This is an optimization exercise on Yosys and OpenROAD, whose aim is small area, a short achievable clock period and few clock cycles, not a production implementation. At most, simulation tests tie the RTL to the original design; equivalence was not proved. Some runs may be left out. An edit can pass the tests and still lose a function that they never use. No functional check of the RTL was part of run 2. Power figures rest on the tool's default switching activity, not on a simulated workload.

## run.sh

```bash
#!/bin/bash
# synth_recipe.tcl (not shown) runs the flow's synth.tcl, then flattens the netlist and writes it again
# the make line also repeats each setting of config.mk as NAME=value (left out here)
make -C /OpenROAD-flow-scripts/flow DESIGN_CONFIG=/design/flow/config.mk WORK_HOME=/design/flow/orfs CLKGATE_MAP_FILE= SYNTH_SCRIPT=/design/flow/synth_recipe.tcl finish
```

## config.mk

```make
export PLATFORM = sky130hd
export DESIGN_NAME = riscv_cpu
export DESIGN_NICKNAME = riscv_cpu
export VERILOG_FILES = /design/flow/design.v
export SDC_FILE = /design/flow/constraint.sdc
export NUM_CORES = 4
export LEC_CHECK = 0
export CAP_MARGIN = 20
export CORE_MARGIN = 2
export CORE_UTILIZATION = 40
export PLACE_DENSITY = 0.6
export SLEW_MARGIN = 20
```

## constraint.sdc

```tcl
create_clock -name core_clock -period 9.0 [get_ports {clk}]
set_input_delay 1.8000 -clock core_clock [delete_from_list [all_inputs] [get_ports {clk}]]
set_output_delay 1.8000 -clock core_clock [all_outputs]
set_load 0.01 [all_outputs]
```

## design.v

```verilog
`timescale 1ns/1ps
`timescale 1ns/1ps
module instruction_fetch (
    input  wire        clk,
    input  wire        rst_n,
    input  wire        stall,            
    input  wire        branch_taken,     
    input  wire [31:0] branch_target,    
    output reg  [31:0] pc_out,           
    output reg  [31:0] instruction,      
    output reg         valid,            
    output wire [31:0] imem_addr,
    input  wire [31:0] imem_rdata
);
    reg [31:0] pc;
    assign imem_addr = pc;
    always @(posedge clk or negedge rst_n) begin
        if (!rst_n) begin
            pc <= 32'h00000000;
        end else if (branch_taken) begin
            pc <= branch_target;
        end else if (!stall) begin
            pc <= pc + 4;
        end
    end
    always @(posedge clk or negedge rst_n) begin
        if (!rst_n) begin
            pc_out <= 32'h00000000;
            instruction <= 32'h00000013;   
            valid <= 1'b0;
        end else if (branch_taken) begin
            pc_out <= branch_target;
            instruction <= 32'h00000013;   
            valid <= 1'b0;
        end else if (!stall) begin
            pc_out <= pc;
            instruction <= imem_rdata;
            valid <= 1'b1;
        end
    end
endmodule
`timescale 1ns/1ps
 `timescale 1ns/1ps
module instruction_decode (
    input  wire        clk,
    input  wire        rst_n,
    input  wire        stall,
    input  wire        flush,
    input  wire [31:0] pc_in,
    input  wire [31:0] instruction_in,
    input  wire        valid_in,
    input  wire        wb_enable,
    input  wire [4:0]  wb_rd,
    input  wire [31:0] wb_data,
    output reg  [31:0] pc_out,
    output reg  [31:0] rs1_data,
    output reg  [31:0] rs2_data,
    output reg  [31:0] imm_out,
    output reg  [4:0]  rd_out,
    output reg  [4:0]  rs1_addr_out,
    output reg  [4:0]  rs2_addr_out,
    output reg  [3:0]  alu_op,
    output reg         alu_src,          
    output reg         pc_src,           
    output reg         mem_read,
    output reg         mem_write,
    output reg         reg_write,
    output reg         mem_to_reg,
    output reg         branch,
    output reg         jump,
    output reg  [2:0]  funct3_out,
    output reg         valid_out
);
    reg [31:0] regfile [0:31];
    wire [6:0]  opcode;
    wire [4:0]  rd, rs1, rs2;
    wire [2:0]  funct3;
    wire [6:0]  funct7;
    wire [31:0] imm_i, imm_s, imm_b, imm_u, imm_j;
    assign opcode = instruction_in[6:0];
    assign rd     = instruction_in[11:7];
    assign funct3 = instruction_in[14:12];
    assign rs1    = instruction_in[19:15];
    assign rs2    = instruction_in[24:20];
    assign funct7 = instruction_in[31:25];
    assign imm_i = {{20{instruction_in[31]}}, instruction_in[31:20]};
    assign imm_s = {{20{instruction_in[31]}}, instruction_in[31:25], instruction_in[11:7]};
    assign imm_b = {{19{instruction_in[31]}}, instruction_in[31], instruction_in[7], 
                   instruction_in[30:25], instruction_in[11:8], 1'b0};
    assign imm_u = {instruction_in[31:12], 12'b0};
    assign imm_j = {{11{instruction_in[31]}}, instruction_in[31], instruction_in[19:12],
                   instruction_in[20], instruction_in[30:21], 1'b0};
    always @(posedge clk) begin
        if (wb_enable && wb_rd != 5'b0) begin
            regfile[wb_rd] <= wb_data;
        end
    end
    always @(posedge clk or negedge rst_n) begin
        if (!rst_n) begin
            pc_out <= 32'b0;
            rs1_data <= 32'b0;
            rs2_data <= 32'b0;
            imm_out <= 32'b0;
            rd_out <= 5'b0;
            rs1_addr_out <= 5'b0;
            rs2_addr_out <= 5'b0;
            alu_op <= 4'b0;
            alu_src <= 1'b0;
            pc_src <= 1'b0;
            mem_read <= 1'b0;
            mem_write <= 1'b0;
            reg_write <= 1'b0;
            mem_to_reg <= 1'b0;
            branch <= 1'b0;
            jump <= 1'b0;
            funct3_out <= 3'b0;
            valid_out <= 1'b0;
        end else if (flush) begin
            pc_src <= 1'b0;
            pc_out <= 32'b0;
            rs1_data <= 32'b0;
            rs2_data <= 32'b0;
            imm_out <= 32'b0;
            rd_out <= 5'b0;
            rs1_addr_out <= 5'b0;
            rs2_addr_out <= 5'b0;
            alu_op <= 4'b0;
            alu_src <= 1'b0;
            mem_read <= 1'b0;
            mem_write <= 1'b0;
            reg_write <= 1'b0;
            mem_to_reg <= 1'b0;
            branch <= 1'b0;
            jump <= 1'b0;
            funct3_out <= 3'b0;
            valid_out <= 1'b0;
        end else if (!stall) begin
            pc_out <= pc_in;
            rs1_addr_out <= rs1;
            rs2_addr_out <= rs2;
            rd_out <= rd;
            funct3_out <= funct3;
            valid_out <= valid_in;
            rs1_data <= (rs1 == 5'b0) ? 32'b0 :
                        (wb_enable && wb_rd == rs1) ? wb_data : regfile[rs1];
            rs2_data <= (rs2 == 5'b0) ? 32'b0 :
                        (wb_enable && wb_rd == rs2) ? wb_data : regfile[rs2];
            pc_src <= (opcode == 7'b0010111) || (opcode == 7'b1101111);
            case (opcode)
                7'b0110111: begin
                    imm_out <= imm_u;
                    alu_op <= 4'b1010;
                    alu_src <= 1'b1;
                    mem_read <= 1'b0;
                    mem_write <= 1'b0;
                    reg_write <= 1'b1;
                    mem_to_reg <= 1'b0;
                    branch <= 1'b0;
                    jump <= 1'b0;
                end
                7'b0010111: begin
                    imm_out <= imm_u;
                    alu_op <= 4'b0000;
                    alu_src <= 1'b1;
                    mem_read <= 1'b0;
                    mem_write <= 1'b0;
                    reg_write <= 1'b1;
                    mem_to_reg <= 1'b0;
                    branch <= 1'b0;
                    jump <= 1'b0;
                end
                7'b1101111: begin
                    imm_out <= imm_j;
                    alu_op <= 4'b0000;
                    alu_src <= 1'b1;
                    mem_read <= 1'b0;
                    mem_write <= 1'b0;
                    reg_write <= 1'b1;
                    mem_to_reg <= 1'b0;
                    branch <= 1'b0;
                    jump <= 1'b1;
                end
                7'b1100111: begin
                    imm_out <= imm_i;
                    alu_op <= 4'b0000;
                    alu_src <= 1'b1;
                    mem_read <= 1'b0;
                    mem_write <= 1'b0;
                    reg_write <= 1'b1;
                    mem_to_reg <= 1'b0;
                    branch <= 1'b0;
                    jump <= 1'b1;
                end
                7'b1100011: begin
                    imm_out <= imm_b;
                    alu_op <= 4'b0001;
                    alu_src <= 1'b0;
                    mem_read <= 1'b0;
                    mem_write <= 1'b0;
                    reg_write <= 1'b0;
                    mem_to_reg <= 1'b0;
                    branch <= 1'b1;
                    jump <= 1'b0;
                end
                7'b0000011: begin
                    imm_out <= imm_i;
                    alu_op <= 4'b0000;
                    alu_src <= 1'b1;
                    mem_read <= 1'b1;
                    mem_write <= 1'b0;
                    reg_write <= 1'b1;
                    mem_to_reg <= 1'b1;
                    branch <= 1'b0;
                    jump <= 1'b0;
                end
                7'b0100011: begin
                    imm_out <= imm_s;
                    alu_op <= 4'b0000;
                    alu_src <= 1'b1;
                    mem_read <= 1'b0;
                    mem_write <= 1'b1;
                    reg_write <= 1'b0;
                    mem_to_reg <= 1'b0;
                    branch <= 1'b0;
                    jump <= 1'b0;
                end
                7'b0010011: begin
                    imm_out <= imm_i;
                    alu_src <= 1'b1;
                    mem_read <= 1'b0;
                    mem_write <= 1'b0;
                    reg_write <= 1'b1;
                    mem_to_reg <= 1'b0;
                    branch <= 1'b0;
                    jump <= 1'b0;
                    case (funct3)
                        3'b000: alu_op <= 4'b0000;    
                        3'b010: alu_op <= 4'b0011;    
                        3'b011: alu_op <= 4'b0100;   
                        3'b100: alu_op <= 4'b0101;    
                        3'b110: alu_op <= 4'b1000;     
                        3'b111: alu_op <= 4'b1001;    
                        3'b001: alu_op <= 4'b0010;    
                        3'b101: alu_op <= (funct7[5]) ? 4'b0111 : 4'b0110;   
                        default: alu_op <= 4'b0000;
                    endcase
                end
                7'b0110011: begin
                    imm_out <= 32'b0;
                    alu_src <= 1'b0;
                    mem_read <= 1'b0;
                    mem_write <= 1'b0;
                    reg_write <= 1'b1;
                    mem_to_reg <= 1'b0;
                    branch <= 1'b0;
                    jump <= 1'b0;
                    case (funct3)
                        3'b000: alu_op <= (funct7[5]) ? 4'b0001 : 4'b0000;
                        3'b001: alu_op <= 4'b0010;
                        3'b010: alu_op <= 4'b0011;
                        3'b011: alu_op <= 4'b0100;
                        3'b100: alu_op <= 4'b0101;
                        3'b101: alu_op <= (funct7[5]) ? 4'b0111 : 4'b0110;
                        3'b110: alu_op <= 4'b1000;
                        3'b111: alu_op <= 4'b1001;
                        default: alu_op <= 4'b0000;
                    endcase
                end
                default: begin
                    imm_out <= 32'b0;
                    alu_op <= 4'b0000;
                    alu_src <= 1'b0;
                    mem_read <= 1'b0;
                    mem_write <= 1'b0;
                    reg_write <= 1'b0;
                    mem_to_reg <= 1'b0;
                    branch <= 1'b0;
                    jump <= 1'b0;
                end
            endcase
        end
    end
endmodule
`timescale 1ns/1ps
 `timescale 1ns/1ps
module execute (
    input  wire        clk,
    input  wire        rst_n,
    input  wire        flush,
    input  wire [31:0] pc_in,
    input  wire [31:0] rs1_data_in,
    input  wire [31:0] rs2_data_in,
    input  wire [31:0] imm_in,
    input  wire [4:0]  rd_in,
    input  wire [4:0]  rs1_addr_in,
    input  wire [4:0]  rs2_addr_in,
    input  wire [3:0]  alu_op_in,
    input  wire        alu_src_in,
    input  wire        pc_src_in,        
    input  wire        mem_read_in,
    input  wire        mem_write_in,
    input  wire        reg_write_in,
    input  wire        mem_to_reg_in,
    input  wire        branch_in,
    input  wire        jump_in,
    input  wire [2:0]  funct3_in,
    input  wire        valid_in,
    input  wire [1:0]  forward_a,
    input  wire [1:0]  forward_b,
    input  wire [31:0] ex_mem_result,
    input  wire [31:0] mem_wb_result,
    output reg  [31:0] alu_result,
    output reg  [31:0] rs2_data_out,
    output reg  [4:0]  rd_out,
    output reg         mem_read_out,
    output reg         mem_write_out,
    output reg         reg_write_out,
    output reg         mem_to_reg_out,
    output reg  [2:0]  funct3_out,
    output reg         valid_out,
    output wire        branch_taken,
    output wire [31:0] branch_target,
    output wire [1:0]  fwd_a_sel,
    output wire [1:0]  fwd_b_sel
);
    reg [31:0] alu_operand_a;
    reg [31:0] alu_operand_b;
    reg [31:0] rs2_forwarded;
    reg [31:0] alu_out;
    reg branch_cmp;
    assign fwd_a_sel = forward_a;
    assign fwd_b_sel = forward_b;
    always @(*) begin
        case (forward_a)
            2'b01: alu_operand_a = ex_mem_result;
            2'b10: alu_operand_a = mem_wb_result;
            default:     alu_operand_a = rs1_data_in;
        endcase
        if (pc_src_in) alu_operand_a = pc_in;
    end
    always @(*) begin
        case (forward_b)
            2'b01: rs2_forwarded = ex_mem_result;
            2'b10: rs2_forwarded = mem_wb_result;
            default:     rs2_forwarded = rs2_data_in;
        endcase
    end
    always @(*) begin
        alu_operand_b = alu_src_in ? imm_in : rs2_forwarded;
    end
    always @(*) begin
        case (alu_op_in)
            4'b0000:    alu_out = alu_operand_a + alu_operand_b;
            4'b0001:    alu_out = alu_operand_a - alu_operand_b;
            4'b0010:    alu_out = alu_operand_a << alu_operand_b[4:0];
            4'b0011:    alu_out = ($signed(alu_operand_a) < $signed(alu_operand_b)) ? 32'd1 : 32'd0;
            4'b0100:   alu_out = (alu_operand_a < alu_operand_b) ? 32'd1 : 32'd0;
            4'b0101:    alu_out = alu_operand_a ^ alu_operand_b;
            4'b0110:    alu_out = alu_operand_a >> alu_operand_b[4:0];
            4'b0111:    alu_out = $signed(alu_operand_a) >>> alu_operand_b[4:0];
            4'b1000:     alu_out = alu_operand_a | alu_operand_b;
            4'b1001:    alu_out = alu_operand_a & alu_operand_b;
            4'b1010: alu_out = alu_operand_b;
            default:     alu_out = 32'b0;
        endcase
    end
    always @(*) begin
        case (funct3_in)
            3'b000:  branch_cmp = (alu_operand_a == rs2_forwarded);
            3'b001:  branch_cmp = (alu_operand_a != rs2_forwarded);
            3'b100:  branch_cmp = ($signed(alu_operand_a) < $signed(rs2_forwarded));
            3'b101:  branch_cmp = ($signed(alu_operand_a) >= $signed(rs2_forwarded));
            3'b110: branch_cmp = (alu_operand_a < rs2_forwarded);
            3'b111: branch_cmp = (alu_operand_a >= rs2_forwarded);
            default:  branch_cmp = 1'b0;
        endcase
    end
    assign branch_taken = valid_in && (jump_in || (branch_in && branch_cmp));
    assign branch_target = jump_in ? alu_out : (pc_in + imm_in);
    always @(posedge clk or negedge rst_n) begin
        if (!rst_n) begin
            alu_result <= 32'b0;
            rs2_data_out <= 32'b0;
            rd_out <= 5'b0;
            mem_read_out <= 1'b0;
            mem_write_out <= 1'b0;
            reg_write_out <= 1'b0;
            mem_to_reg_out <= 1'b0;
            funct3_out <= 3'b0;
            valid_out <= 1'b0;
        end else if (flush) begin
            alu_result <= 32'b0;
            rs2_data_out <= 32'b0;
            rd_out <= 5'b0;
            mem_read_out <= 1'b0;
            mem_write_out <= 1'b0;
            reg_write_out <= 1'b0;
            mem_to_reg_out <= 1'b0;
            funct3_out <= 3'b0;
            valid_out <= 1'b0;
        end else begin
            alu_result <= jump_in ? (pc_in + 4) : alu_out;   
            rs2_data_out <= rs2_forwarded;
            rd_out <= rd_in;
            mem_read_out <= mem_read_in;
            mem_write_out <= mem_write_in;
            reg_write_out <= reg_write_in;
            mem_to_reg_out <= mem_to_reg_in;
            funct3_out <= funct3_in;
            valid_out <= valid_in;   
        end
    end
endmodule
`timescale 1ns/1ps
module memory_stage (
    input  wire        clk,
    input  wire        rst_n,
    input  wire [31:0] alu_result_in,
    input  wire [31:0] rs2_data_in,
    input  wire [4:0]  rd_in,
    input  wire        mem_read_in,
    input  wire        mem_write_in,
    input  wire        reg_write_in,
    input  wire        mem_to_reg_in,
    input  wire [2:0]  funct3_in,
    input  wire        valid_in,
    output reg  [31:0] alu_result_out,
    output reg  [31:0] mem_data_out,
    output reg  [4:0]  rd_out,
    output reg         reg_write_out,
    output reg         mem_to_reg_out,
    output reg         valid_out,
    output wire [31:0] mem_result,
    output wire [31:0] dmem_addr,
    output wire [31:0] dmem_wdata,
    output wire [1:0]  dmem_size,
    output wire        dmem_we,
    input  wire [31:0] dmem_rdata
);
    reg [31:0] read_data;
    assign mem_result = alu_result_in;
    assign dmem_addr  = alu_result_in;
    assign dmem_wdata = rs2_data_in;
    assign dmem_size  = funct3_in[1:0];
    assign dmem_we    = mem_write_in && valid_in &&
                        (funct3_in == 3'b000 || funct3_in == 3'b001 || funct3_in == 3'b010);
    always @(*) begin
        if (mem_read_in && valid_in) begin
            case (funct3_in)
                3'b000: read_data = {{24{dmem_rdata[7]}}, dmem_rdata[7:0]};      
                3'b001: read_data = {{16{dmem_rdata[15]}}, dmem_rdata[15:0]};    
                3'b010: read_data = dmem_rdata;                                  
                3'b100: read_data = {24'b0, dmem_rdata[7:0]};                    
                3'b101: read_data = {16'b0, dmem_rdata[15:0]};                   
                default: read_data = 32'b0;
            endcase
        end else begin
            read_data = 32'b0;
        end
    end
    always @(posedge clk or negedge rst_n) begin
        if (!rst_n) begin
            alu_result_out <= 32'b0;
            mem_data_out <= 32'b0;
            rd_out <= 5'b0;
            reg_write_out <= 1'b0;
            mem_to_reg_out <= 1'b0;
            valid_out <= 1'b0;
        end else begin
            alu_result_out <= alu_result_in;
            mem_data_out <= read_data;
            rd_out <= rd_in;
            reg_write_out <= reg_write_in;
            mem_to_reg_out <= mem_to_reg_in;
            valid_out <= valid_in;
        end
    end
endmodule
`timescale 1ns/1ps
module writeback (
    input  wire [31:0] alu_result_in,
    input  wire [31:0] mem_data_in,
    input  wire [4:0]  rd_in,
    input  wire        reg_write_in,
    input  wire        mem_to_reg_in,
    input  wire        valid_in,
    output wire        wb_enable,
    output wire [4:0]  wb_rd,
    output wire [31:0] wb_data
);
    assign wb_data = mem_to_reg_in ? mem_data_in : alu_result_in;
    assign wb_enable = reg_write_in && valid_in && (rd_in != 5'b0);
    assign wb_rd = rd_in;
endmodule
`timescale 1ns/1ps
module hazard_unit (
    input  wire [4:0] if_id_rs1,
    input  wire [4:0] if_id_rs2,
    input  wire [4:0] id_ex_rd,
    input  wire       id_ex_mem_read,
    input  wire       id_ex_valid,
    output wire       stall_if,
    output wire       stall_id,
    output wire       flush_id
);
    wire load_use_hazard;
    assign load_use_hazard = id_ex_mem_read && id_ex_valid && (id_ex_rd != 5'b0) &&
                            ((id_ex_rd == if_id_rs1) || (id_ex_rd == if_id_rs2));
    assign stall_if = load_use_hazard;
    assign stall_id = 1'b0;
    assign flush_id = load_use_hazard;
endmodule
`timescale 1ns/1ps
 `timescale 1ns/1ps
module forwarding_unit (
    input  wire [4:0] id_ex_rs1,
    input  wire [4:0] id_ex_rs2,
    input  wire [4:0] ex_mem_rd,
    input  wire       ex_mem_reg_write,
    input  wire       ex_mem_valid,
    input  wire [4:0] mem_wb_rd,
    input  wire       mem_wb_reg_write,
    input  wire       mem_wb_valid,
    output reg  [1:0] forward_a,
    output reg  [1:0] forward_b
);
    always @(*) begin
        if (ex_mem_reg_write && ex_mem_valid && 
            (ex_mem_rd != 5'b0) && (ex_mem_rd == id_ex_rs1)) begin
            forward_a = 2'b01;
        end else if (mem_wb_reg_write && mem_wb_valid && 
                    (mem_wb_rd != 5'b0) && (mem_wb_rd == id_ex_rs1)) begin
            forward_a = 2'b10;
        end else begin
            forward_a = 2'b00;
        end
    end
    always @(*) begin
        if (ex_mem_reg_write && ex_mem_valid && 
            (ex_mem_rd != 5'b0) && (ex_mem_rd == id_ex_rs2)) begin
            forward_b = 2'b01;
        end else if (mem_wb_reg_write && mem_wb_valid && 
                    (mem_wb_rd != 5'b0) && (mem_wb_rd == id_ex_rs2)) begin
            forward_b = 2'b10;
        end else begin
            forward_b = 2'b00;
        end
    end
endmodule
`timescale 1ns/1ps
module riscv_cpu (
    input  wire        clk,
    input  wire        rst_n,
    output wire [31:0] imem_addr,
    input  wire [31:0] imem_rdata,
    output wire [31:0] dmem_addr,
    output wire [31:0] dmem_wdata,
    output wire [1:0]  dmem_size,
    output wire        dmem_we,
    input  wire [31:0] dmem_rdata
);
    wire [31:0] if_pc;
    wire [31:0] if_instruction;
    wire        if_valid;
    wire [31:0] id_pc;
    wire [31:0] id_rs1_data;
    wire [31:0] id_rs2_data;
    wire [31:0] id_imm;
    wire [4:0]  id_rd;
    wire [4:0]  id_rs1_addr;
    wire [4:0]  id_rs2_addr;
    wire [3:0]  id_alu_op;
    wire        id_alu_src;
    wire        id_pc_src;
    wire        id_mem_read;
    wire        id_mem_write;
    wire        id_reg_write;
    wire        id_mem_to_reg;
    wire        id_branch;
    wire        id_jump;
    wire [2:0]  id_funct3;
    wire        id_valid;
    wire [31:0] ex_alu_result;
    wire [31:0] ex_rs2_data;
    wire [4:0]  ex_rd;
    wire        ex_mem_read;
    wire        ex_mem_write;
    wire        ex_reg_write;
    wire        ex_mem_to_reg;
    wire [2:0]  ex_funct3;
    wire        ex_valid;
    wire        branch_taken;
    wire [31:0] branch_target;
    wire [1:0]  fwd_a_sel;
    wire [1:0]  fwd_b_sel;
    wire [31:0] mem_alu_result;
    wire [31:0] mem_mem_data;
    wire [4:0]  mem_rd;
    wire        mem_reg_write;
    wire        mem_mem_to_reg;
    wire        mem_valid;
    wire [31:0] mem_forward_result;
    wire        wb_enable;
    wire [4:0]  wb_rd;
    wire [31:0] wb_data;
    wire        stall_if;
    wire        stall_id;
    wire        flush_id;
    wire [1:0]  forward_a;
    wire [1:0]  forward_b;
    instruction_fetch u_if (
        .clk           (clk),
        .rst_n         (rst_n),
        .stall         (stall_if),
        .branch_taken  (branch_taken),
        .branch_target (branch_target),
        .pc_out        (if_pc),
        .instruction   (if_instruction),
        .valid         (if_valid),
        .imem_addr     (imem_addr),
        .imem_rdata    (imem_rdata)
    );
    instruction_decode u_id (
        .clk            (clk),
        .rst_n          (rst_n),
        .stall          (stall_id),
        .flush          (branch_taken | flush_id),
        .pc_in          (if_pc),
        .instruction_in (if_instruction),
        .valid_in       (if_valid),
        .wb_enable      (wb_enable),
        .wb_rd          (wb_rd),
        .wb_data        (wb_data),
        .pc_out         (id_pc),
        .rs1_data       (id_rs1_data),
        .rs2_data       (id_rs2_data),
        .imm_out        (id_imm),
        .rd_out         (id_rd),
        .rs1_addr_out   (id_rs1_addr),
        .rs2_addr_out   (id_rs2_addr),
        .alu_op         (id_alu_op),
        .alu_src        (id_alu_src),
        .pc_src         (id_pc_src),
        .mem_read       (id_mem_read),
        .mem_write      (id_mem_write),
        .reg_write      (id_reg_write),
        .mem_to_reg     (id_mem_to_reg),
        .branch         (id_branch),
        .jump           (id_jump),
        .funct3_out     (id_funct3),
        .valid_out      (id_valid)
    );
    execute u_ex (
        .clk            (clk),
        .rst_n          (rst_n),
        .flush          (1'b0),
        .pc_in          (id_pc),
        .rs1_data_in    (id_rs1_data),
        .rs2_data_in    (id_rs2_data),
        .imm_in         (id_imm),
        .rd_in          (id_rd),
        .rs1_addr_in    (id_rs1_addr),
        .rs2_addr_in    (id_rs2_addr),
        .alu_op_in      (id_alu_op),
        .alu_src_in     (id_alu_src),
        .pc_src_in      (id_pc_src),
        .mem_read_in    (id_mem_read),
        .mem_write_in   (id_mem_write),
        .reg_write_in   (id_reg_write),
        .mem_to_reg_in  (id_mem_to_reg),
        .branch_in      (id_branch),
        .jump_in        (id_jump),
        .funct3_in      (id_funct3),
        .valid_in       (id_valid),
        .forward_a      (forward_a),
        .forward_b      (forward_b),
        .ex_mem_result  (mem_forward_result),
        .mem_wb_result  (wb_data),
        .alu_result     (ex_alu_result),
        .rs2_data_out   (ex_rs2_data),
        .rd_out         (ex_rd),
        .mem_read_out   (ex_mem_read),
        .mem_write_out  (ex_mem_write),
        .reg_write_out  (ex_reg_write),
        .mem_to_reg_out (ex_mem_to_reg),
        .funct3_out     (ex_funct3),
        .valid_out      (ex_valid),
        .branch_taken   (branch_taken),
        .branch_target  (branch_target),
        .fwd_a_sel      (fwd_a_sel),
        .fwd_b_sel      (fwd_b_sel)
    );
    memory_stage u_mem (
        .clk            (clk),
        .rst_n          (rst_n),
        .alu_result_in  (ex_alu_result),
        .rs2_data_in    (ex_rs2_data),
        .rd_in          (ex_rd),
        .mem_read_in    (ex_mem_read),
        .mem_write_in   (ex_mem_write),
        .reg_write_in   (ex_reg_write),
        .mem_to_reg_in  (ex_mem_to_reg),
        .funct3_in      (ex_funct3),
        .valid_in       (ex_valid),
        .alu_result_out (mem_alu_result),
        .mem_data_out   (mem_mem_data),
        .rd_out         (mem_rd),
        .reg_write_out  (mem_reg_write),
        .mem_to_reg_out (mem_mem_to_reg),
        .valid_out      (mem_valid),
        .mem_result     (mem_forward_result),
        .dmem_addr      (dmem_addr),
        .dmem_wdata     (dmem_wdata),
        .dmem_size      (dmem_size),
        .dmem_we        (dmem_we),
        .dmem_rdata     (dmem_rdata)
    );
    writeback u_wb (
        .alu_result_in  (mem_alu_result),
        .mem_data_in    (mem_mem_data),
        .rd_in          (mem_rd),
        .reg_write_in   (mem_reg_write),
        .mem_to_reg_in  (mem_mem_to_reg),
        .valid_in       (mem_valid),
        .wb_enable      (wb_enable),
        .wb_rd          (wb_rd),
        .wb_data        (wb_data)
    );
    hazard_unit u_hazard (
        .if_id_rs1      (if_instruction[19:15]),
        .if_id_rs2      (if_instruction[24:20]),
        .id_ex_rd       (id_rd),
        .id_ex_mem_read (id_mem_read),
        .id_ex_valid    (id_valid),
        .stall_if       (stall_if),
        .stall_id       (stall_id),
        .flush_id       (flush_id)
    );
    forwarding_unit u_forward (
        .id_ex_rs1        (id_rs1_addr),
        .id_ex_rs2        (id_rs2_addr),
        .ex_mem_rd        (ex_rd),
        .ex_mem_reg_write (ex_reg_write),
        .ex_mem_valid     (ex_valid),
        .mem_wb_rd        (mem_rd),
        .mem_wb_reg_write (mem_reg_write),
        .mem_wb_valid     (mem_valid),
        .forward_a        (forward_a),
        .forward_b        (forward_b)
    );
endmodule
```

Fig. 1: run 1, routed metal per tile
22 x 22 tiles, from white (low) to dark blue (high), scaled to the fullest tile. Values are wire area over tile area, all layers added.
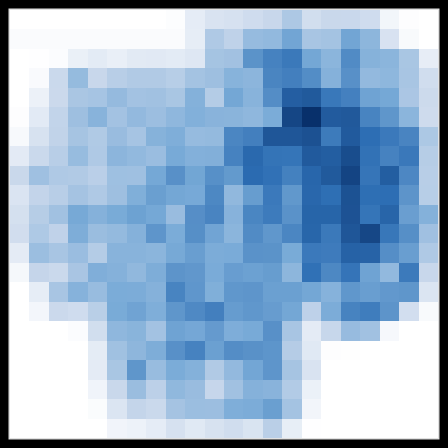
emptiest ninth of the die: bottom right
densest ninth of the die: right middle
fullest tile: 0.68
tiles over half the peak: 32%
mean over tiles: 0.25

Fig. 2: run 1, sequential cells grouped by signal name
Scale: 1 px per um. Other sequential cells in the stronger grey, the rest of the logic in the fainter grey.
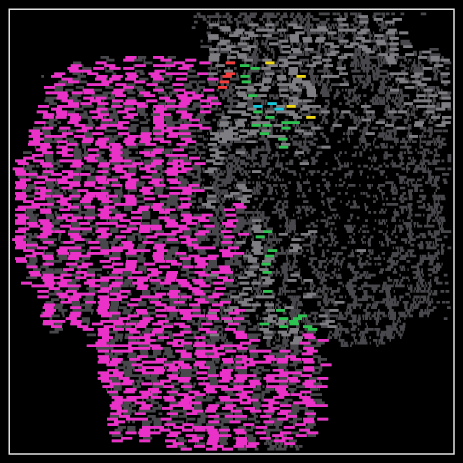
| colour | signal | flops |
|---|---|---|
| yellow | `u_id.alu_op` | 4 |
| magenta | `u_id.regfile` | 1024 |
| green | `u_mem.alu_result_out` | 32 |
| cyan | `u_ex.funct3_out` | 3 |
| red | `u_id.rd_out` | 5 |
not coloured: 359

Fig. 3: run 1, port wiring
Scale: 1 px per um.
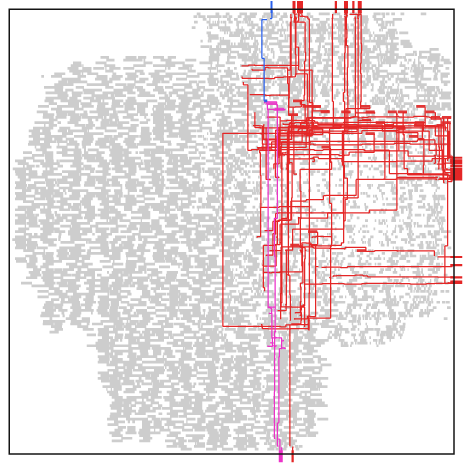
| colour | port | direction | edge | end cells | wire |
|---|---|---|---|---|---|
| magenta | `dmem_size` | output | bottom | 2 | 805 um |
| blue | `dmem_we` | output | top | 1 | 102 um |
| red | `dmem_addr` | output | 19 right, 12 top, 1 bottom | 32 | 10400 um |

==> summary.txt, run 1 <==
hpwl dp=194500 um; Leading cell kind=flip-flops and latches; Post-CTS Setup Inserts=0; Pwr Density=246.8 nW/um2; max FFs per register=1024; Starting Density=40.15%; hold crit path type=register to register; Post-DP Area=82000 um2; Top FF cell, synth=edfxtp_1; EDFF count, synth=1024; Area contributors post-synth=edfxtp_1, mux4_2, dfrtp_1; die height=443.2 um; clock-net power=6520 uW; status=no timing/DRC/antenna violations; Antenna Diode Count=3; clk sink count=1427; P_seq=9230 uW; final RePlAce weighted congestion=1.058; P_comb=5790 uW; fin cells=8375; Stages on worst setup path=19; asr flop ratio synth=28.24%; clock buf count=198; placed insts=8080; dominant cell type by area after synthesis=edfxtp_1; synthesized area per cell=13.75 um2; TritonCTS clock tree=yes; number of unique standard cell types used by synthesis=108; Post-CTS Resized=0; grt total ovfl=0; Layout clock area frac=5.989%; Seq/total area=46.83%; CTS buffer count=156
Testbench counts for the RTL of run 1, summed over its fixed seeds: cycles 58,680.
## run 1: metal layers
layer | GRT usage [%] | routed length, um | vias up
met2 | 46.20 | 135700 | 2886
met3 | 5.643 | 24860 | 769
li1 | - | - | 22390
met1 | 37.19 | 109200 | 28170
met5 | 0 | 42 | -
met4 | 18.85 | 21930 | 6
## run 1: cells in the final DEF, fill, tap and decap left out, drive strengths merged, types with 18 or more instances in the layout
master	count
conb	32
nand3	72
nand2	362
a31oi	38
clkdlybuf4s50	163
a221oi	20
buf	157
mux2	66
and3	87
and2	32
nor3	86
a22oi	62
or2	18
clkbuf	198
dfrtp	400
inv	175
xor2	57
o221ai	25
o21ai	178
a21oi	324
xnor2	71
clkinv	72
nor2b	54
o31ai	18
nand4	38
edfxtp	1024
ha	162
o22ai	32
o211ai	50
nor2	347
nand2b	23
mux2i	277
mux4	612
a21o	56
a211oi	164
## run 1: cells in the mapped netlist (38+ instances only)
cell type,n
buf_1,86
ha_1,162
clkbuf_1,265
o21ai_0,148
a21o_1,56
mux4_2,612
edfxtp_1,1024
mux2i_1,275
nor3_1,84
xor2_1,57
xnor2_1,71
a31oi_1,38
inv_1,168
a211oi_1,162
o211ai_1,50
nand4_1,38
a21oi_1,324
and3_1,87
nand3_1,72
a22oi_1,61
dfrtp_1,400
nand2_1,361
nor2b_1,54
nor2_1,346
mux2_2,65
## run 1: logic make-up (layout without fill, tap and decap cells)
kind of cell	Yosys count	after routing	share of synthesized area (%)
adder cells (fa/ha/maj)	165	165	2.705
multiplexers	955	955	22.43
other	1	35	0.004860
AND/OR/NAND/NOR	1195	1195	7.292
AO/OA/AOI/OAI	1162	1162	10.16
flip-flops	1427	1427	52.93
XOR/XNOR	128	128	1.453
buffers and inverters	578	782	3.023
## run 1: path summary, 6_finish.rpt
check / endpoint / slack [ns]
setup / recovery: u_id.imm_out[21]$_DFF_PN0_ / 1.45
max in group asynchronous: u_if.instruction[20]$_DFFE_PN0P_ / 6.25
setup reg to reg: u_id.imm_out[21]$_DFF_PN0_ / 1.45
min in group asynchronous: u_if.pc_out[19]$_DFFE_PN0P_ / 1.10
hold / removal: u_ex.reg_write_out$_DFF_PN0_ / 0.36
hold reg to reg: u_ex.reg_write_out$_DFF_PN0_ / 0.36
Fig. 4: run 1, routed metal, one colour a layer
Scale: 1 px per um.
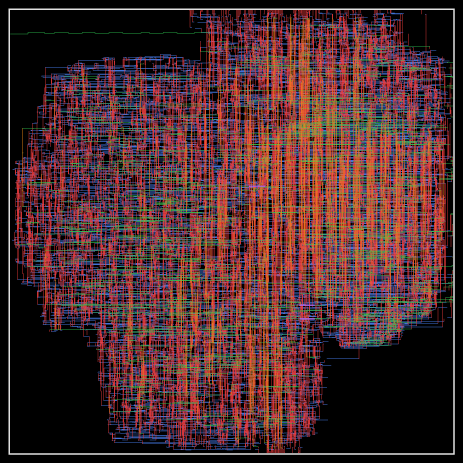

--- run 2 (changed files replaced; the others as in run 1) ---
==> design.v <==
`timescale 1ns/1ps
module riscv_cpu (
    input  wire        clk,
    input  wire        rst_n,
    output wire [31:0] imem_addr,
    input  wire [31:0] imem_rdata,
    output wire [31:0] dmem_addr,
    output wire [31:0] dmem_wdata,
    output wire [1:0]  dmem_size,
    output wire        dmem_we,
    input  wire [31:0] dmem_rdata
);
    reg  [31:0] pc;
    reg         x_valid;
    reg  [31:0] x_a, x_b;         
    reg  [11:0] x_imm;            
    reg  [31:0] x_alt;            
    reg  [4:0]  x_rd;
    reg         x_wen;            
    reg         x_use_imm;
    reg         x_sub;            
    reg  [2:0]  x_f3;             
    reg  [2:0]  x_fn;             
    reg         x_f7;             
    reg         x_alu;            
    reg         x_load, x_store, x_br, x_jalr, x_pred;
    reg         m_valid;
    reg  [31:0] m_res;
    reg  [31:0] m_sdata;
    reg  [4:0]  m_rd;
    reg         m_wen;
    reg         m_load, m_store;
    reg  [2:0]  m_f3;
    wire [32*32-1:0] rf_q;
    assign rf_q[31:0] = 32'b0;
    reg  [31:0] ld_data;
    always @(*) begin
        case (m_f3)
            3'b000:  ld_data = {{24{dmem_rdata[7]}}, dmem_rdata[7:0]};
            3'b001:  ld_data = {{16{dmem_rdata[15]}}, dmem_rdata[15:0]};
            3'b100:  ld_data = {24'b0, dmem_rdata[7:0]};
            3'b101:  ld_data = {16'b0, dmem_rdata[15:0]};
            default: ld_data = dmem_rdata;
        endcase
    end
    wire [31:0] wb_data = m_load ? ld_data : m_res;
    assign imem_addr  = pc;
    assign dmem_addr  = m_res;
    assign dmem_wdata = m_sdata;
    assign dmem_size  = m_f3[1:0];
    assign dmem_we    = m_valid & m_store;
    genvar gi;
    generate
        for (gi = 1; gi < 32; gi = gi + 1) begin : g_rf
            reg [31:0] r;
            always @(posedge clk)
                if (m_wen && m_rd == gi) r <= wb_data;
            assign rf_q[gi*32 +: 32] = r;
        end
    endgenerate
    wire [31:0] a  = x_a;
    wire [31:0] b  = x_b;
    wire [31:0] bi = x_use_imm ? {{20{x_imm[11]}}, x_imm} : b;
    wire [32:0] sum = {1'b0, a} + {1'b0, bi ^ {32{x_sub}}} + {32'b0, x_sub};
    wire        ltu = ~sum[32];
    wire        lts = (a[31] ^ bi[31]) ? a[31] : sum[31];
    wire        eq  = (a == b);
    wire        sl = (x_fn == 3'b001);
    wire [4:0]  shamt = bi[4:0];
    reg  [31:0] a_rev, sh_rev;
    integer j;
    always @(*) for (j = 0; j < 32; j = j + 1) a_rev[j] = a[31 - j];
    wire [31:0] sh_in = sl ? a_rev : a;
    wire signed [32:0] sh_ext = {x_f7 & ~sl & a[31], sh_in};
    wire [31:0] sh_out = sh_ext >>> shamt;
    always @(*) for (j = 0; j < 32; j = j + 1) sh_rev[j] = sh_out[31 - j];
    reg  [31:0] alu_out;
    always @(*) begin
        case (x_fn)
            3'b000:  alu_out = sum[31:0];
            3'b001:  alu_out = sh_rev;
            3'b010:  alu_out = {31'b0, lts};
            3'b011:  alu_out = {31'b0, ltu};
            3'b100:  alu_out = a ^ bi;
            3'b101:  alu_out = sh_out;
            3'b110:  alu_out = a | bi;
            default: alu_out = a & bi;
        endcase
    end
    reg taken;
    always @(*) begin
        case (x_f3)
            3'b000:  taken = eq;
            3'b001:  taken = ~eq;
            3'b100:  taken = lts;
            3'b101:  taken = ~lts;
            3'b110:  taken = ltu;
            default: taken = ~ltu;
        endcase
    end
    wire        redirect    = x_valid & ((x_br & (taken ^ x_pred)) | x_jalr);
    wire [31:0] redirect_pc = x_jalr ? {sum[31:1], 1'b0} : x_alt;
    always @(posedge clk or negedge rst_n) begin
        if (!rst_n) begin
            m_valid <= 1'b0;
            m_wen   <= 1'b0;
            m_load  <= 1'b0;
            m_store <= 1'b0;
        end else begin
            m_valid <= x_valid;
            m_wen   <= x_valid & x_wen;
            m_load  <= x_valid & x_load;
            m_store <= x_valid & x_store;
        end
    end
    wire [31:0] x_res = x_alu ? alu_out : x_alt;
    always @(posedge clk) begin
        m_res   <= x_res;
        m_sdata <= b;
        m_rd    <= x_rd;
        m_f3    <= x_f3;
    end
    wire [31:0] ins = imem_rdata;
    wire [4:0]  opc = ins[6:2];
    wire [4:0]  rs1 = ins[19:15];
    wire [4:0]  rs2 = ins[24:20];
    wire [4:0]  rd  = ins[11:7];
    wire [2:0]  f3  = ins[14:12];
    wire op_lui   = (opc == 5'b01101);
    wire op_auipc = (opc == 5'b00101);
    wire op_jal   = (opc == 5'b11011);
    wire op_jalr  = (opc == 5'b11001);
    wire op_br    = (opc == 5'b11000);
    wire op_load  = (opc == 5'b00000);
    wire op_store = (opc == 5'b01000);
    wire op_imm   = (opc == 5'b00100);
    wire op_reg   = (opc == 5'b01100);
    wire use_rs1 = op_jalr | op_br | op_load | op_store | op_imm | op_reg;
    wire use_rs2 = op_br | op_store | op_reg;
    wire wr_rd   = (op_lui | op_auipc | op_jal | op_jalr | op_load | op_imm | op_reg) & (rd != 5'd0);
    wire        sj = ins[3];
    wire        su = ins[2] & ~ins[3];
    wire        sg = ins[31];
    wire [31:0] timm;
    assign timm[0]     = 1'b0;
    assign timm[4:1]   = su ? 4'b0 : sj ? ins[24:21] : ins[11:8];
    assign timm[10:5]  = su ? 6'b0 : ins[30:25];
    assign timm[11]    = su ? 1'b0 : sj ? ins[20] : ins[7];
    assign timm[19:12] = (sj | su) ? ins[19:12] : {8{sg}};
    assign timm[30:20] = su ? ins[30:20] : {11{sg}};
    assign timm[31]    = sg;
    wire [31:0] tgt = pc + timm;
    wire [31:0] pc4 = pc + 32'd4;
    wire pred = op_jal | (op_br & ins[31]);
    wire [31:0] sel1, sel2;
    genvar gs;
    generate
        for (gs = 0; gs < 32; gs = gs + 1) begin : g_sel
            assign sel1[gs] = (rs1 == gs);
            assign sel2[gs] = (rs2 == gs);
        end
    endgenerate
    wire [31:0] rf1, rf2;
    rf_rd u_rd1 (.q(rf_q), .sel(sel1), .y(rf1));
    rf_rd u_rd2 (.q(rf_q), .sel(sel2), .y(rf2));
    wire [31:0] ra  = (x_valid && x_wen && x_rd == rs1) ? x_res :
                      (m_wen && m_rd == rs1) ? wb_data : rf1;
    wire [31:0] rb  = (x_valid && x_wen && x_rd == rs2) ? x_res :
                      (m_wen && m_rd == rs2) ? wb_data : rf2;
    wire stall = x_valid & x_load & x_wen &
                 ((use_rs1 & (rs1 == x_rd)) | (use_rs2 & (rs2 == x_rd)));
    always @(posedge clk or negedge rst_n) begin
        if (!rst_n) begin
            pc      <= 32'b0;
            x_valid <= 1'b0;
        end else begin
            if (redirect)
                pc <= redirect_pc;
            else if (!stall)
                pc <= pred ? tgt : pc4;
            x_valid <= ~redirect & ~stall;
        end
    end
    always @(posedge clk) begin
        x_a       <= ra;
        x_b       <= rb;
        x_imm     <= op_store ? {ins[31:25], ins[11:7]} : ins[31:20];
        x_alt     <= op_lui ? {ins[31:12], 12'b0} :
                     ((op_br & ~ins[31]) | op_auipc) ? tgt : pc4;
        x_rd      <= rd;
        x_wen     <= wr_rd;
        x_use_imm <= ~(op_reg | op_br);
        x_sub     <= op_br | (op_reg & ins[30] & (f3 == 3'b000)) |
                     ((op_reg | op_imm) & (f3 == 3'b010 || f3 == 3'b011));
        x_f3      <= f3;
        x_fn      <= (op_imm | op_reg) ? f3 : 3'b000;
        x_f7      <= ins[30];
        x_alu     <= ~(op_lui | op_auipc | op_jal | op_jalr);
        x_load    <= op_load;
        x_store   <= op_store & ~f3[2] & ~(f3[1] & f3[0]);
        x_br      <= op_br;
        x_jalr    <= op_jalr;
        x_pred    <= pred;
    end
endmodule
module rf_rd (
    input  wire [32*32-1:0] q,
    input  wire [31:0]      sel,
    output reg  [31:0]      y
);
    integer i;
    always @(*) begin
        y = 32'b0;
        for (i = 1; i < 32; i = i + 1)
            y = y | ({32{sel[i]}} & q[i*32 +: 32]);
    end
endmodule
Fig. 5: run 2, routed metal, one colour a layer
Scale: 1.5 px per um.
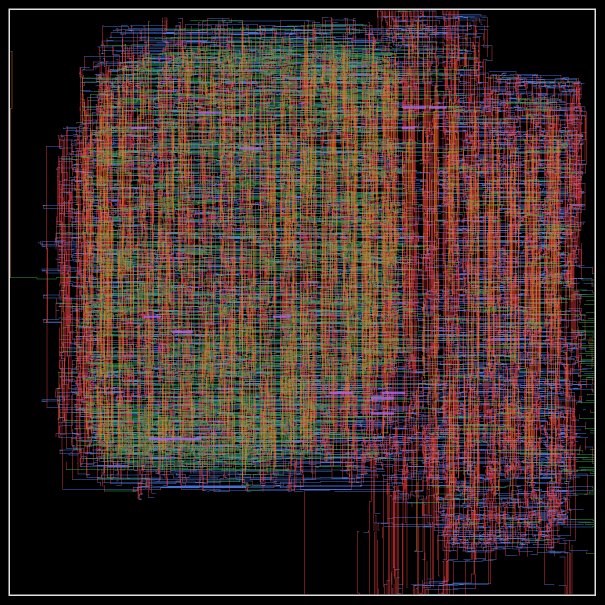
| colour | layer | wire length |
|---|---|---|
| green | metal 3 | 48.2 mm |
| red | metal 2 | 120 mm |
| purple | metal 5 | 187 um |
| orange | metal 4 | 29.1 mm |
| blue | metal 1 | 98.0 mm |

Fig. 6: run 2, sequential cells grouped by signal name
Scale: 1 px per um. Other sequential cells in the stronger grey, the rest of the logic in the fainter grey.
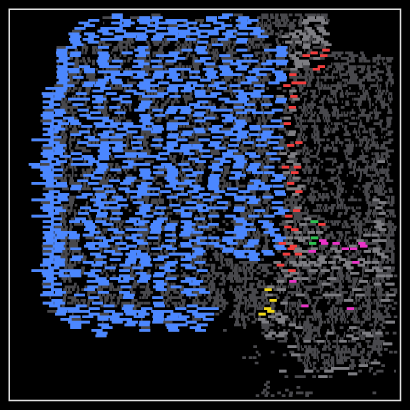
| colour | signal | flops |
|---|---|---|
| green | `x_fn` | 3 |
| blue | `g_rf.r` | 992 |
| magenta | `x_imm` | 12 |
| red | `x_a` | 32 |
| yellow | `m_rd` | 5 |

==> run 2 against run 1 <==
Effect of this change: sequential share of layout area increased by 3.6 points; critical path type unchanged; cell area down 21%; clock-buffer cell count fell by 29; highest routed layer unchanged; worst hold slack better by 0.018 ns; still clean; largest cell class unchanged; sequential cell count fell by 198; clock skew fell by 0.047 ns; cell count down 15%.
==> summary.txt, run 2 <==
status=no timing/DRC/antenna violations; Post-CTS Resized=0; most frequent cells in the layout=edfxtp_1, a22oi_1, nor2_1, a21oi_1, buf_4; Psw=5864 uW; Synth Register Bits=1229; number of unique standard cell types used by synthesis=82; Reg-to-Reg End=pc[13]$_DFFE_PN0P_; hold endpoint=m_f3[2]$_DFF_P_; reg-to-reg setup timing slack=2.38 ns; Post-DP Area=64670 um2; gr usage total=37.72%; Peak Freq=151.1 MHz; Area contributors post-synth=edfxtp_1, dfxtp_1, a22oi_1; final RePlAce weighted congestion=1.005; fin cells=7121; CTS buffer count=131; Hold Vio Cnt, Final=0; hpwl dp=176200 um; synthesized area per cell=12.05 um2; die height=389.7 um; clk sink count=1229; grt total ovfl=0; commonest non-fill, non-tap cell in the layout=edfxtp_1; vias per cell=7.334; Top FF cell, synth=edfxtp_1; sequential area share after synthesis=58.34%; max FFs per register=992; EDFF count, synth=992; placed insts=6877; Starting Density=40.30%; hold crit path type=register to register; 1st-iter DRT viols=10440; most common cell in the synthesized netlist=edfxtp_1; Pwr Density=253.8 nW/um2; first-pass GRT wire length=396400 um; Area Growth Syn to Fin=15.80%; asr flop ratio synth=3.011%; TritonCTS clock tree=yes; crit path DAT=7.31 ns; CP bufs+invs=2; crit start category=register; Clk pwr share=31.1%; dominant cell type by area after synthesis=edfxtp_1; Post-synth top cells=edfxtp_1, a22oi_1, nor2_1; setup TNS=0 ns
Fig. 7: run 2, track usage over the die
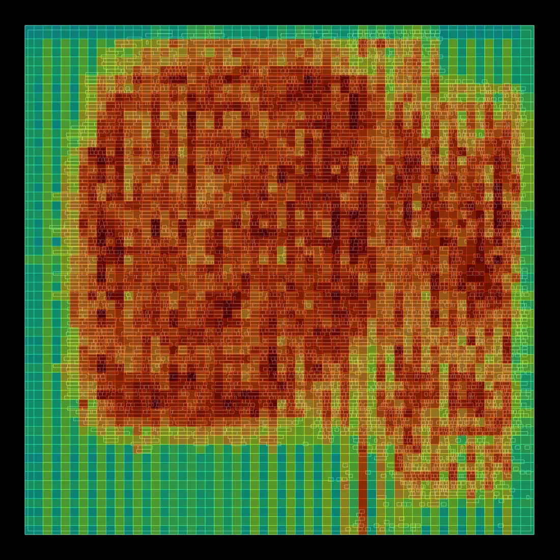
wire per inst: 41.47 um
Most Crowded Layer GR: met2
met2 usage: 53.93%
Finished Core Util: 46.67%

## run 2: logic make-up after synthesis
logic type                 share of synthesized area (%)
AOI/OAI and AO/OA                                  20.58
DFF                                                58.34
and+or+nand+nor                                    8.141
buffers and inverters                              3.128
muxes                                              4.577
xor gates and xnor gates                           2.517
adders and majority gates                          2.716
## run 2: worst register-to-register path: stages, from the launching register on
cell and delay, ns:
dfxtp_1 0.99, mux2i_4 0.38, buf_4 0.51, nor2_1 0.12
a21oi_1 0.19, fa_1 0.24, nor2b_1 0.07, o31a_1 0.28
o311ai_0 0.60, a31oi_1 0.27, nand4b_1 0.29, a21oi_1 0.21
nor2_1 0.13, xnor2_1 0.15, mux2i_1 0.27, mux2i_1 0.32
a21o_1 0.74, buf_4 0.50, mux2i_1 0.28
## run 2: cell type report
type,count,area (um2),area share [%]
repair buffers,371,3248,4.713
multi-input cells,3229,23850,34.60
well taps,1930,2415,3.504
clock inverters,67,580.6,0.8424
inverters,118,442.9,0.6427
diodes,8,20.02,0.02905
flip-flops and latches,1229,34720,50.38
clock buffers,169,3640,5.282
## run 2: power groups by stage
stage	registers, uW	logic [uW]	clock network (uW)
2_1_floorplan	7560	2310	0
3_3_place_gp	7760	4180	0
3_5_place_dp	7760	4210	0
4_1_cts	7650	4230	5420
5_1_grt	7670	4600	5640
6_report	7670	4390	5430
## run 2: metal layers
metal,GRT usage [%],share of wire [%]
met1,44.90,33
met2,53.93,41
met3,16.39,16
met4,27.95,9.9
met5,0,0.063
## run 2: stage by stage
step | setup slack [ns] | power (uW)
global placement | 2.446 | 11940
detailed placement | 2.400 | 11970
global route | 2.083 | 17910
floorplan | 3.807 | 9869
CTS | 2.446 | 17290
finish | 2.383 | 17490
## run 2: how the worst max path moves through the flow
stage                                    end  depth (start not counted)               from  slack (ns)
after floorplan           pc[31]$_DFFE_PN0P_                         17      imem_rdata[2]        3.81
after global placement    pc[28]$_DFFE_PN0P_                         17      imem_rdata[3]        2.45
final                     pc[13]$_DFFE_PN0P_                         18  x_use_imm$_DFF_P_        2.38
after CTS                 pc[13]$_DFFE_PN0P_                         17  x_use_imm$_DFF_P_        2.45
after global routing      pc[13]$_DFFE_PN0P_                         18  x_use_imm$_DFF_P_        2.08
after detailed placement  pc[28]$_DFFE_PN0P_                         17      imem_rdata[3]        2.40
Fig. 8: run 2, port wiring
Scale: 1.5 px per um.
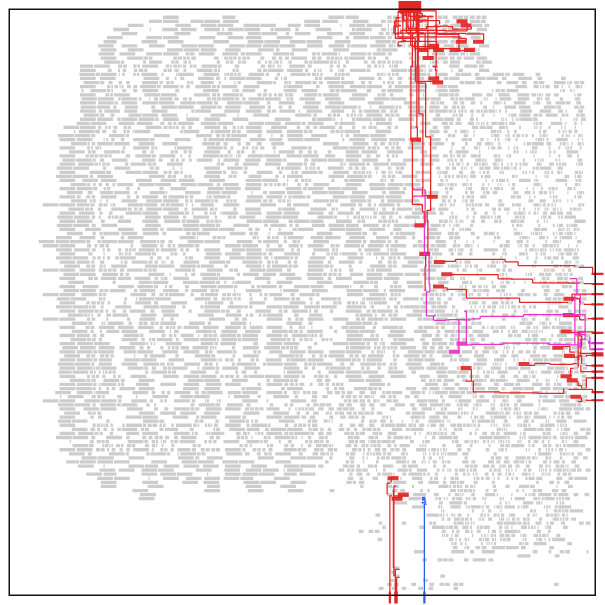

==> inputs of run 3 (changes only) <==
--- a/design.v
+++ b/design.v
@@ -19,2 +19,3 @@
     reg         x_wen;            
+    reg         x_fa, x_fb;       
     reg         x_use_imm;
@@ -33,4 +34,4 @@
     reg  [2:0]  m_f3;
-    wire [32*32-1:0] rf_q;
-    assign rf_q[31:0] = 32'b0;
+    wire [31:0] rf [0:31];
+    assign rf[0] = 32'b0;
     reg  [31:0] ld_data;
@@ -57,7 +58,7 @@
                 if (m_wen && m_rd == gi) r <= wb_data;
-            assign rf_q[gi*32 +: 32] = r;
+            assign rf[gi] = r;
         end
     endgenerate
-    wire [31:0] a  = x_a;
-    wire [31:0] b  = x_b;
+    wire [31:0] a  = x_fa ? m_res : x_a;
+    wire [31:0] b  = x_fb ? m_res : x_b;
     wire [31:0] bi = x_use_imm ? {{20{x_imm[11]}}, x_imm} : b;
@@ -115,5 +116,4 @@
     end
-    wire [31:0] x_res = x_alu ? alu_out : x_alt;
     always @(posedge clk) begin
-        m_res   <= x_res;
+        m_res   <= x_alu ? alu_out : x_alt;
         m_sdata <= b;
@@ -140,31 +140,19 @@
     wire wr_rd   = (op_lui | op_auipc | op_jal | op_jalr | op_load | op_imm | op_reg) & (rd != 5'd0);
-    wire        sj = ins[3];
-    wire        su = ins[2] & ~ins[3];
-    wire        sg = ins[31];
-    wire [31:0] timm;
-    assign timm[0]     = 1'b0;
-    assign timm[4:1]   = su ? 4'b0 : sj ? ins[24:21] : ins[11:8];
-    assign timm[10:5]  = su ? 6'b0 : ins[30:25];
-    assign timm[11]    = su ? 1'b0 : sj ? ins[20] : ins[7];
-    assign timm[19:12] = (sj | su) ? ins[19:12] : {8{sg}};
-    assign timm[30:20] = su ? ins[30:20] : {11{sg}};
-    assign timm[31]    = sg;
-    wire [31:0] tgt = pc + timm;
+    reg  [31:0] timm;
+    always @(*) begin
+        timm = 32'b0;
+        if (op_br)
+            timm = {{20{ins[31]}}, ins[7], ins[30:25], ins[11:8], 1'b0};
+        else if (op_jal)
+            timm = {{12{ins[31]}}, ins[19:12], ins[20], ins[30:21], 1'b0};
+        else
+            timm = {ins[31:12], 12'b0};
+    end
+    wire [31:0] tgt = (op_lui ? 32'b0 : pc) + timm;
     wire [31:0] pc4 = pc + 32'd4;
     wire pred = op_jal | (op_br & ins[31]);
-    wire [31:0] sel1, sel2;
-    genvar gs;
-    generate
-        for (gs = 0; gs < 32; gs = gs + 1) begin : g_sel
-            assign sel1[gs] = (rs1 == gs);
-            assign sel2[gs] = (rs2 == gs);
-        end
-    endgenerate
-    wire [31:0] rf1, rf2;
-    rf_rd u_rd1 (.q(rf_q), .sel(sel1), .y(rf1));
-    rf_rd u_rd2 (.q(rf_q), .sel(sel2), .y(rf2));
-    wire [31:0] ra  = (x_valid && x_wen && x_rd == rs1) ? x_res :
-                      (m_wen && m_rd == rs1) ? wb_data : rf1;
-    wire [31:0] rb  = (x_valid && x_wen && x_rd == rs2) ? x_res :
-                      (m_wen && m_rd == rs2) ? wb_data : rf2;
+    wire [31:0] rf1 = rf[rs1];
+    wire [31:0] rf2 = rf[rs2];
+    wire [31:0] ra  = (m_wen && m_rd == rs1) ? wb_data : rf1;
+    wire [31:0] rb  = (m_wen && m_rd == rs2) ? wb_data : rf2;
     wire stall = x_valid & x_load & x_wen &
@@ -187,6 +175,7 @@
         x_imm     <= op_store ? {ins[31:25], ins[11:7]} : ins[31:20];
-        x_alt     <= op_lui ? {ins[31:12], 12'b0} :
-                     ((op_br & ~ins[31]) | op_auipc) ? tgt : pc4;
+        x_alt     <= ((op_br & ~ins[31]) | op_auipc | op_lui) ? tgt : pc4;
         x_rd      <= rd;
         x_wen     <= wr_rd;
+        x_fa      <= x_valid & x_wen & (rs1 == x_rd);
+        x_fb      <= x_valid & x_wen & (rs2 == x_rd);
         x_use_imm <= ~(op_reg | op_br);
@@ -205,13 +194 @@
 endmodule
-module rf_rd (
-    input  wire [32*32-1:0] q,
-    input  wire [31:0]      sel,
-    output reg  [31:0]      y
-);
-    integer i;
-    always @(*) begin
-        y = 32'b0;
-        for (i = 1; i < 32; i = i + 1)
-            y = y | ({32{sel[i]}} & q[i*32 +: 32]);
-    end
-endmodule
Fig. 9: run 3, port wiring
Scale: 1.5 px per um.
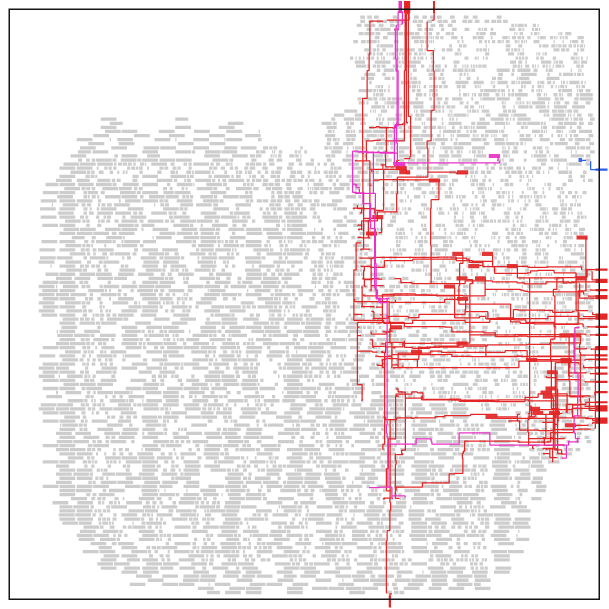
| colour | port | direction | edge | end cells | wire |
|---|---|---|---|---|---|
| blue | `dmem_we` | output | right | 1 | 13.3 um |
| magenta | `dmem_size` | output | top | 2 | 1030 um |
| red | `dmem_addr` | output | 26 right, 5 top, 1 bottom | 32 | 6180 um |

Fig. 10: run 3, sequential cells grouped by signal name
Scale: 1 px per um. Other sequential cells in the stronger grey, the rest of the logic in the fainter grey.
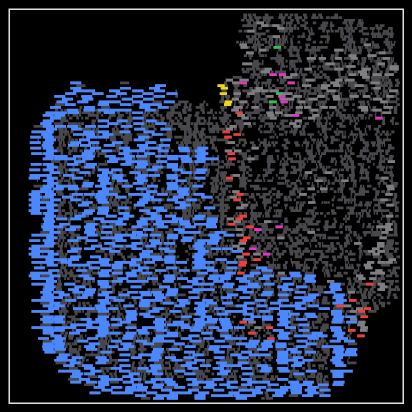
| colour | signal | flops |
|---|---|---|
| magenta | `x_imm` | 12 |
| blue | `g_rf.r` | 992 |
| green | `x_fn` | 3 |
| red | `x_a` | 32 |
| yellow | `m_rd` | 5 |
not coloured: 187

Fig. 11: run 3, track usage over the die
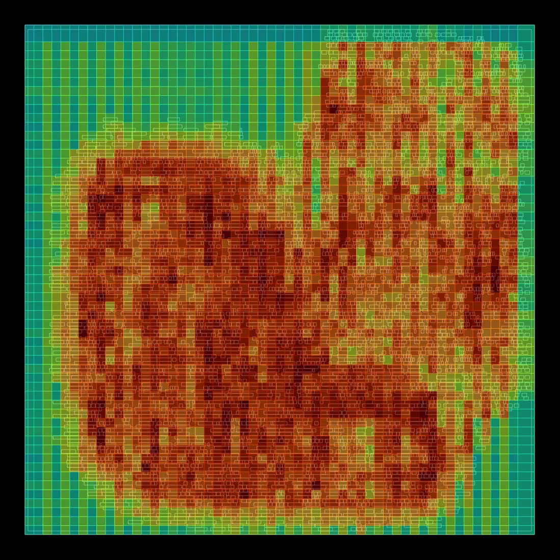
gr usage total: 38.29%
met2 usage: 55.16%

==> run 3 against run 2 <==
Effect of this change: routed wire length increased by 2.6%; area after synthesis increased by 1.4%; first-iteration DRC count grew 8.3%; critical endpoint is now pc[31]$_DFFE_PN0P_; sequential power increased by 1%; synthesized cell count rose by 1.0%; combinational power barely moved; non-clock buffer count is 16 lower.
==> summary.txt, run 3 <==
status=no timing/DRC/antenna violations; total power=17930 uW; Setup WS pre-CTS=1.520 ns; sequential area share after synthesis=57.60%; placed insts=7011; Post-CTS Setup Inserts=0; largest family of logic cells by synthesized area=compound AO/OA/AOI/OAI gates; final RePlAce weighted congestion=1.030; DR top layer=met5; grt total ovfl=0; Post-DP Area=65440 um2; final worst slack=2.185 ns; Post-synth top cells=edfxtp_1, a22oi_1, clkbuf_1; most frequent cells in the layout=edfxtp_1, a22oi_1, a221oi_1, a22o_1; mux cell area share after synthesis=4.559%; Area contributors post-synth=edfxtp_1, dfxtp_1, a22oi_1; hpwl dp=187700 um; TritonCTS clock tree=yes; metal3 WL=49790 um; Area Growth Syn to Fin=16.13%; hold crit path type=register to register; Synth Register Bits=1231; Finished Core Util=46.79%; most common cell in the synthesized netlist=edfxtp_1; setup TNS=0 ns; 1st-iter DRT viols=11310; Pwr Density=255.9 nW/um2; crit start category=input port; Starting Density=40.29%; asr flop ratio synth=3.006%; Synth Area in XOR/XNOR=2.990%; adder-cell share of the synthesized area=2.679%; compound-cell area share of the yosys netlist=20.74%; vias per cell=7.287; Post-CTS Resized=0; wire per inst=41.68 um; number of unique standard cell types used by synthesis=99; fin cells=7268; Post-Synth Simple-Gate Area=8.310%; Antenna Violating Nets Remaining=0; synthesized area per cell=12.09 um2; wire length on met1=102100 um; Tmin final=6.815 ns; die height=392.4 um; crit path DAT=7.48 ns; die area=154000 um2
Testbench counts for the RTL of run 3, summed over its fixed seeds: cycles 49,879.
==> run 3: changes by cell type in the layout (fill, tap and decap cells not counted), sizes merged, moves of 31 or more <==
cell    change
a22o       +47
a221oi     +50
a22oi      -92
a21oi      -69
mux2       +61
nor3       +53
o21ai      +34
nor4       +31
nand4      -46
nor2       -97
and2       +35
==> run 3: critical path: stages <==
cell	delay (ns)
clkdlybuf4s50_1	0.55
nand3b_1	0.23
or3_1	0.36
clkinv_1	0.45
nor2_1	0.43
buf_4	0.25
nor2b_1	0.06
ha_1	0.34
a21o_1	0.20
a21o_1	0.21
o41ai_1	0.85
o211ai_1	0.30
o21ai_0	0.43
o221ai_1	0.17
a21oi_1	0.25
xnor2_1	0.18
o21ai_0	0.11
a221o_1	0.30
==> run 3: cell families (layout without fill, tap and decap cells) <==
| family | after synthesis | count (layout) |
|---|---|---|
| flip-flops | 1231 | 1231 |
| XOR/XNOR | 206 | 206 |
| buffers and inverters | 483 | 734 |
| AO/OA/AOI/OAI | 1665 | 1665 |
| multiplexers | 253 | 253 |
| AND/OR/NAND/NOR | 1024 | 1024 |
| other | 0 | 11 |
| adder cells (fa/ha/maj) | 128 | 128 |
==> run 3: final timing paths <==
check	startpoint	cells past startpoint	endpoint	slack [ns]
max in group asynchronous	rst_n	2	m_load$_DFF_PN0_	7.45
min	x_rd[4]$_DFF_P_	0	m_rd[4]$_DFF_P_	0.40
max reg2reg	x_fb$_DFF_P_	16	pc[5]$_DFFE_PN0P_	2.73
max	imem_rdata[5]	18	pc[31]$_DFFE_PN0P_	2.18
min reg2reg	x_rd[4]$_DFF_P_	0	m_rd[4]$_DFF_P_	0.40
min in group asynchronous	rst_n	2	m_valid$_DFF_PN0_	1.09
==> run 3: layout make-up <==
type                       count  area [um2]
inverter                     135       506.7
multi-input combinational   3276       24540
clock buffer                 164        3517
tap                         2016        2522
timing repair buffer         355        3158
fill                       13420       79700
sequential                  1231       34770
antenna                       11       27.53
clock inverter                80        1041
==> run 3: report_power, final <==
part,switching (uW),internal [uW]
combinational,2890,1480
clock,2490,3300
sequential,641,7140
==> run 3: metal layers <==
layer	global-route usage, %	up-vias
li1	-	20340
met1	46.77	25530
met2	55.16	5453
met3	15.81	1615
met4	25.56	22
met5	0.1595	-
Fig. 12: run 3, routed metal per tile
Scale: 1 px per um. 39 x 39 tiles, from white (low) to dark blue (high), scaled to the fullest tile. Values are wire area over tile area, all layers added.
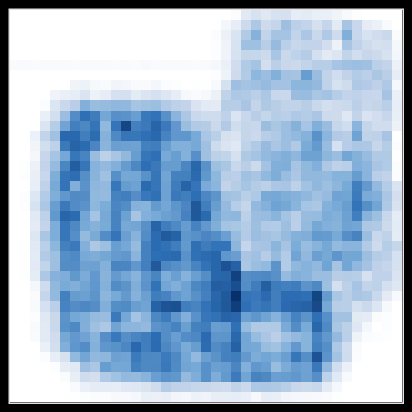

==> run 4: a larger rewrite; changed files in full <==
==> design.v <==
`timescale 1ns/1ps
module riscv_cpu (
    input  wire        clk,
    input  wire        rst_n,
    output wire [31:0] imem_addr,
    input  wire [31:0] imem_rdata,
    output wire [31:0] dmem_addr,
    output wire [31:0] dmem_wdata,
    output wire [1:0]  dmem_size,
    output wire        dmem_we,
    input  wire [31:0] dmem_rdata
);
    reg  [31:0] pc;
    reg         x_valid;
    reg  [31:0] x_a, x_b;         
    reg  [11:0] x_imm;            
    reg  [31:0] x_alt;            
    reg  [4:0]  x_rd;
    reg         x_wen;            
    reg         x_use_imm;
    reg         x_sub;            
    reg         x_uns;            
    reg         x_sra;            
    reg         x_sl;             
    reg         x_r_add, x_r_slt, x_r_xor, x_r_or, x_r_and, x_r_sh, x_r_alt;
    reg  [2:0]  x_f3;             
    reg         x_load, x_store, x_br, x_jalr;
    reg         x_blt, x_bsg, x_binv;
    reg         m_valid;
    reg  [31:0] m_res;
    reg  [31:0] m_sdata;
    reg  [4:0]  m_rd;
    reg         m_wen;
    reg         m_load, m_store;
    reg  [2:0]  m_f3;
    wire [32*32-1:0] rf_q;
    assign rf_q[31:0] = 32'b0;
    reg  [31:0] ld_data;
    always @(*) begin
        case (m_f3)
            3'b000:  ld_data = {{24{dmem_rdata[7]}}, dmem_rdata[7:0]};
            3'b001:  ld_data = {{16{dmem_rdata[15]}}, dmem_rdata[15:0]};
            3'b100:  ld_data = {24'b0, dmem_rdata[7:0]};
            3'b101:  ld_data = {16'b0, dmem_rdata[15:0]};
            default: ld_data = dmem_rdata;
        endcase
    end
    wire [31:0] wb_data = m_load ? ld_data : m_res;
    assign imem_addr  = pc;
    assign dmem_addr  = m_res;
    assign dmem_wdata = m_sdata;
    assign dmem_size  = m_f3[1:0];
    assign dmem_we    = m_valid & m_store;
    genvar gi;
    generate
        for (gi = 1; gi < 32; gi = gi + 1) begin : g_rf
            reg [31:0] r;
            always @(posedge clk)
                if (m_wen && m_rd == gi) r <= wb_data;
            assign rf_q[gi*32 +: 32] = r;
        end
    endgenerate
    wire [31:0] a  = x_a;
    wire [31:0] b  = x_b;
    wire [31:0] bi = x_use_imm ? {{20{x_imm[11]}}, x_imm} : b;
    wire [32:0] sum = {1'b0, a} + {1'b0, bi ^ {32{x_sub}}} + {32'b0, x_sub};
    wire        ltu = ~sum[32];
    wire        lts = (a[31] ^ bi[31]) ? a[31] : sum[31];
    wire        slt = x_uns ? ltu : lts;
    wire        eq  = (a == b);
    wire        lt  = $signed({x_bsg & a[31], a}) < $signed({x_bsg & b[31], b});
    wire        taken = (x_blt ? lt : eq) ^ x_binv;
    wire [4:0]  shamt = bi[4:0];
    reg  [31:0] a_rev, sh_rev;
    integer j;
    always @(*) for (j = 0; j < 32; j = j + 1) a_rev[j] = a[31 - j];
    wire [31:0] sh_in = x_sl ? a_rev : a;
    wire signed [32:0] sh_ext = {x_sra & a[31], sh_in};
    wire [31:0] sh_out = sh_ext >>> shamt;
    always @(*) for (j = 0; j < 32; j = j + 1) sh_rev[j] = sh_out[31 - j];
    wire [31:0] sh_res = x_sl ? sh_rev : sh_out;
    wire [31:0] x_res = ({32{x_r_add}} & sum[31:0]) |
                        ({32{x_r_slt}} & {31'b0, slt}) |
                        ({32{x_r_xor}} & (a ^ bi)) |
                        ({32{x_r_or}}  & (a | bi)) |
                        ({32{x_r_and}} & (a & bi)) |
                        ({32{x_r_sh}}  & sh_res) |
                        ({32{x_r_alt}} & x_alt);
    wire        redirect    = x_valid & ((x_br & taken) | x_jalr);
    wire [31:0] redirect_pc = x_jalr ? {sum[31:1], 1'b0} : x_alt;
    always @(posedge clk or negedge rst_n) begin
        if (!rst_n) begin
            m_valid <= 1'b0;
            m_wen   <= 1'b0;
            m_load  <= 1'b0;
            m_store <= 1'b0;
        end else begin
            m_valid <= x_valid;
            m_wen   <= x_valid & x_wen;
            m_load  <= x_valid & x_load;
            m_store <= x_valid & x_store;
        end
    end
    always @(posedge clk) begin
        m_res   <= x_res;
        m_sdata <= b;
        m_rd    <= x_rd;
        m_f3    <= x_f3;
    end
    wire [31:0] ins = imem_rdata;
    wire [4:0]  opc = ins[6:2];
    wire [4:0]  rs1 = ins[19:15];
    wire [4:0]  rs2 = ins[24:20];
    wire [4:0]  rd  = ins[11:7];
    wire [2:0]  f3  = ins[14:12];
    wire op_lui   = (opc == 5'b01101);
    wire op_auipc = (opc == 5'b00101);
    wire op_jal   = (opc == 5'b11011);
    wire op_jalr  = (opc == 5'b11001);
    wire op_br    = (opc == 5'b11000);
    wire op_load  = (opc == 5'b00000);
    wire op_store = (opc == 5'b01000);
    wire op_imm   = (opc == 5'b00100);
    wire op_reg   = (opc == 5'b01100);
    wire op_alu   = op_imm | op_reg;
    wire use_rs1 = op_jalr | op_br | op_load | op_store | op_alu;
    wire use_rs2 = op_br | op_store | op_reg;
    wire wr_rd   = (op_lui | op_auipc | op_jal | op_jalr | op_load | op_alu) & (rd != 5'd0);
    wire        sj = ins[3];
    wire        su = ins[2] & ~ins[3];
    wire        sg = ins[31];
    wire [31:0] timm;
    assign timm[0]     = 1'b0;
    assign timm[4:1]   = su ? 4'b0 : sj ? ins[24:21] : ins[11:8];
    assign timm[10:5]  = su ? 6'b0 : ins[30:25];
    assign timm[11]    = su ? 1'b0 : sj ? ins[20] : ins[7];
    assign timm[19:12] = (sj | su) ? ins[19:12] : {8{sg}};
    assign timm[30:20] = su ? ins[30:20] : {11{sg}};
    assign timm[31]    = sg;
    wire [31:0] tgt = pc + timm;
    wire [31:0] pc4 = pc + 32'd4;
    wire pred = op_jal | (op_br & ins[31]);
    wire [31:0] sel1, sel2;
    genvar gs;
    generate
        for (gs = 0; gs < 32; gs = gs + 1) begin : g_sel
            assign sel1[gs] = (rs1 == gs);
            assign sel2[gs] = (rs2 == gs);
        end
    endgenerate
    reg  [31:0] rf1, rf2;
    integer i;
    always @(*) begin
        rf1 = 32'b0;
        rf2 = 32'b0;
        for (i = 1; i < 32; i = i + 1) begin
            rf1 = rf1 | ({32{sel1[i]}} & rf_q[i*32 +: 32]);
            rf2 = rf2 | ({32{sel2[i]}} & rf_q[i*32 +: 32]);
        end
    end
    wire [31:0] ra  = (x_valid && x_wen && x_rd == rs1) ? x_res :
                      (m_wen && m_rd == rs1) ? wb_data : rf1;
    wire [31:0] rb  = (x_valid && x_wen && x_rd == rs2) ? x_res :
                      (m_wen && m_rd == rs2) ? wb_data : rf2;
    wire stall = x_valid & x_load & x_wen &
                 ((use_rs1 & (rs1 == x_rd)) | (use_rs2 & (rs2 == x_rd)));
    always @(posedge clk or negedge rst_n) begin
        if (!rst_n) begin
            pc      <= 32'b0;
            x_valid <= 1'b0;
        end else begin
            if (redirect)
                pc <= redirect_pc;
            else if (!stall)
                pc <= pred ? tgt : pc4;
            x_valid <= ~redirect & ~stall;
        end
    end
    always @(posedge clk) begin
        x_a       <= ra;
        x_b       <= rb;
        x_imm     <= op_store ? {ins[31:25], ins[11:7]} : ins[31:20];
        x_alt     <= op_lui ? {ins[31:12], 12'b0} :
                     ((op_br & ~ins[31]) | op_auipc) ? tgt : pc4;
        x_rd      <= rd;
        x_wen     <= wr_rd;
        x_use_imm <= ~(op_reg | op_br);
        x_sub     <= op_reg & ins[30] & (f3 == 3'b000) |
                     op_alu & (f3 == 3'b010 || f3 == 3'b011);
        x_uns     <= f3[0];
        x_sra     <= ins[30];
        x_sl      <= ~f3[2];
        x_r_add   <= (op_alu & (f3 == 3'b000)) | op_load | op_store;
        x_r_slt   <= op_alu & (f3 == 3'b010 || f3 == 3'b011);
        x_r_xor   <= op_alu & (f3 == 3'b100);
        x_r_or    <= op_alu & (f3 == 3'b110);
        x_r_and   <= op_alu & (f3 == 3'b111);
        x_r_sh    <= op_alu & (f3 == 3'b001 || f3 == 3'b101);
        x_r_alt   <= op_lui | op_auipc | op_jal | op_jalr;
        x_f3      <= f3;
        x_load    <= op_load;
        x_store   <= op_store & ~f3[2] & ~(f3[1] & f3[0]);
        x_br      <= op_br;
        x_jalr    <= op_jalr;
        x_blt     <= f3[2];
        x_bsg     <= ~f3[1];
        x_binv    <= f3[0] ^ ins[31];    
    end
endmodule
==> config.mk <==
export PLATFORM = sky130hd
export DESIGN_NAME = riscv_cpu
export DESIGN_NICKNAME = riscv_cpu
export VERILOG_FILES = /design/flow/design.v
export SDC_FILE = /design/flow/constraint.sdc
export NUM_CORES = 4
export LEC_CHECK = 0
export CAP_MARGIN = 20
export CORE_MARGIN = 2
export CORE_UTILIZATION = 40
export PLACE_DENSITY = 0.6
export SETUP_SLACK_MARGIN = 3.5
export SLEW_MARGIN = 20
Fig. 13: run 4, routed metal per tile
Scale: 1 px per um. 40 x 40 tiles, from white (low) to dark blue (high), scaled to the fullest tile. Values are wire area over tile area, all layers added.
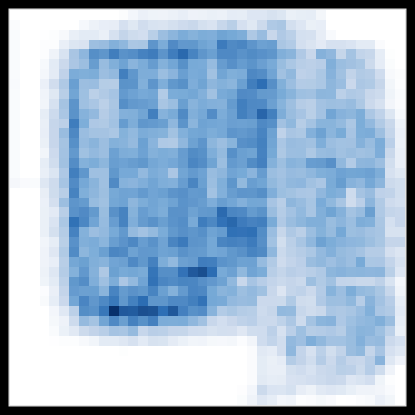
tiles over half the peak: 24%
mean over tiles: 0.37
densest ninth of the die: middle
emptiest ninth of the die: bottom left
nearly empty tiles: 18%

Fig. 14: run 4, track usage over the die
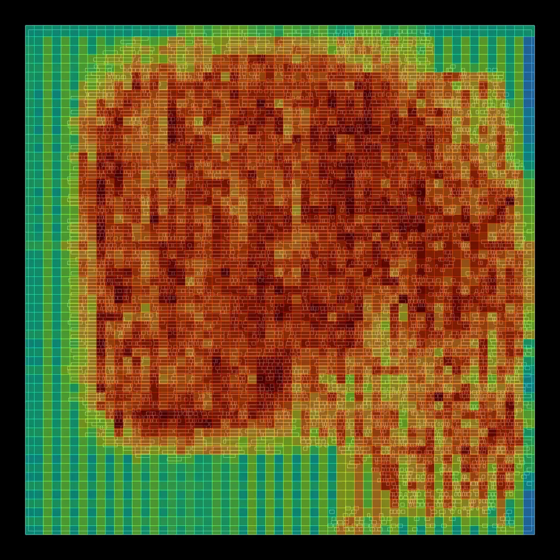
GRT met1 Usage: 45.45%
met3 Use GR: 14.32%
wire per inst: 40.37 um
gr usage total: 38.51%

==> run 4 against run 3 <==
Effect of this change: sequential cell count up 3; critical path type unchanged; clock skew down 0.013 ns; die area up 1.3%; combinational power down 18%; largest cell class unchanged; critical path depth down 7; global-route usage up 0.22 points.
==> summary.txt, run 4 <==
Post-CTS Setup Inserts=0; Critical Path Max Stage Delay=1.10 ns; max FFs per register=992; CTS buffer count=133; FF/Latch Area=34820 um2; status=no timing/DRC/antenna violations; Setup WS pre-CTS=2.332 ns; grt total ovfl=0; TritonCTS clock tree=yes; Clk pwr share=34.3%; clk sink count=1234; worst reg-to-reg path cell count=17; crit path DAT=6.38 ns; Peak Freq=176.6 MHz; most frequent cells in the layout=edfxtp_1, a22oi_1, nand2_1, nor2_1, dfxtp_1; hold path startpoint=x_f3[1]$_DFF_P_; Hold Path Cell Cnt=0; die height=395.0 um; internal power=11010 uW; number of unique standard cell types used by synthesis=87; synthesized area per cell=11.30 um2; Comb pwr share=21.9%; commonest non-fill, non-tap cell in the layout=edfxtp_1; asr flop ratio synth=2.998%; crit start category=input port; Synth Register Bits=1234; Reg-to-Reg Start=x_use_imm$_DFF_P_; Area contributors post-synth=edfxtp_1, a22oi_1, dfxtp_1; vias per cell=7.163; Hold Vio Cnt, Final=0; Psw=5269 uW; hold crit path type=register to register; Post-CTS Resized=5; first-pass GRT wire length=418400 um; final RePlAce weighted congestion=1.021; Area Growth Syn to Fin=16.09%; final setup fails=0; Post-synth top cells=edfxtp_1, a22oi_1, nand2_1; sequential area share after synthesis=56.93%; final worst slack=3.337 ns; Top FF cell, synth=edfxtp_1; sequential power share=43.9%; total power=16280 uW; EDFF count, synth=992; Multi-input gate area=25210 um2; dominant cell type by area after synthesis=edfxtp_1; Pwr Density=229.3 nW/um2; most common cell in the synthesized netlist=edfxtp_1; switching fraction of total power=32.37%; slowest CP cell=clkdlybuf4s50_1; setup TNS=0 ns; 1st-iter DRT viols=11040; CP cell instances=clkdlybuf4s50_1 -> or3b_2 -> nor2_4 -> buf_4 -> a22oi_1 -> nand2_1 -> nor4_1 -> and3_1 -> a31oi_1 -> nor2_1 -> a21oi_1
Testbench counts for the RTL of run 4, summed over its fixed seeds: cycles 49,879.
Fig. 15: run 4, port wiring
Scale: 1.5 px per um.
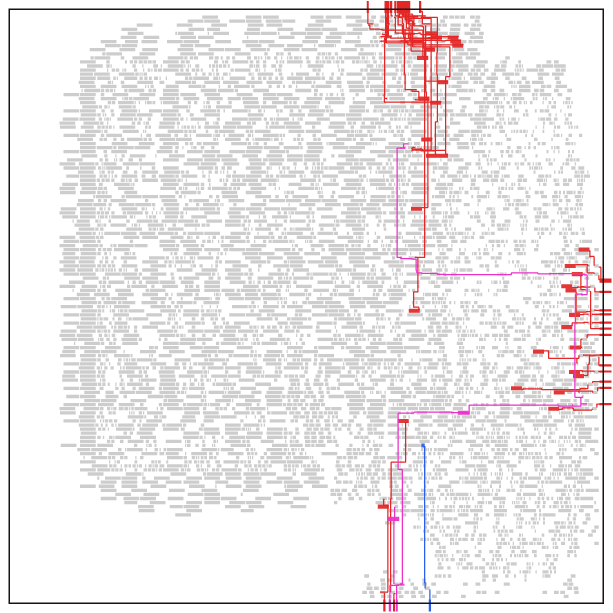
| colour | port | direction | edge | end cells | wire |
|---|---|---|---|---|---|
| magenta | `dmem_size` | output | bottom | 2 | 671 um |
| blue | `dmem_we` | output | bottom | 1 | 103 um |
| red | `dmem_addr` | output | 16 top, 14 right, 2 bottom | 32 | 2170 um |

-- run 4: layer usage --
metal | vias to the layer above | global-route usage (%) | wire (um)
met5 | - | 0.3079 | 251
met2 | 5519 | 56.97 | 130200
li1 | 21420 | - | -
met3 | 1643 | 14.32 | 47920
met1 | 26540 | 45.45 | 101800
met4 | 23 | 29.21 | 30560
-- run 4: final cells by class --
| class | instances | area share [%] |
|---|---|---|
| Clock inverter | 66 | 1.034 |
| Sequential cell | 1234 | 49.05 |
| Antenna cell | 8 | 0.02820 |
| Timing Repair Buffer | 373 | 4.808 |
| Clock buffer | 176 | 5.109 |
| Tap cell | 2030 | 3.577 |
| Multi-Input combinational cell | 3643 | 35.51 |
| Inverter | 168 | 0.8882 |
-- run 4: logic make-up after synthesis --
| group | Yosys count | synth area share, % |
|---|---|---|
| muxes | 161 | 3.412 |
| and+or+nand+nor | 1451 | 10.57 |
| AOI/OAI and AO/OA | 1737 | 20.46 |
| buffers and inverters | 535 | 3.402 |
| adders and majority gates | 160 | 3.298 |
| xor gates and xnor gates | 134 | 1.919 |
| DFF | 1234 | 56.93 |
-- run 4: path summary, 6_finish.rpt --
check	slack, ns	endpoint
worst max-delay path	3.34	x_b[31]$_DFF_P_
worst min-delay path	0.33	m_f3[1]$_DFF_P_
worst max register to register	3.66	m_res[0]$_DFF_P_
worst min register to register	0.33	m_f3[1]$_DFF_P_
max in group asynchronous	7.11	m_load$_DFF_PN0_
min in group asynchronous	1.18	pc[13]$_DFFE_PN0P_
-- run 4: worst max-delay path: cells and delay by family --
family                 cells  cell delay, ns
AOI/OAI and AO/OA          3            1.19
buffers and inverters      2            1.88
and+or+nand+nor            6            1.47
-- run 4: power groups by stage --
stage	sequential, uW	clock (uW)	combinational (uW)
floorplan	6960	0	2010
global placement	7230	0	3370
global route	7130	5790	3760
detailed placement	7230	0	3390
CTS	7110	5560	3410
finish	7140	5580	3560
-- run 4: metrics by stage --
stage | hold WS, ns | instance area [um2] | std cells | utilization [%]
floorplan | 0.3096 | 61160 | 5412 | -
global placement | 0.3162 | 66410 | 7434 | 43.72
detailed placement | 0.3188 | 66430 | 7435 | 43.73
CTS | 0.3311 | 70810 | 7677 | 46.61
global route | 0.3446 | 70980 | 7690 | 46.73
finish | 0.3291 | 71000 | 7698 | 46.74
Fig. 16: run 4, sequential cells grouped by signal name
Scale: 1 px per um. Other sequential cells in the stronger grey, the rest of the logic in the fainter grey.
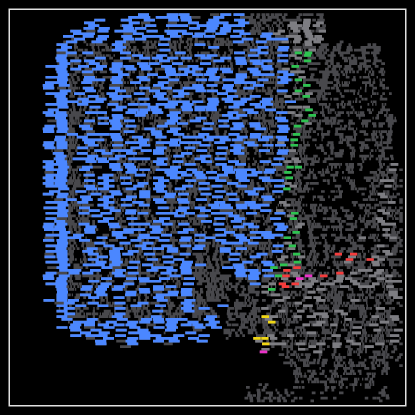

==> inputs of run 5 (changes only) <==
--- a/design.v
+++ b/design.v
@@ -15,3 +15,3 @@
     reg  [31:0] x_a, x_b;         
-    reg  [11:0] x_imm;            
+    reg  [31:0] x_bi;             
     reg  [31:0] x_alt;            
@@ -19,3 +19,2 @@
     reg         x_wen;            
-    reg         x_use_imm;
     reg         x_sub;            
@@ -35,15 +34,13 @@
     reg  [2:0]  m_f3;
+    reg         m_res_sel, m_lbh, m_lh, m_lw, m_lbs, m_lhs;
     wire [32*32-1:0] rf_q;
     assign rf_q[31:0] = 32'b0;
-    reg  [31:0] ld_data;
-    always @(*) begin
-        case (m_f3)
-            3'b000:  ld_data = {{24{dmem_rdata[7]}}, dmem_rdata[7:0]};
-            3'b001:  ld_data = {{16{dmem_rdata[15]}}, dmem_rdata[15:0]};
-            3'b100:  ld_data = {24'b0, dmem_rdata[7:0]};
-            3'b101:  ld_data = {16'b0, dmem_rdata[15:0]};
-            default: ld_data = dmem_rdata;
-        endcase
-    end
-    wire [31:0] wb_data = m_load ? ld_data : m_res;
+    wire        s7  = dmem_rdata[7];
+    wire        s15 = dmem_rdata[15];
+    wire [31:0] wb_data;
+    assign wb_data[7:0]   = ({8{m_lbh}}  & dmem_rdata[7:0])   | ({8{m_res_sel}} & m_res[7:0]);
+    assign wb_data[15:8]  = ({8{m_lh}}   & dmem_rdata[15:8])  | ({8{m_lbs}} & {8{s7}}) |
+                            ({8{m_res_sel}} & m_res[15:8]);
+    assign wb_data[31:16] = ({16{m_lw}}  & dmem_rdata[31:16]) | ({16{m_lbs}} & {16{s7}}) |
+                            ({16{m_lhs}} & {16{s15}}) | ({16{m_res_sel}} & m_res[31:16]);
     assign imem_addr  = pc;
@@ -64,3 +61,3 @@
     wire [31:0] b  = x_b;
-    wire [31:0] bi = x_use_imm ? {{20{x_imm[11]}}, x_imm} : b;
+    wire [31:0] bi = x_bi;
     wire [32:0] sum = {1'b0, a} + {1'b0, bi ^ {32{x_sub}}} + {32'b0, x_sub};
@@ -108,2 +105,8 @@
         m_f3    <= x_f3;
+        m_res_sel <= ~x_load;
+        m_lbh     <= x_load;                                    
+        m_lh      <= x_load & (x_f3[1:0] != 2'b00);             
+        m_lw      <= x_load & x_f3[1];                          
+        m_lbs     <= x_load & (x_f3 == 3'b000);                 
+        m_lhs     <= x_load & (x_f3 == 3'b001);                 
     end
@@ -128,15 +131,16 @@
     wire wr_rd   = (op_lui | op_auipc | op_jal | op_jalr | op_load | op_alu) & (rd != 5'd0);
-    wire        sj = ins[3];
-    wire        su = ins[2] & ~ins[3];
     wire        sg = ins[31];
-    wire [31:0] timm;
-    assign timm[0]     = 1'b0;
-    assign timm[4:1]   = su ? 4'b0 : sj ? ins[24:21] : ins[11:8];
-    assign timm[10:5]  = su ? 6'b0 : ins[30:25];
-    assign timm[11]    = su ? 1'b0 : sj ? ins[20] : ins[7];
-    assign timm[19:12] = (sj | su) ? ins[19:12] : {8{sg}};
-    assign timm[30:20] = su ? ins[30:20] : {11{sg}};
-    assign timm[31]    = sg;
-    wire [31:0] tgt = pc + timm;
-    wire [31:0] pc4 = pc + 32'd4;
+    wire [20:0] immb = {{9{sg}}, ins[7], ins[30:25], ins[11:8], 1'b0};
+    wire [20:0] immj = {sg, ins[19:12], ins[20], ins[30:21], 1'b0};
+    wire [21:0] tb_lo  = {1'b0, pc[20:0]} + {1'b0, immb};
+    wire [21:0] tj_lo  = {1'b0, pc[20:0]} + {1'b0, immj};
+    wire [10:0] pc_hi  = pc[31:21];
+    wire [10:0] pc_inc, pc_dec;
+    incdec u_incdec (.x(pc_hi), .inc(pc_inc), .dec(pc_dec));
+    wire [10:0] tb_hi  = (tb_lo[21] == sg) ? pc_hi : tb_lo[21] ? pc_inc : pc_dec;
+    wire [10:0] tj_hi  = (tj_lo[21] == sg) ? pc_hi : tj_lo[21] ? pc_inc : pc_dec;
+    wire [31:0] tgt_b  = {tb_hi, tb_lo[20:0]};
+    wire [31:0] tgt_j  = {tj_hi, tj_lo[20:0]};
+    wire [31:0] tu     = {pc[31:12] + ins[31:12], pc[11:0]};
+    wire [31:0] pc4    = pc + 32'd4;
     wire pred = op_jal | (op_br & ins[31]);
@@ -162,4 +166,9 @@
                       (m_wen && m_rd == rs1) ? wb_data : rf1;
-    wire [31:0] rb  = (x_valid && x_wen && x_rd == rs2) ? x_res :
-                      (m_wen && m_rd == rs2) ? wb_data : rf2;
+    wire        fx2 = x_valid && x_wen && x_rd == rs2;
+    wire [31:0] rb0 = (m_wen && m_rd == rs2) ? wb_data : rf2;
+    wire [31:0] rb  = fx2 ? x_res : rb0;
+    wire        use_imm = ~(op_reg | op_br);
+    wire [31:0] imm_is  = op_store ? {{20{ins[31]}}, ins[31:25], ins[11:7]} :
+                                     {{20{ins[31]}}, ins[31:20]};
+    wire [31:0] rbi = (fx2 & ~use_imm) ? x_res : use_imm ? imm_is : rb0;
     wire stall = x_valid & x_load & x_wen &
@@ -174,3 +183,3 @@
             else if (!stall)
-                pc <= pred ? tgt : pc4;
+                pc <= op_jal ? tgt_j : (op_br & sg) ? tgt_b : pc4;
             x_valid <= ~redirect & ~stall;
@@ -181,8 +190,8 @@
         x_b       <= rb;
-        x_imm     <= op_store ? {ins[31:25], ins[11:7]} : ins[31:20];
-        x_alt     <= op_lui ? {ins[31:12], 12'b0} :
-                     ((op_br & ~ins[31]) | op_auipc) ? tgt : pc4;
+        x_bi      <= rbi;
+        x_alt     <= op_lui   ? {ins[31:12], 12'b0} :
+                     op_auipc ? tu :
+                     (op_br & ~ins[31]) ? tgt_b : pc4;
         x_rd      <= rd;
         x_wen     <= wr_rd;
-        x_use_imm <= ~(op_reg | op_br);
         x_sub     <= op_reg & ins[30] & (f3 == 3'b000) |
@@ -209 +218,9 @@
 endmodule
+module incdec (
+    input  wire [10:0] x,
+    output wire [10:0] inc,
+    output wire [10:0] dec
+);
+    assign inc = x + 1'b1;
+    assign dec = x - 1'b1;
+endmodule
--- a/config.mk
+++ b/config.mk
@@ -10,4 +10,6 @@
 export CORE_UTILIZATION = 40
+export CTS_BUF_LIST = sky130_fd_sc_hd__clkbuf_4 sky130_fd_sc_hd__clkbuf_8
 export PLACE_DENSITY = 0.6
-export SETUP_SLACK_MARGIN = 3.5
+export SETUP_SLACK_MARGIN = 3.8
 export SLEW_MARGIN = 20
+export SYNTH_HIERARCHICAL = 1
Fig. 17: run 5, sequential cells grouped by signal name
Scale: 1 px per um. Other sequential cells in the stronger grey, the rest of the logic in the fainter grey.
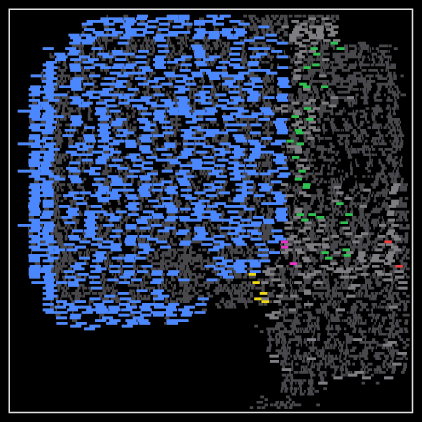
| colour | signal | flops |
|---|---|---|
| yellow | `m_rd` | 5 |
| red | `m_f3` | 2 |
| blue | `g_rf.r` | 992 |
| magenta | `x_f3` | 3 |
| green | `x_a` | 32 |
not coloured: 224

Fig. 18: run 5, routed metal per tile
Scale: 1 px per um. 20 x 20 tiles, from white (low) to dark blue (high), scaled to the fullest tile. Values are wire area over tile area, all layers added.
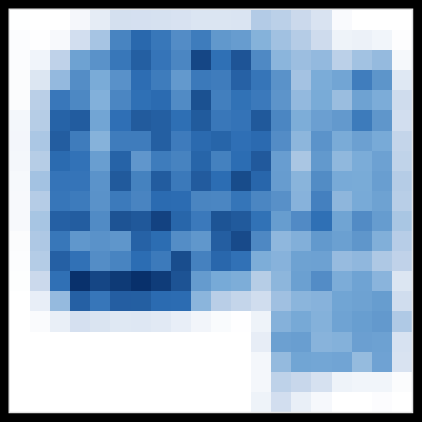
tiles over half the peak: 48%
nearly empty tiles: 18%
densest ninth of the die: middle

Fig. 19: run 5, routed metal, one colour a layer
Scale: 1.5 px per um.
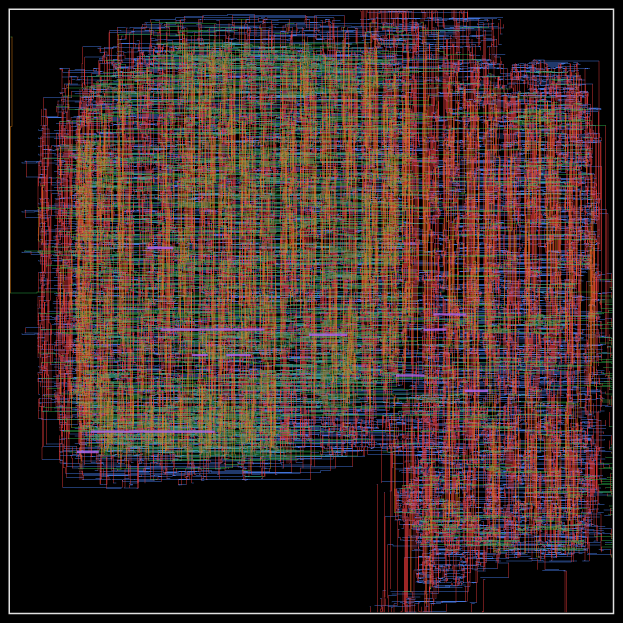
| colour | layer | wire length |
|---|---|---|
| purple | metal 5 | 290 um |
| blue | metal 1 | 106 mm |
| orange | metal 4 | 30.7 mm |
| red | metal 2 | 130 mm |
| green | metal 3 | 50.2 mm |

==> run 5 against run 4 <==
Effect of this change: still clean on timing, DRC and antenna; cell area grew 2.7%; sequential share of layout area down 0.65 points; clock skew grew 0.0089 ns; worst hold slack better by 0.024 ns; register-to-register slack gained 0.54 ns; utilization fell by 0.21 points; power is 3.0% higher; largest power group unchanged.
==> summary.txt, run 5 <==
Post-synth top cells=edfxtp_1, a22oi_1, nand2_1; Hold Vio Cnt, Final=0; dominant cell type by area after synthesis=edfxtp_1; wire length on met1=106200 um; Synth Register Bits=1258; crit path DAT=6.28 ns; final worst slack=3.614 ns; Area contributors post-synth=edfxtp_1, a22oi_1, dfxtp_1; critical path's top delay family=simple AND/OR/NAND/NOR gates; TritonCTS clock tree=yes; die height=401.8 um; slowest CP cell=nor2_4; wire per inst=39.56 um; first-pass GRT wire length=429300 um; 1st-iter DRT viols=11820; grt total ovfl=0; Peak Freq=185.7 MHz; hold path startpoint=x_b[18]$_DFF_P_; Starting Density=40.38%; Top FF cell, synth=edfxtp_1; final RePlAce weighted congestion=1.001; Tmin final=5.386 ns; total power=16770 uW; hold endpoint=m_sdata[18]$_DFF_P_; DR top layer=met5; max FFs per register=992; commonest non-fill, non-tap cell in the layout=edfxtp_1; met2 wire length=130300 um; Area Growth Syn to Fin=15.22%; met2 usage=54.92%; Antenna Violating Nets Remaining=0; hpwl dp=194400 um; status=no timing/DRC/antenna violations; setup TNS=0 ns; gr usage total=37.92%; number of fillers in the final layout=14280; final setup fails=0; number of unique standard cell types used by synthesis=86; most common cell in the synthesized netlist=edfxtp_1; GRT met1 Usage=45.41%; final instance area=72930 um2; Critical Path Max Stage Delay=0.94 ns; Reg-to-Reg End=pc[18]$_DFFE_PN0P_; CTS buffer count=203; EDFF count, synth=992
Testbench counts for the RTL of run 5, summed over its fixed seeds: cycles 49,879.
==> run 5: cell types whose count changed in the layout (fill, tap and decap cells not counted), sizes merged, moves of 24 or more <==
cell,change
clkbuf,+96
nand2,-51
xor2,+46
nor2,-43
nand3,+40
clkinv,+29
a31oi,-26
dfxtp,+25
mux2i,-25
xnor2,-24
==> run 5: cell families (layout without fill, tap and decap cells) <==
group / after synthesis / count (layout) / synth area share, %
AO/OA/AOI/OAI: 1824 / 1824 / 20.96
flip-flops: 1258 / 1258 / 55.76
XOR/XNOR: 156 / 156 / 2.159
multiplexers: 164 / 164 / 3.673
AND/OR/NAND/NOR: 1435 / 1435 / 10.40
adder cells (fa/ha/maj): 178 / 178 / 3.566
other: 0 / 11 / 0
buffers and inverters: 575 / 950 / 3.481
==> run 5: worst max path at each step <==
stage	slack (ns)	cells past startpoint	end	startpoint
2_1_floorplan	4.20	14	pc[28]$_DFFE_PN0P_	imem_rdata[22]
3_3_place_gp	2.61	12	x_bi[27]$_DFF_P_	imem_rdata[22]
3_5_place_dp	2.61	12	x_bi[27]$_DFF_P_	imem_rdata[22]
4_1_cts	3.81	12	x_bi[29]$_DFF_P_	imem_rdata[22]
5_1_grt	3.73	12	x_alt[26]$_DFF_P_	imem_rdata[8]
6_report	3.61	11	x_bi[29]$_DFF_P_	imem_rdata[24]
==> run 5: area by class of cell <==
cell class,instances,area (um2),share of cell area [%]
Timing Repair Buffer,392,3523,4.831
Sequential cell,1258,35300,48.40
Clock buffer,273,3357,4.603
Antenna cell,11,27.53,0.03774
Multi-Input combinational cell,3757,26620,36.50
Inverter,183,686.9,0.9419
Clock inverter,102,839.6,1.151
Tap cell,2058,2575,3.531
==> run 5: modules after synthesis (local to each module, per instance) <==
| module | copies in the design | cells inside | area [um2] |
|---|---|---|---|
| riscv_cpu | 1 | 5538 | 62910 |
| incdec | 1 | 52 | 387.9 |
==> run 5: power by group <==
part           internal (uW)  total [uW]  switching [uW]  leakage [uW]
logic                   1560        4250            2690        0.0129
registers               6680        7280             599        0.0115
clock network           2720        5250            2530       0.00222
total                  11000       16800            5820        0.0266
==> run 5: what timing repair did <==
action / CTS / global route
gates resized for setup: 3 / 9
endpoints found under the hold margin: 0 / 0
endpoints found under the setup margin: 7 / 32
setup buffers: 0 / 31
pin swaps: 0 / 12
Fig. 20: run 5, port wiring
Scale: 1.5 px per um.
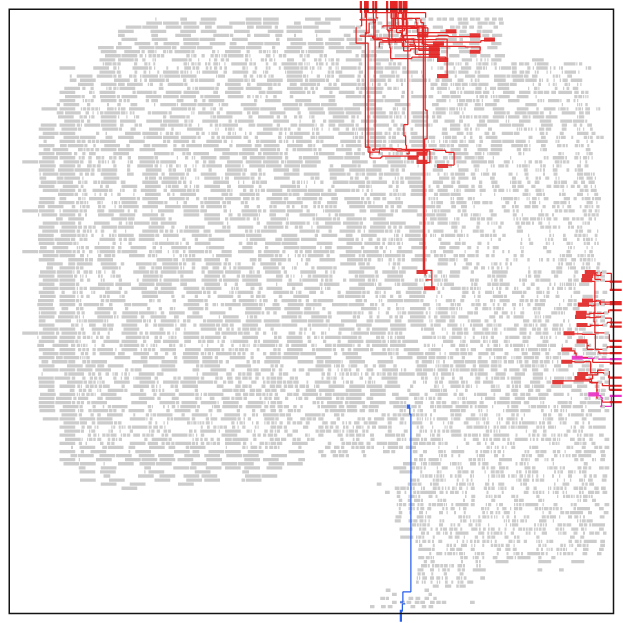

==> inputs of run 6 (changes only) <==
--- a/design.v
+++ b/design.v
@@ -12,3 +12,4 @@
 );
-    reg  [31:0] pc;
+    reg  [31:2] pc_q;             
+    wire [31:0] pc = {pc_q, 2'b00};
     reg         x_valid;
@@ -20,3 +21,2 @@
     reg         x_sub;            
-    reg         x_uns;            
     reg         x_sra;            
@@ -62,8 +62,5 @@
     wire [31:0] bi = x_bi;
-    wire [32:0] sum = {1'b0, a} + {1'b0, bi ^ {32{x_sub}}} + {32'b0, x_sub};
-    wire        ltu = ~sum[32];
-    wire        lts = (a[31] ^ bi[31]) ? a[31] : sum[31];
-    wire        slt = x_uns ? ltu : lts;
-    wire        eq  = (a == b);
-    wire        lt  = $signed({x_bsg & a[31], a}) < $signed({x_bsg & b[31], b});
+    wire [31:0] sum = a + (bi ^ {32{x_sub}}) + {31'b0, x_sub};
+    wire        eq  = (a == bi);
+    wire        lt  = $signed({x_bsg & a[31], a}) < $signed({x_bsg & bi[31], bi});
     wire        taken = (x_blt ? lt : eq) ^ x_binv;
@@ -79,3 +76,3 @@
     wire [31:0] x_res = ({32{x_r_add}} & sum[31:0]) |
-                        ({32{x_r_slt}} & {31'b0, slt}) |
+                        ({32{x_r_slt}} & {31'b0, lt}) |
                         ({32{x_r_xor}} & (a ^ bi)) |
@@ -86,3 +83,3 @@
     wire        redirect    = x_valid & ((x_br & taken) | x_jalr);
-    wire [31:0] redirect_pc = x_jalr ? {sum[31:1], 1'b0} : x_alt;
+    wire [31:0] redirect_pc = x_jalr ? {sum[31:2], 2'b0} : x_alt;
     always @(posedge clk or negedge rst_n) begin
@@ -143,3 +140,2 @@
     wire [31:0] tgt_j  = {tj_hi, tj_lo[20:0]};
-    wire [31:0] tu     = {pc[31:12] + ins[31:12], pc[11:0]};
     wire [31:0] pc4    = pc + 32'd4;
@@ -164,4 +160,7 @@
     end
-    wire [31:0] ra  = (x_valid && x_wen && x_rd == rs1) ? x_res :
+    wire        upper = op_lui | op_auipc;
+    wire        fx1 = x_valid && x_wen && x_rd == rs1 && !upper;
+    wire [31:0] ra0 = upper ? (op_lui ? 32'b0 : pc) :
                       (m_wen && m_rd == rs1) ? wb_data : rf1;
+    wire [31:0] ra  = fx1 ? x_res : ra0;
     wire        fx2 = x_valid && x_wen && x_rd == rs2;
@@ -170,5 +169,6 @@
     wire        use_imm = ~(op_reg | op_br);
-    wire [31:0] imm_is  = op_store ? {{20{ins[31]}}, ins[31:25], ins[11:7]} :
+    wire [31:0] imm_x   = upper    ? {ins[31:12], 12'b0} :
+                          op_store ? {{20{ins[31]}}, ins[31:25], ins[11:7]} :
                                      {{20{ins[31]}}, ins[31:20]};
-    wire [31:0] rbi = (fx2 & ~use_imm) ? x_res : use_imm ? imm_is : rb0;
+    wire [31:0] rbi = (fx2 & ~use_imm) ? x_res : use_imm ? imm_x : rb0;
     wire stall = x_valid & x_load & x_wen &
@@ -177,3 +177,3 @@
         if (!rst_n) begin
-            pc      <= 32'b0;
+            pc_q    <= 30'b0;
             x_valid <= 1'b0;
@@ -181,5 +181,5 @@
             if (redirect)
-                pc <= redirect_pc;
+                pc_q <= redirect_pc[31:2];
             else if (!stall)
-                pc <= op_jal ? tgt_j : (op_br & sg) ? tgt_b : pc4;
+                pc_q <= op_jal ? tgt_j[31:2] : (op_br & sg) ? tgt_b[31:2] : pc4[31:2];
             x_valid <= ~redirect & ~stall;
@@ -191,13 +191,9 @@
         x_bi      <= rbi;
-        x_alt     <= op_lui   ? {ins[31:12], 12'b0} :
-                     op_auipc ? tu :
-                     (op_br & ~ins[31]) ? tgt_b : pc4;
+        x_alt     <= (op_br & ~ins[31]) ? {tgt_b[31:2], 2'b00} : pc4;
         x_rd      <= rd;
         x_wen     <= wr_rd;
-        x_sub     <= op_reg & ins[30] & (f3 == 3'b000) |
-                     op_alu & (f3 == 3'b010 || f3 == 3'b011);
-        x_uns     <= f3[0];
+        x_sub     <= op_reg & ins[30] & (f3 == 3'b000);
         x_sra     <= ins[30];
         x_sl      <= ~f3[2];
-        x_r_add   <= (op_alu & (f3 == 3'b000)) | op_load | op_store;
+        x_r_add   <= (op_alu & (f3 == 3'b000)) | op_load | op_store | upper;
         x_r_slt   <= op_alu & (f3 == 3'b010 || f3 == 3'b011);
@@ -207,3 +203,3 @@
         x_r_sh    <= op_alu & (f3 == 3'b001 || f3 == 3'b101);
-        x_r_alt   <= op_lui | op_auipc | op_jal | op_jalr;
+        x_r_alt   <= op_jal | op_jalr;
         x_f3      <= f3;
@@ -214,3 +210,3 @@
         x_blt     <= f3[2];
-        x_bsg     <= ~f3[1];
+        x_bsg     <= op_br ? ~f3[1] : ~f3[0];
         x_binv    <= f3[0] ^ ins[31];    
--- a/config.mk
+++ b/config.mk
@@ -12,3 +12,3 @@
 export PLACE_DENSITY = 0.6
-export SETUP_SLACK_MARGIN = 3.8
+export SETUP_SLACK_MARGIN = 4.3
 export SLEW_MARGIN = 20
Fig. 21: run 6, port wiring
Scale: 1.5 px per um.
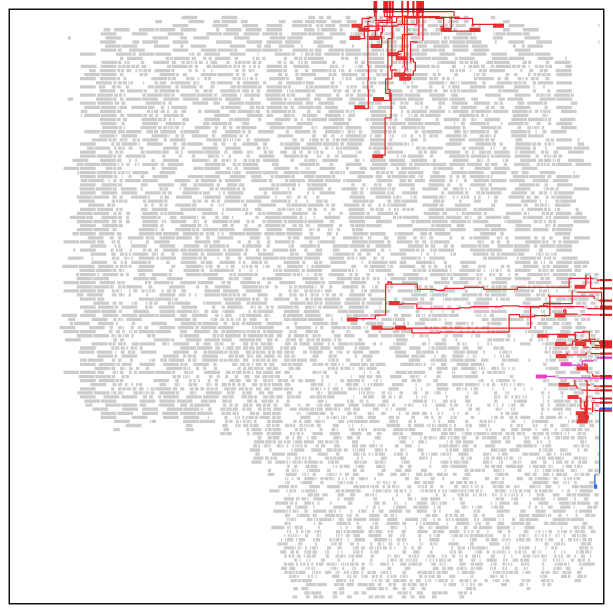
| colour | port | direction | edge | end cells | wire |
|---|---|---|---|---|---|
| magenta | `dmem_size` | output | right | 2 | 56.7 um |
| blue | `dmem_we` | output | right | 1 | 53.6 um |
| red | `dmem_addr` | output | 17 right, 15 top | 32 | 1860 um |

Fig. 22: run 6, track usage over the die
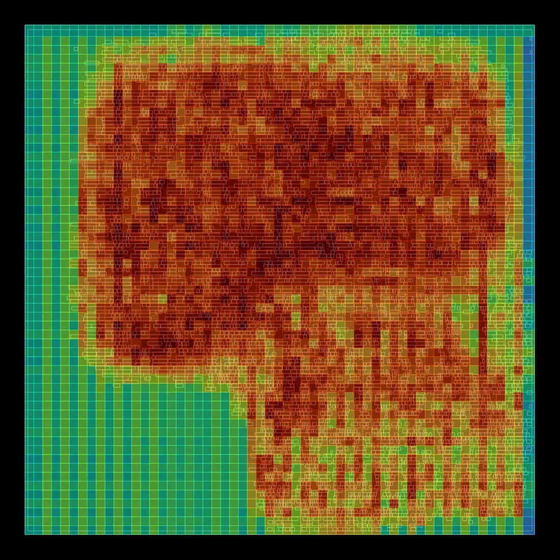
wire per inst: 42.00 um
Finished Core Util: 47.16%
met2 usage: 53.97%

==> run 6 against run 5 <==
Effect of this change: sequential cell count shrank 4; critical endpoint is now x_a[29]$_DFF_P_; utilization grew 0.63 points; area after synthesis shrank 3.2%; clock skew grew 0.0096 ns; maximum frequency grew 10%; clock-buffer cell count shrank 7; power shrank 2.8%; sequential share of layout area grew 0.70 points; cell area shrank 1.7%; die area shrank 3.2%; non-clock buffer count grew 62.
==> summary.txt, run 6 <==
Peak Freq=204.3 MHz; met2 wire length=125200 um; metal3 WL=57450 um; Hold Vio Cnt, Final=0; Reg-to-Reg Start=x_bi[0]$_DFF_P_; asr flop ratio synth=2.711%; most frequent cells in the layout=edfxtp_1, a22oi_1, nand2_1, buf_4, dfxtp_1; Area contributors post-synth=edfxtp_1, dfxtp_1, a22oi_1; CTS buffer count=196; sequential power share=44.6%; synthesized area per cell=11.85 um2; worst reg-to-reg path cell count=12; Max power group=registers; status=no timing/DRC/antenna violations; first-pass GRT wire length=430200 um; hold path startpoint=x_b[11]$_DFF_P_; FF/Latch Area=35210 um2; P_comb=3810 uW; fin cells=7660; die height=395.3 um; reg-to-reg setup timing slack=4.24 ns; Setup WS pre-CTS=2.580 ns; Top FF cell, synth=edfxtp_1; Multi-input gate area=25060 um2; Area Growth Syn to Fin=17.08%; max FFs per register=992; worst hold margin=0.3252 ns; placed insts=7193; hpwl dp=186100 um; vias per cell=7.384; critical path launch point=imem_rdata[18]; hold endpoint=m_sdata[11]$_DFF_P_
Testbench counts for the RTL of run 6, summed over its fixed seeds: cycles 49,879.
Fig. 23: run 6, sequential cells grouped by signal name
Scale: 1 px per um. Other sequential cells in the stronger grey, the rest of the logic in the fainter grey.
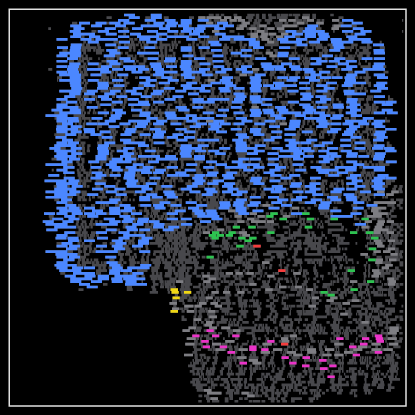
| colour | signal | flops |
|---|---|---|
| yellow | `m_rd` | 5 |
| blue | `g_rf.r` | 992 |
| green | `x_a` | 32 |
| red | `x_f3` | 3 |
| magenta | `x_alt` | 30 |

-- run 6: cell count changes in the layout (fill, tap and decap cells not counted), sizes merged, moves of 28 or more --
cell    before  now
a21o        51   22
a221oi      70  187
a22o        60  176
a22oi      865  606
buf        231  292
inv        198  166
nand2      572  417
nand4       73  110
nor2       330  294
o21ai      180  208
o221ai      17   55
-- run 6: worst max path at each step --
stage	end	slack, ns	cells after the start
after floorplan	pc_q[25]$_DFFE_PN0P_	4.57	12
after global placement	x_bi[21]$_DFF_P_	2.55	9
after detailed placement	x_bi[21]$_DFF_P_	2.58	9
after CTS	x_bi[20]$_DFF_P_	4.25	13
after global routing	x_bi[0]$_DFF_P_	4.20	13
final	x_a[29]$_DFF_P_	4.10	12
-- run 6: layer usage --
| layer | up-vias | global-route usage [%] |
|---|---|---|
| li1 | 21260 | - |
| met1 | 27160 | 47.72 |
| met2 | 6216 | 53.97 |
| met5 | - | 1.478 |
| met4 | 35 | 29.56 |
| met3 | 1885 | 20.86 |
-- run 6: cell type report --
type	instances	share of cell area, %
antenna	15	0.05234
inverter	157	0.8235
clock buffer	266	4.634
tap	2030	3.542
clock inverter	91	1.169
sequential	1254	49.10
multi-input combinational	3393	34.95
timing repair buffer	454	5.731
-- run 6: cell families after synthesis --
logic type | Yosys count | synth area share [%]
AOI/OAI and AO/OA | 1737 | 21.29
xor gates and xnor gates | 145 | 2.073
adders and majority gates | 163 | 3.366
buffers and inverters | 525 | 3.380
DFF | 1254 | 57.47
muxes | 145 | 3.276
other | 1 | 0.006122
and+or+nand+nor | 1199 | 9.139
-- run 6: metrics by stage --
step / utilization, % / instance area (um2) / power (uW)
after floorplan: - / 61260 / 9304
after global placement: 43.62 / 66340 / 10850
after detailed placement: 43.62 / 66340 / 10900
after CTS: 46.85 / 71260 / 16040
after global routing: 47.14 / 71690 / 16720
final: 47.16 / 71720 / 16310
-- run 6: worst max-delay path, stage by stage --
cell             delay, ns
clkdlybuf4s50_1       0.46
buf_4                 0.28
nand2b_2              0.49
nor2_4                0.24
buf_4                 0.35
buf_4                 0.27
a22oi_1               0.23
nand4_1               0.13
nor4_1                0.73
a21oi_1               0.32
a22oi_1               0.22
o21ai_0               0.10
-- run 6: what timing repair did --
item | in CTS | in global routing
hold endpoints to repair | 0 | 0
setup buffers | 72 | 11
gates resized for setup | 40 | 32
pin swaps | 24 | 4
endpoints found under the setup margin | 106 | 72
gates cloned | 2 | 0
Fig. 24: run 6, routed metal, one colour a layer
Scale: 1.5 px per um.
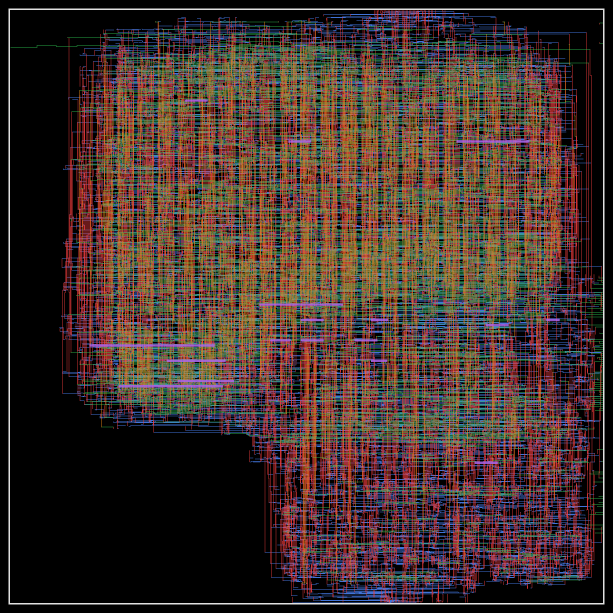

==> inputs of run 7 (changes only) <==
==> flow/run.sh (new file) <==
#!/bin/bash
set -euo pipefail
bash standard.sh BUFFER_PORTS_ARGS="-buffer_cell sky130_fd_sc_hd__buf_4" finish > flow_make.log 2>&1
==> standard.sh (new file) <==
#!/bin/bash
# synth_recipe.tcl (not shown) runs the flow's synth.tcl, then flattens the netlist and writes it again
# the make line also repeats each setting of config.mk as NAME=value (left out here)
make -C /OpenROAD-flow-scripts/flow DESIGN_CONFIG=/design/flow/config.mk WORK_HOME=/design/flow/orfs CLKGATE_MAP_FILE= SYNTH_SCRIPT=/design/flow/synth_recipe.tcl "${@:-finish}"
--- a/config.mk
+++ b/config.mk
@@ -10,3 +10,4 @@
 export CORE_UTILIZATION = 40
-export CTS_BUF_LIST = sky130_fd_sc_hd__clkbuf_4 sky130_fd_sc_hd__clkbuf_8
+export CTS_CLUSTER_DIAMETER = 75
+export CTS_CLUSTER_SIZE = 30
 export PLACE_DENSITY = 0.6
removed: run.sh
Fig. 25: run 7, routed metal, one colour a layer
Scale: 1.5 px per um.
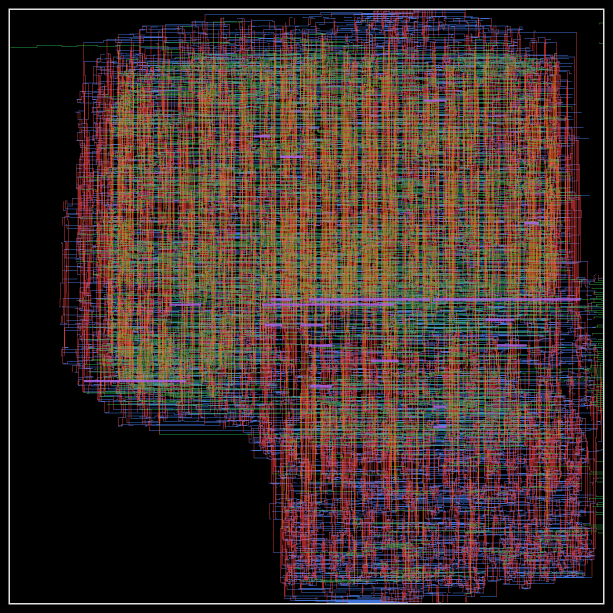
| colour | layer | wire length |
|---|---|---|
| purple | metal 5 | 523 um |
| red | metal 2 | 122 mm |
| orange | metal 4 | 30.3 mm |
| blue | metal 1 | 105 mm |
| green | metal 3 | 53.2 mm |

Fig. 26: run 7, track usage over the die
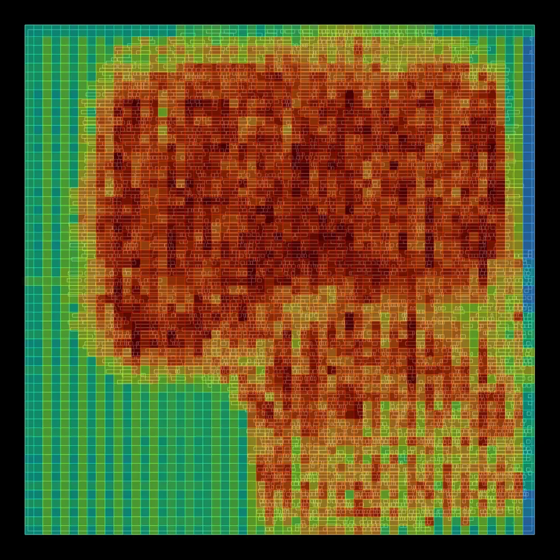
Finished Core Util: 45.40%
wire per inst: 42.13 um
met2 usage: 52.56%
GRT met1 Usage: 47.46%

Fig. 27: run 7, port wiring
Scale: 1.5 px per um.
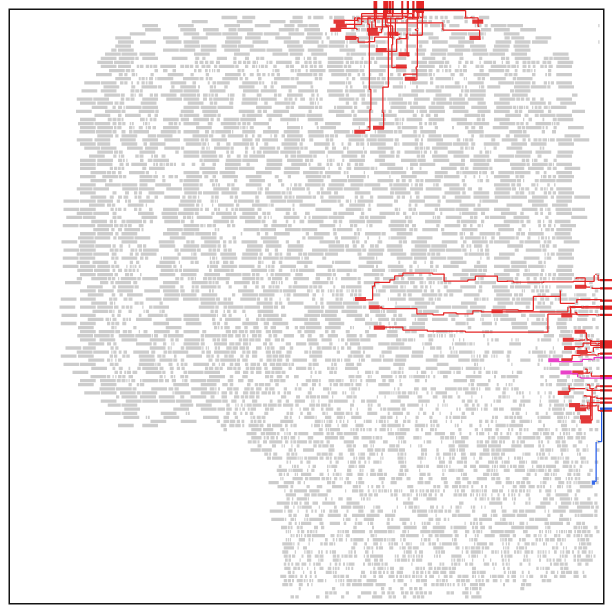
| colour | port | direction | edge | end cells | wire |
|---|---|---|---|---|---|
| red | `dmem_addr` | output | 17 right, 15 top | 32 | 1730 um |
| blue | `dmem_we` | output | right | 1 | 52.0 um |
| magenta | `dmem_size` | output | right | 2 | 53.5 um |

==> run 7 against run 6 <==
Effect of this change: still clean; critical path depth shrank 5; worst hold slack better by 0.0044 ns; utilization shrank 1.8 points; via count decreased by 3.5%; routed wire length down 3.6%; clock-buffer cell count down 184.
==> summary.txt, run 7 <==
status=no timing/DRC/antenna violations; Peak Freq=205.1 MHz; EDFF count, synth=992; placed insts=7155; total power=15110 uW; die height=395.3 um; hold endpoint=m_sdata[28]$_DFF_P_; number of unique standard cell types used by synthesis=104; most frequent cells in the layout=edfxtp_1, a22oi_1, nand2_1, buf_4, dfxtp_1; grt total ovfl=0; fin cells=7365; final RePlAce weighted congestion=1.045; Hold Vio Cnt, Final=0; compound-cell area share of the yosys netlist=21.29%; Least-Margin Pin Slew=1.320 ns; Pwr Density=218.8 nW/um2; Reg-to-Reg Start=x_sl$_DFF_P_; reg-to-reg setup timing slack=4.17 ns; synthesized area per cell=11.85 um2; Tmin final=4.876 ns; Starting Density=40.28%; hpwl dp=179500 um; Area Growth Syn to Fin=12.72%; Post-Synth Simple-Gate Area=9.139%; TritonCTS clock tree=yes; Setup WS pre-CTS=3.241 ns; first-pass GRT wire length=416900 um; 1st-iter DRT viols=11820; asr flop ratio synth=2.711%; Reg-to-Reg End=x_bi[4]$_DFF_P_; crit start category=input port; Hold Path Cell Cnt=0; Synth Area in XOR/XNOR=2.073%; hold crit path type=register to register; final setup fails=0; worst reg-to-reg path cell count=11; cell count after synthesis=5169; gr usage total=38.49%; die area=156300 um2; most common cell in the synthesized netlist=edfxtp_1; vias per cell=7.410; final worst slack=4.124 ns; max FFs per register=992; Post-synth top cells=edfxtp_1, a22oi_1, nand2_1; Top FF cell, synth=edfxtp_1; setup TNS=0 ns; largest family of logic cells by synthesized area=compound AO/OA/AOI/OAI gates; sequential area share after synthesis=57.47%; dominant cell type by area after synthesis=edfxtp_1; hold path startpoint=x_b[28]$_DFF_P_
## run 7: cells by family (layout without fill, tap and decap cells)
kind of cell | count (synthesis) | count (layout)
flops | 1254 | 1254
buf+inv | 525 | 676
xor+xnor | 145 | 145
simple gates | 1199 | 1199
mux | 145 | 145
compound gates | 1737 | 1737
fa+ha+maj | 163 | 163
other cells | 1 | 16
## run 7: critical path, cell delays in order
cell and delay [ns]:
buf_4 0.20, xor2_1 0.19, nor4_1 0.45, nand3_4 0.70, buf_4 0.65, o211ai_1 1.06
o21ai_0 0.31
## run 7: what timing repair did
action / 4_1_cts / 5_1_grt
pin swaps: 6 / 9
endpoints found under the setup margin: 50 / 50
cloned: 0 / 0
buffers inserted: 13 / 41
resized for setup: 13 / 16
## run 7: through the flow
step | area, um2 | hold WS, ns
after detailed placement | 65530 | 0.3128
after floorplan | 61260 | 0.3096
after CTS | 68400 | 0.3319
after global routing | 69010 | 0.3418
after global placement | 65500 | 0.3106
final | 69040 | 0.3296
## run 7: worst max path at each step
stage,start,to,slack (ns),cells after the start
after global routing,imem_rdata[21],x_bi[25]$_DFF_P_,4.09,12
after global placement,imem_rdata[23],x_bi[21]$_DFF_P_,3.24,13
after CTS,x_sub$_DFF_P_,x_bi[25]$_DFF_P_,4.29,11
after floorplan,imem_rdata[30],pc_q[25]$_DFFE_PN0P_,4.57,12
final,imem_rdata[22],x_b[1]$_DFF_P_,4.12,7
after detailed placement,imem_rdata[23],x_bi[21]$_DFF_P_,3.24,13
## run 7: final cells by class
class / instances / area [um2]
fillers: 13770 / 83040
flip-flops and latches: 1254 / 35220
multi-input cells: 3391 / 24910
repair buffers: 386 / 3045
well taps: 2030 / 2540
clock buffers: 82 / 1903
clock inverters: 51 / 802.0
inverters: 157 / 590.6
diodes: 14 / 35.03
## run 7: modules after synthesis, one instance, submodules excluded
module	copies in the design	cells inside	cell area [um2]	flip-flops and latches
incdec	1	52	387.9	0
riscv_cpu	1	5117	60870	1254
## run 7: report_power, final
group	switching, uW	internal, uW
logic	2340	1380
registers	599	6680
clock network	2370	1740
total	5310	9800
## run 7: metal layers
metal / GRT usage, % / part of all wire, %
met5: 1.447 / 0.17
met4: 27.53 / 9.8
met3: 17.89 / 17
met2: 52.56 / 39
met1: 47.46 / 34
Fig. 28: run 7, routed metal per tile
Scale: 1 px per um. 40 x 40 tiles, from white (low) to dark blue (high), scaled to the fullest tile. Values are wire area over tile area, all layers added.
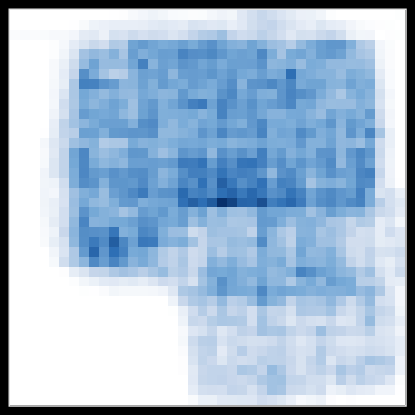

==> inputs of run 8 (changes only) <==
--- a/config.mk
+++ b/config.mk
@@ -10,6 +10,6 @@
 export CORE_UTILIZATION = 40
-export CTS_CLUSTER_DIAMETER = 75
+export CTS_CLUSTER_DIAMETER = 70
 export CTS_CLUSTER_SIZE = 30
 export PLACE_DENSITY = 0.6
-export SETUP_SLACK_MARGIN = 4.3
+export SETUP_SLACK_MARGIN = 4.6
 export SLEW_MARGIN = 20
Fig. 29: run 8, routed metal per tile
Scale: 1 px per um. 40 x 40 tiles, from white (low) to dark blue (high), scaled to the fullest tile. Values are wire area over tile area, all layers added.
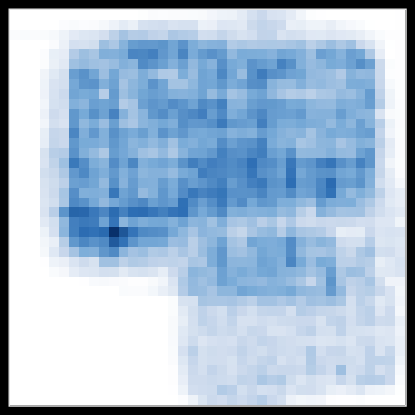
tiles over half the peak: 22%
nearly empty tiles: 21%
densest ninth of the die: middle
emptiest ninth of the die: bottom left
fullest tile: 1.3

Fig. 30: run 8, track usage over the die
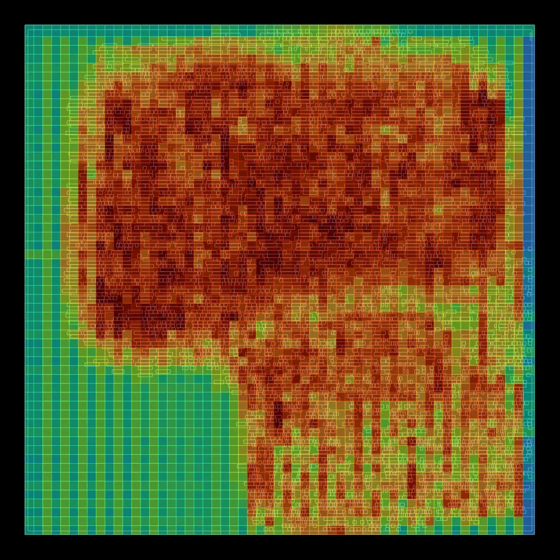
wire per inst: 42.63 um
met2 usage: 52.98%

Fig. 31: run 8, routed metal, one colour a layer
Scale: 1.5 px per um.
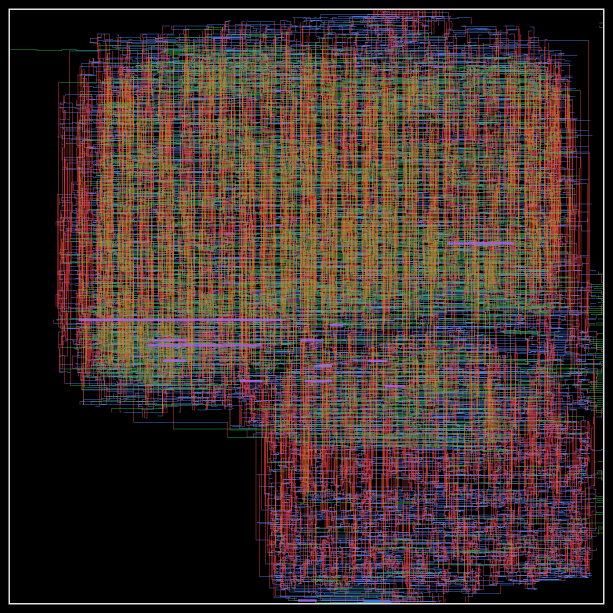
| colour | layer | wire length |
|---|---|---|
| red | metal 2 | 122 mm |
| green | metal 3 | 56.2 mm |
| orange | metal 4 | 30.8 mm |
| blue | metal 1 | 107 mm |
| purple | metal 5 | 383 um |

==> run 8 against run 7 <==
Effect of this change: still clean; combinational power up 1%; non-clock buffer count rose by 56; global-route usage rose by 0.61 points; cell area up 1.7%; via count increased by 1.3%; routed wire length rose by 2.2%; worst hold slack got worse by 0.0061 ns; critical path depth increased by 4; power rose by 3.0%; area after synthesis unchanged; first-iteration DRC count is 8.2% higher; worst setup slack improved by 0.20 ns; critical path type unchanged; critical endpoint is now x_bi[11]$_DFF_P_.
==> summary.txt, run 8 <==
Final #Nets=5558; number of fillers in the final layout=13810; Hold Path Cell Cnt=0; vias in the first global route=50580; status=no timing/DRC/antenna violations; final RePlAce weighted congestion=1.015; final worst path period share=52.00%; mux cell area share after synthesis=3.276%; hpwl dp=185400 um; largest family of logic cells by synthesized area=compound AO/OA/AOI/OAI gates; synthesized area per cell=11.85 um2; most used cell along the critical path=buf_4; hold path startpoint=x_b[29]$_DFF_P_; Post-Synth Simple-Gate Area=9.139%; Top FF cell, synth=edfxtp_1; critical path launch point=imem_rdata[22]; EDFF count, synth=992; Tmin final=4.680 ns; slowest CP cell=buf_4; TritonCTS clock tree=yes; cell count after synthesis=5169; Synth Area in XOR/XNOR=2.073%; die area=156300 um2; Peak Freq=213.7 MHz; crit path DAT=5.31 ns; setup TNS=0 ns; die height=395.3 um; DR top layer=met5; asr flop ratio synth=2.711%; dominant cell type by area after synthesis=edfxtp_1; Area contributors post-synth=edfxtp_1, dfxtp_1, a22oi_1; placed insts=7184; Synth Register Bits=1254; commonest non-fill, non-tap cell in the layout=edfxtp_1; Pwr Density=221.7 nW/um2; number of unique standard cell types used by synthesis=104; Area Growth Syn to Fin=14.63%; fin cells=7439; clk sink count=1254; worst reg-to-reg path cell count=12; most frequent cells in the layout=edfxtp_1, a22oi_1, buf_4, nand2_1, dfxtp_1; Post-DP Area=65750 um2; first-pass GRT wire length=422600 um; CP cell instances=buf_4 -> or3b_2 -> nor2_4 -> buf_4 -> a22oi_1 -> nand4_1 -> nor3_1 -> nand2_1 -> o211ai_1 -> clkbuf_4 -> o221ai_1; crit start category=input port; Post-synth top cells=edfxtp_1, a22oi_1, nand2_1; final instance area=70220 um2; adder-cell share of the synthesized area=3.366%; grt total ovfl=0; gr usage total=39.10%; compound-cell area share of the yosys netlist=21.29%; reg-to-reg setup timing slack=4.69 ns; hold crit path type=register to register; Least-Margin Pin Slew=1.239 ns; Critical Path Max Stage Delay=0.83 ns; max FFs per register=992; final setup fails=0; most common cell in the synthesized netlist=edfxtp_1; metal3 WL=56200 um; wire length on met1=107400 um
==> run 8: layout make-up <==
| type | count | area (um2) | share of cell area [%] |
|---|---|---|---|
| Antenna cell | 12 | 30.03 | 0.04277 |
| Clock buffer | 84 | 2059 | 2.933 |
| Clock inverter | 67 | 1134 | 1.614 |
| Inverter | 157 | 589.3 | 0.8393 |
| Multi-Input combinational cell | 3393 | 25140 | 35.81 |
| Sequential cell | 1254 | 35220 | 50.16 |
| Tap cell | 2030 | 2540 | 3.617 |
| Timing Repair Buffer | 442 | 3505 | 4.991 |
==> run 8: worst paths after layout <==
check                                 endpoint
max                           x_bi[11]$_DFF_P_
min                        m_sdata[29]$_DFF_P_
min reg2reg                m_sdata[29]$_DFF_P_
min in group asynchronous    m_valid$_DFF_PN0_
max reg2reg                    x_b[15]$_DFF_P_
max in group asynchronous  pc_q[4]$_DFFE_PN0P_
==> run 8: kinds of logic (layout without fill, tap and decap cells) <==
logic type	Yosys count	after routing
buf+inv	525	750
compound gates	1737	1737
mux	145	145
simple gates	1199	1201
fa+ha+maj	163	163
flops	1254	1254
other cells	1	14
xor+xnor	145	145
==> run 8: metrics by stage <==
step | total power, uW | setup slack, ns | hold WS (ns)
after floorplan | 9305 | 4.612 | 0.3096
after global placement | 10830 | 3.359 | 0.3099
after detailed placement | 10860 | 3.359 | 0.3121
after CTS | 15290 | 4.495 | 0.3329
after global routing | 15970 | 4.559 | 0.3373
final | 15570 | 4.320 | 0.3235
==> run 8: what timing repair did <==
action | 4_1_cts | 5_1_grt
endpoints found under the setup margin | 95 | 84
cloned | 1 | 2
hold endpoints to repair | 0 | 0
pin swaps | 12 | 20
buffers inserted | 35 | 51
gates resized for setup | 41 | 55
==> run 8: power breakdown <==
group | internal [uW] | switching (uW)
combinational | 1370 | 2400
sequential | 6680 | 580
clock | 1950 | 2580
==> run 8: critical path, delay by kind of cell <==
kind,cells,cell delay (ns)
AOI/OAI and AO/OA,3,0.77
buffers and inverters,3,1.47
and+or+nand+nor,5,1.20
==> run 8: routing by layer <==
layer	track usage, %	vias up
met5	1.170	-
met4	27.53	28
met3	18.20	1796
met2	52.98	5977
met1	48.73	26520
li1	-	20950
==> run 8: per-module statistics from Yosys (local to each module, per instance) <==
| module | area (um2) | copies in the design |
|---|---|---|
| riscv_cpu | 60870 | 1 |
| incdec | 387.9 | 1 |
Fig. 32: run 8, sequential cells grouped by signal name
Scale: 1 px per um. Other sequential cells in the stronger grey, the rest of the logic in the fainter grey.
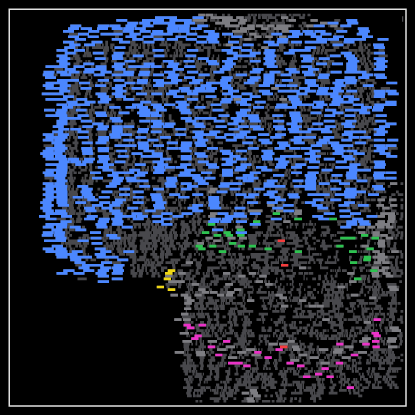

==> inputs of run 9 (changes only) <==
--- a/config.mk
+++ b/config.mk
@@ -13,3 +13,3 @@
 export PLACE_DENSITY = 0.6
-export SETUP_SLACK_MARGIN = 4.6
+export SETUP_SLACK_MARGIN = 5.0
 export SLEW_MARGIN = 20
Fig. 33: run 9, sequential cells grouped by signal name
Scale: 1 px per um. Other sequential cells in the stronger grey, the rest of the logic in the fainter grey.
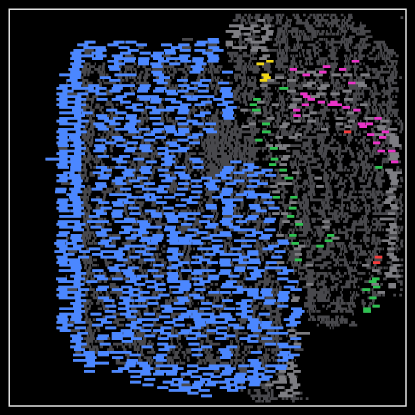
| colour | signal | flops |
|---|---|---|
| green | `x_a` | 32 |
| yellow | `m_rd` | 5 |
| blue | `g_rf.r` | 992 |
| magenta | `x_alt` | 30 |
| red | `x_f3` | 3 |
not coloured: 192

Fig. 34: run 9, routed metal, one colour a layer
Scale: 1.5 px per um.
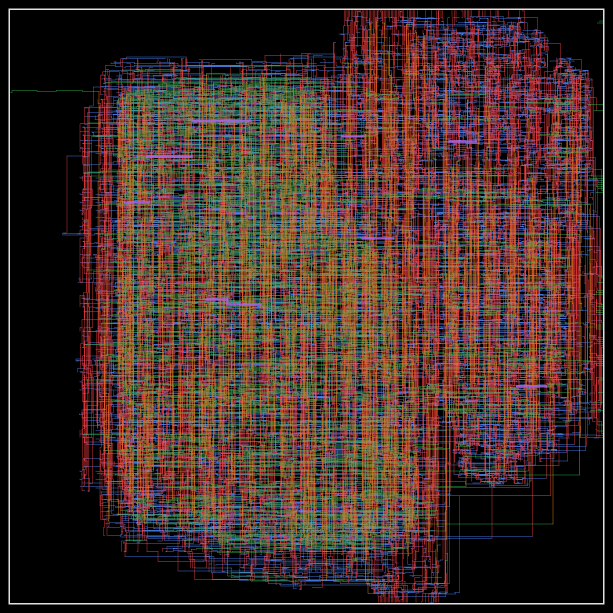
| colour | layer | wire length |
|---|---|---|
| purple | metal 5 | 193 um |
| green | metal 3 | 49.2 mm |
| red | metal 2 | 128 mm |
| blue | metal 1 | 98.7 mm |
| orange | metal 4 | 35.0 mm |

Fig. 35: run 9, track usage over the die
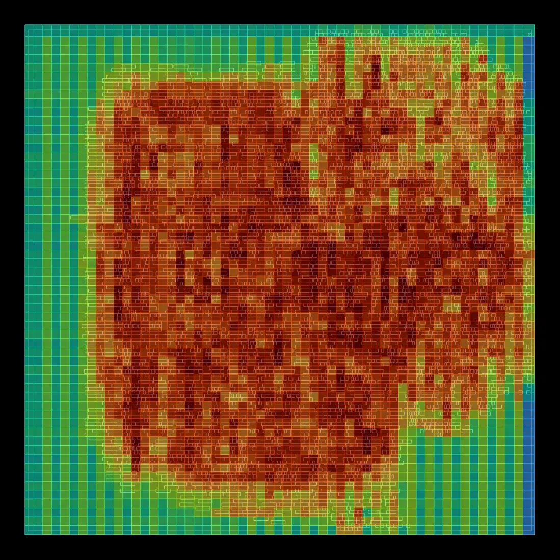
GRT met1 Usage: 44.03%
met2 usage: 55.81%

==> run 9 against run 8 <==
Effect of this change: combinational power up 7.4%; worst setup slack better by 0.50 ns; critical endpoint is now x_bi[2]$_DFF_P_; clock skew fell by 0.041 ns; highest routed layer unchanged; still clean; die area is the same; cell count up 0.16%.
==> summary.txt, run 9 <==
Top FF cell, synth=edfxtp_1; 1st-iter DRT viols=11110; Finished Core Util=46.56%; hold crit path type=register to register; Antenna Violating Nets Remaining=0; Pwr Density=218.5 nW/um2; Tmin final=4.181 ns; vias in the first global route=50870; number of fillers in the final layout=13680; Area Growth Syn to Fin=15.59%; P_seq=7250 uW; vias per cell=7.377; hold endpoint=m_sdata[10]$_DFF_P_; sequential area share after synthesis=57.47%; Comb pwr share=26.2%; final setup fails=0; Psw=5495 uW; most common cell in the synthesized netlist=edfxtp_1; Post-synth top cells=edfxtp_1, a22oi_1, nand2_1; Multi-input gate area=25680 um2; Hold Vio Cnt, Final=0; hpwl dp=185500 um; worst reg-to-reg path cell count=9; reg-to-reg setup timing slack=4.97 ns; synthesized area per cell=11.85 um2; placed insts=7199; commonest non-fill, non-tap cell in the layout=edfxtp_1; Setup WS pre-CTS=3.409 ns; wire per inst=41.74 um; cell count after synthesis=5169; EDFF count, synth=992; Reg-to-Reg End=x_b[3]$_DFF_P_; Hold Path Cell Cnt=0; FF/Latch Area=35240 um2; crit start category=input port; TritonCTS clock tree=yes; status=no timing/DRC/antenna violations; most frequent cells in the layout=edfxtp_1, a22oi_1, buf_4, nand2_1, dfxtp_1; number of unique standard cell types used by synthesis=104; gr usage total=38.28%; Reg-to-Reg Start=x_bi[0]$_DFF_P_; sequential power share=46.9%; Synth Register Bits=1254; hold path startpoint=x_b[10]$_DFF_P_; final instance area=70800 um2; CTS buffer count=75
==> run 9: cell counts after synthesis <==
Identical to the previous run, type by type.
==> run 9: cell type report <==
class | count | share of cell area (%)
multi-input cells | 3391 | 36.27
repair buffers | 476 | 5.551
flip-flops and latches | 1254 | 49.77
diodes | 6 | 0.02121
inverters | 157 | 0.8394
clock buffers | 80 | 2.767
well taps | 2030 | 3.587
clock inverters | 57 | 1.195
==> run 9: cells by family after synthesis <==
logic type / synth area share, %
AO/OA/AOI/OAI: 21.29
multiplexers: 3.276
AND/OR/NAND/NOR: 9.139
buffers and inverters: 3.380
flip-flops: 57.47
XOR/XNOR: 2.073
adder cells (fa/ha/maj): 3.366
other: 0.006122
==> run 9: how the worst max path moves through the flow <==
stage	from	cells after the start	slack, ns	to
3_5_place_dp	imem_rdata[23]	12	3.41	x_bi[28]$_DFF_P_
2_1_floorplan	imem_rdata[27]	12	4.88	pc_q[25]$_DFFE_PN0P_
6_report	imem_rdata[24]	11	4.82	x_bi[2]$_DFF_P_
4_1_cts	x_bi[0]$_DFF_P_	9	4.99	x_b[3]$_DFF_P_
5_1_grt	x_sub$_DFF_P_	12	4.80	x_b[24]$_DFF_P_
3_3_place_gp	imem_rdata[23]	12	3.46	x_bi[28]$_DFF_P_
==> run 9: layer usage <==
| layer | track usage, % | vias up | part of all wire [%] |
|---|---|---|---|
| li1 | - | 20980 | - |
| met3 | 15.48 | 1918 | 16 |
| met5 | 0.1847 | - | 0.062 |
| met2 | 55.81 | 5628 | 41 |
| met1 | 44.03 | 26430 | 32 |
| met4 | 31.65 | 17 | 11 |
==> run 9: worst max-delay path, cell delays in order <==
cell	delay (ns)
buf_4	0.24
nand3b_1	0.16
buf_4	0.20
nor2_4	0.47
buf_6	0.53
a221oi_1	0.21
nand4_1	0.14
nor3_1	0.06
nand2_1	0.15
o211ai_1	0.19
o221ai_1	0.59
==> run 9: Yosys stat by module (local to each module, per instance) <==
module | flip-flops and latches | area (um2) | cells | times used
riscv_cpu | 1254 | 60870 | 5117 | 1
incdec | 0 | 387.9 | 52 | 1
==> run 9: repair_timing <==
item,CTS,global route
pin swaps,34,23
resized for setup,118,121
gates cloned,0,1
buffers inserted,65,43
endpoints found under the setup margin,159,101

[separate check: timing with driven ports]
No port has a modelled driver above. Below, the same layouts with a new extraction and two added sets of constraints.
Step 1 sets driving cells, clkbuf_16 on the clock port and buf_2 on the other inputs (assumed; they add their load-dependent delay and slew).
Step 2 also shifts input and output timing later by t, the mid clock arrival at the registers, as if the neighbouring blocks saw the same clock.
a / b / c = no drivers / after step 1 / after step 2; a / b = the first two.
| run | t, ns | setup slack, ns |
|---|---|---|
| run 1 | 0.873 | 1.448 / 1.448 / 1.448 |
| run 2 | 0.855 | 2.383 / 2.383 / 2.330 |
| run 3 | 0.866 | 2.185 / 2.226 / 1.360 |
| run 4 | 0.888 | 3.337 / 3.394 / 2.506 |
| run 5 | 1.030 | 3.614 / 3.630 / 2.601 |
| run 6 | 1.077 | 4.104 / 4.169 / 3.093 |
| run 7 | 0.855 | 4.124 / 4.166 / 3.344 |
| run 8 | 0.871 | 4.320 / 4.397 / 3.527 |
| run 9 | 0.843 | 4.819 / 4.880 / 4.038 |
After both steps every run listed still meets setup and hold.
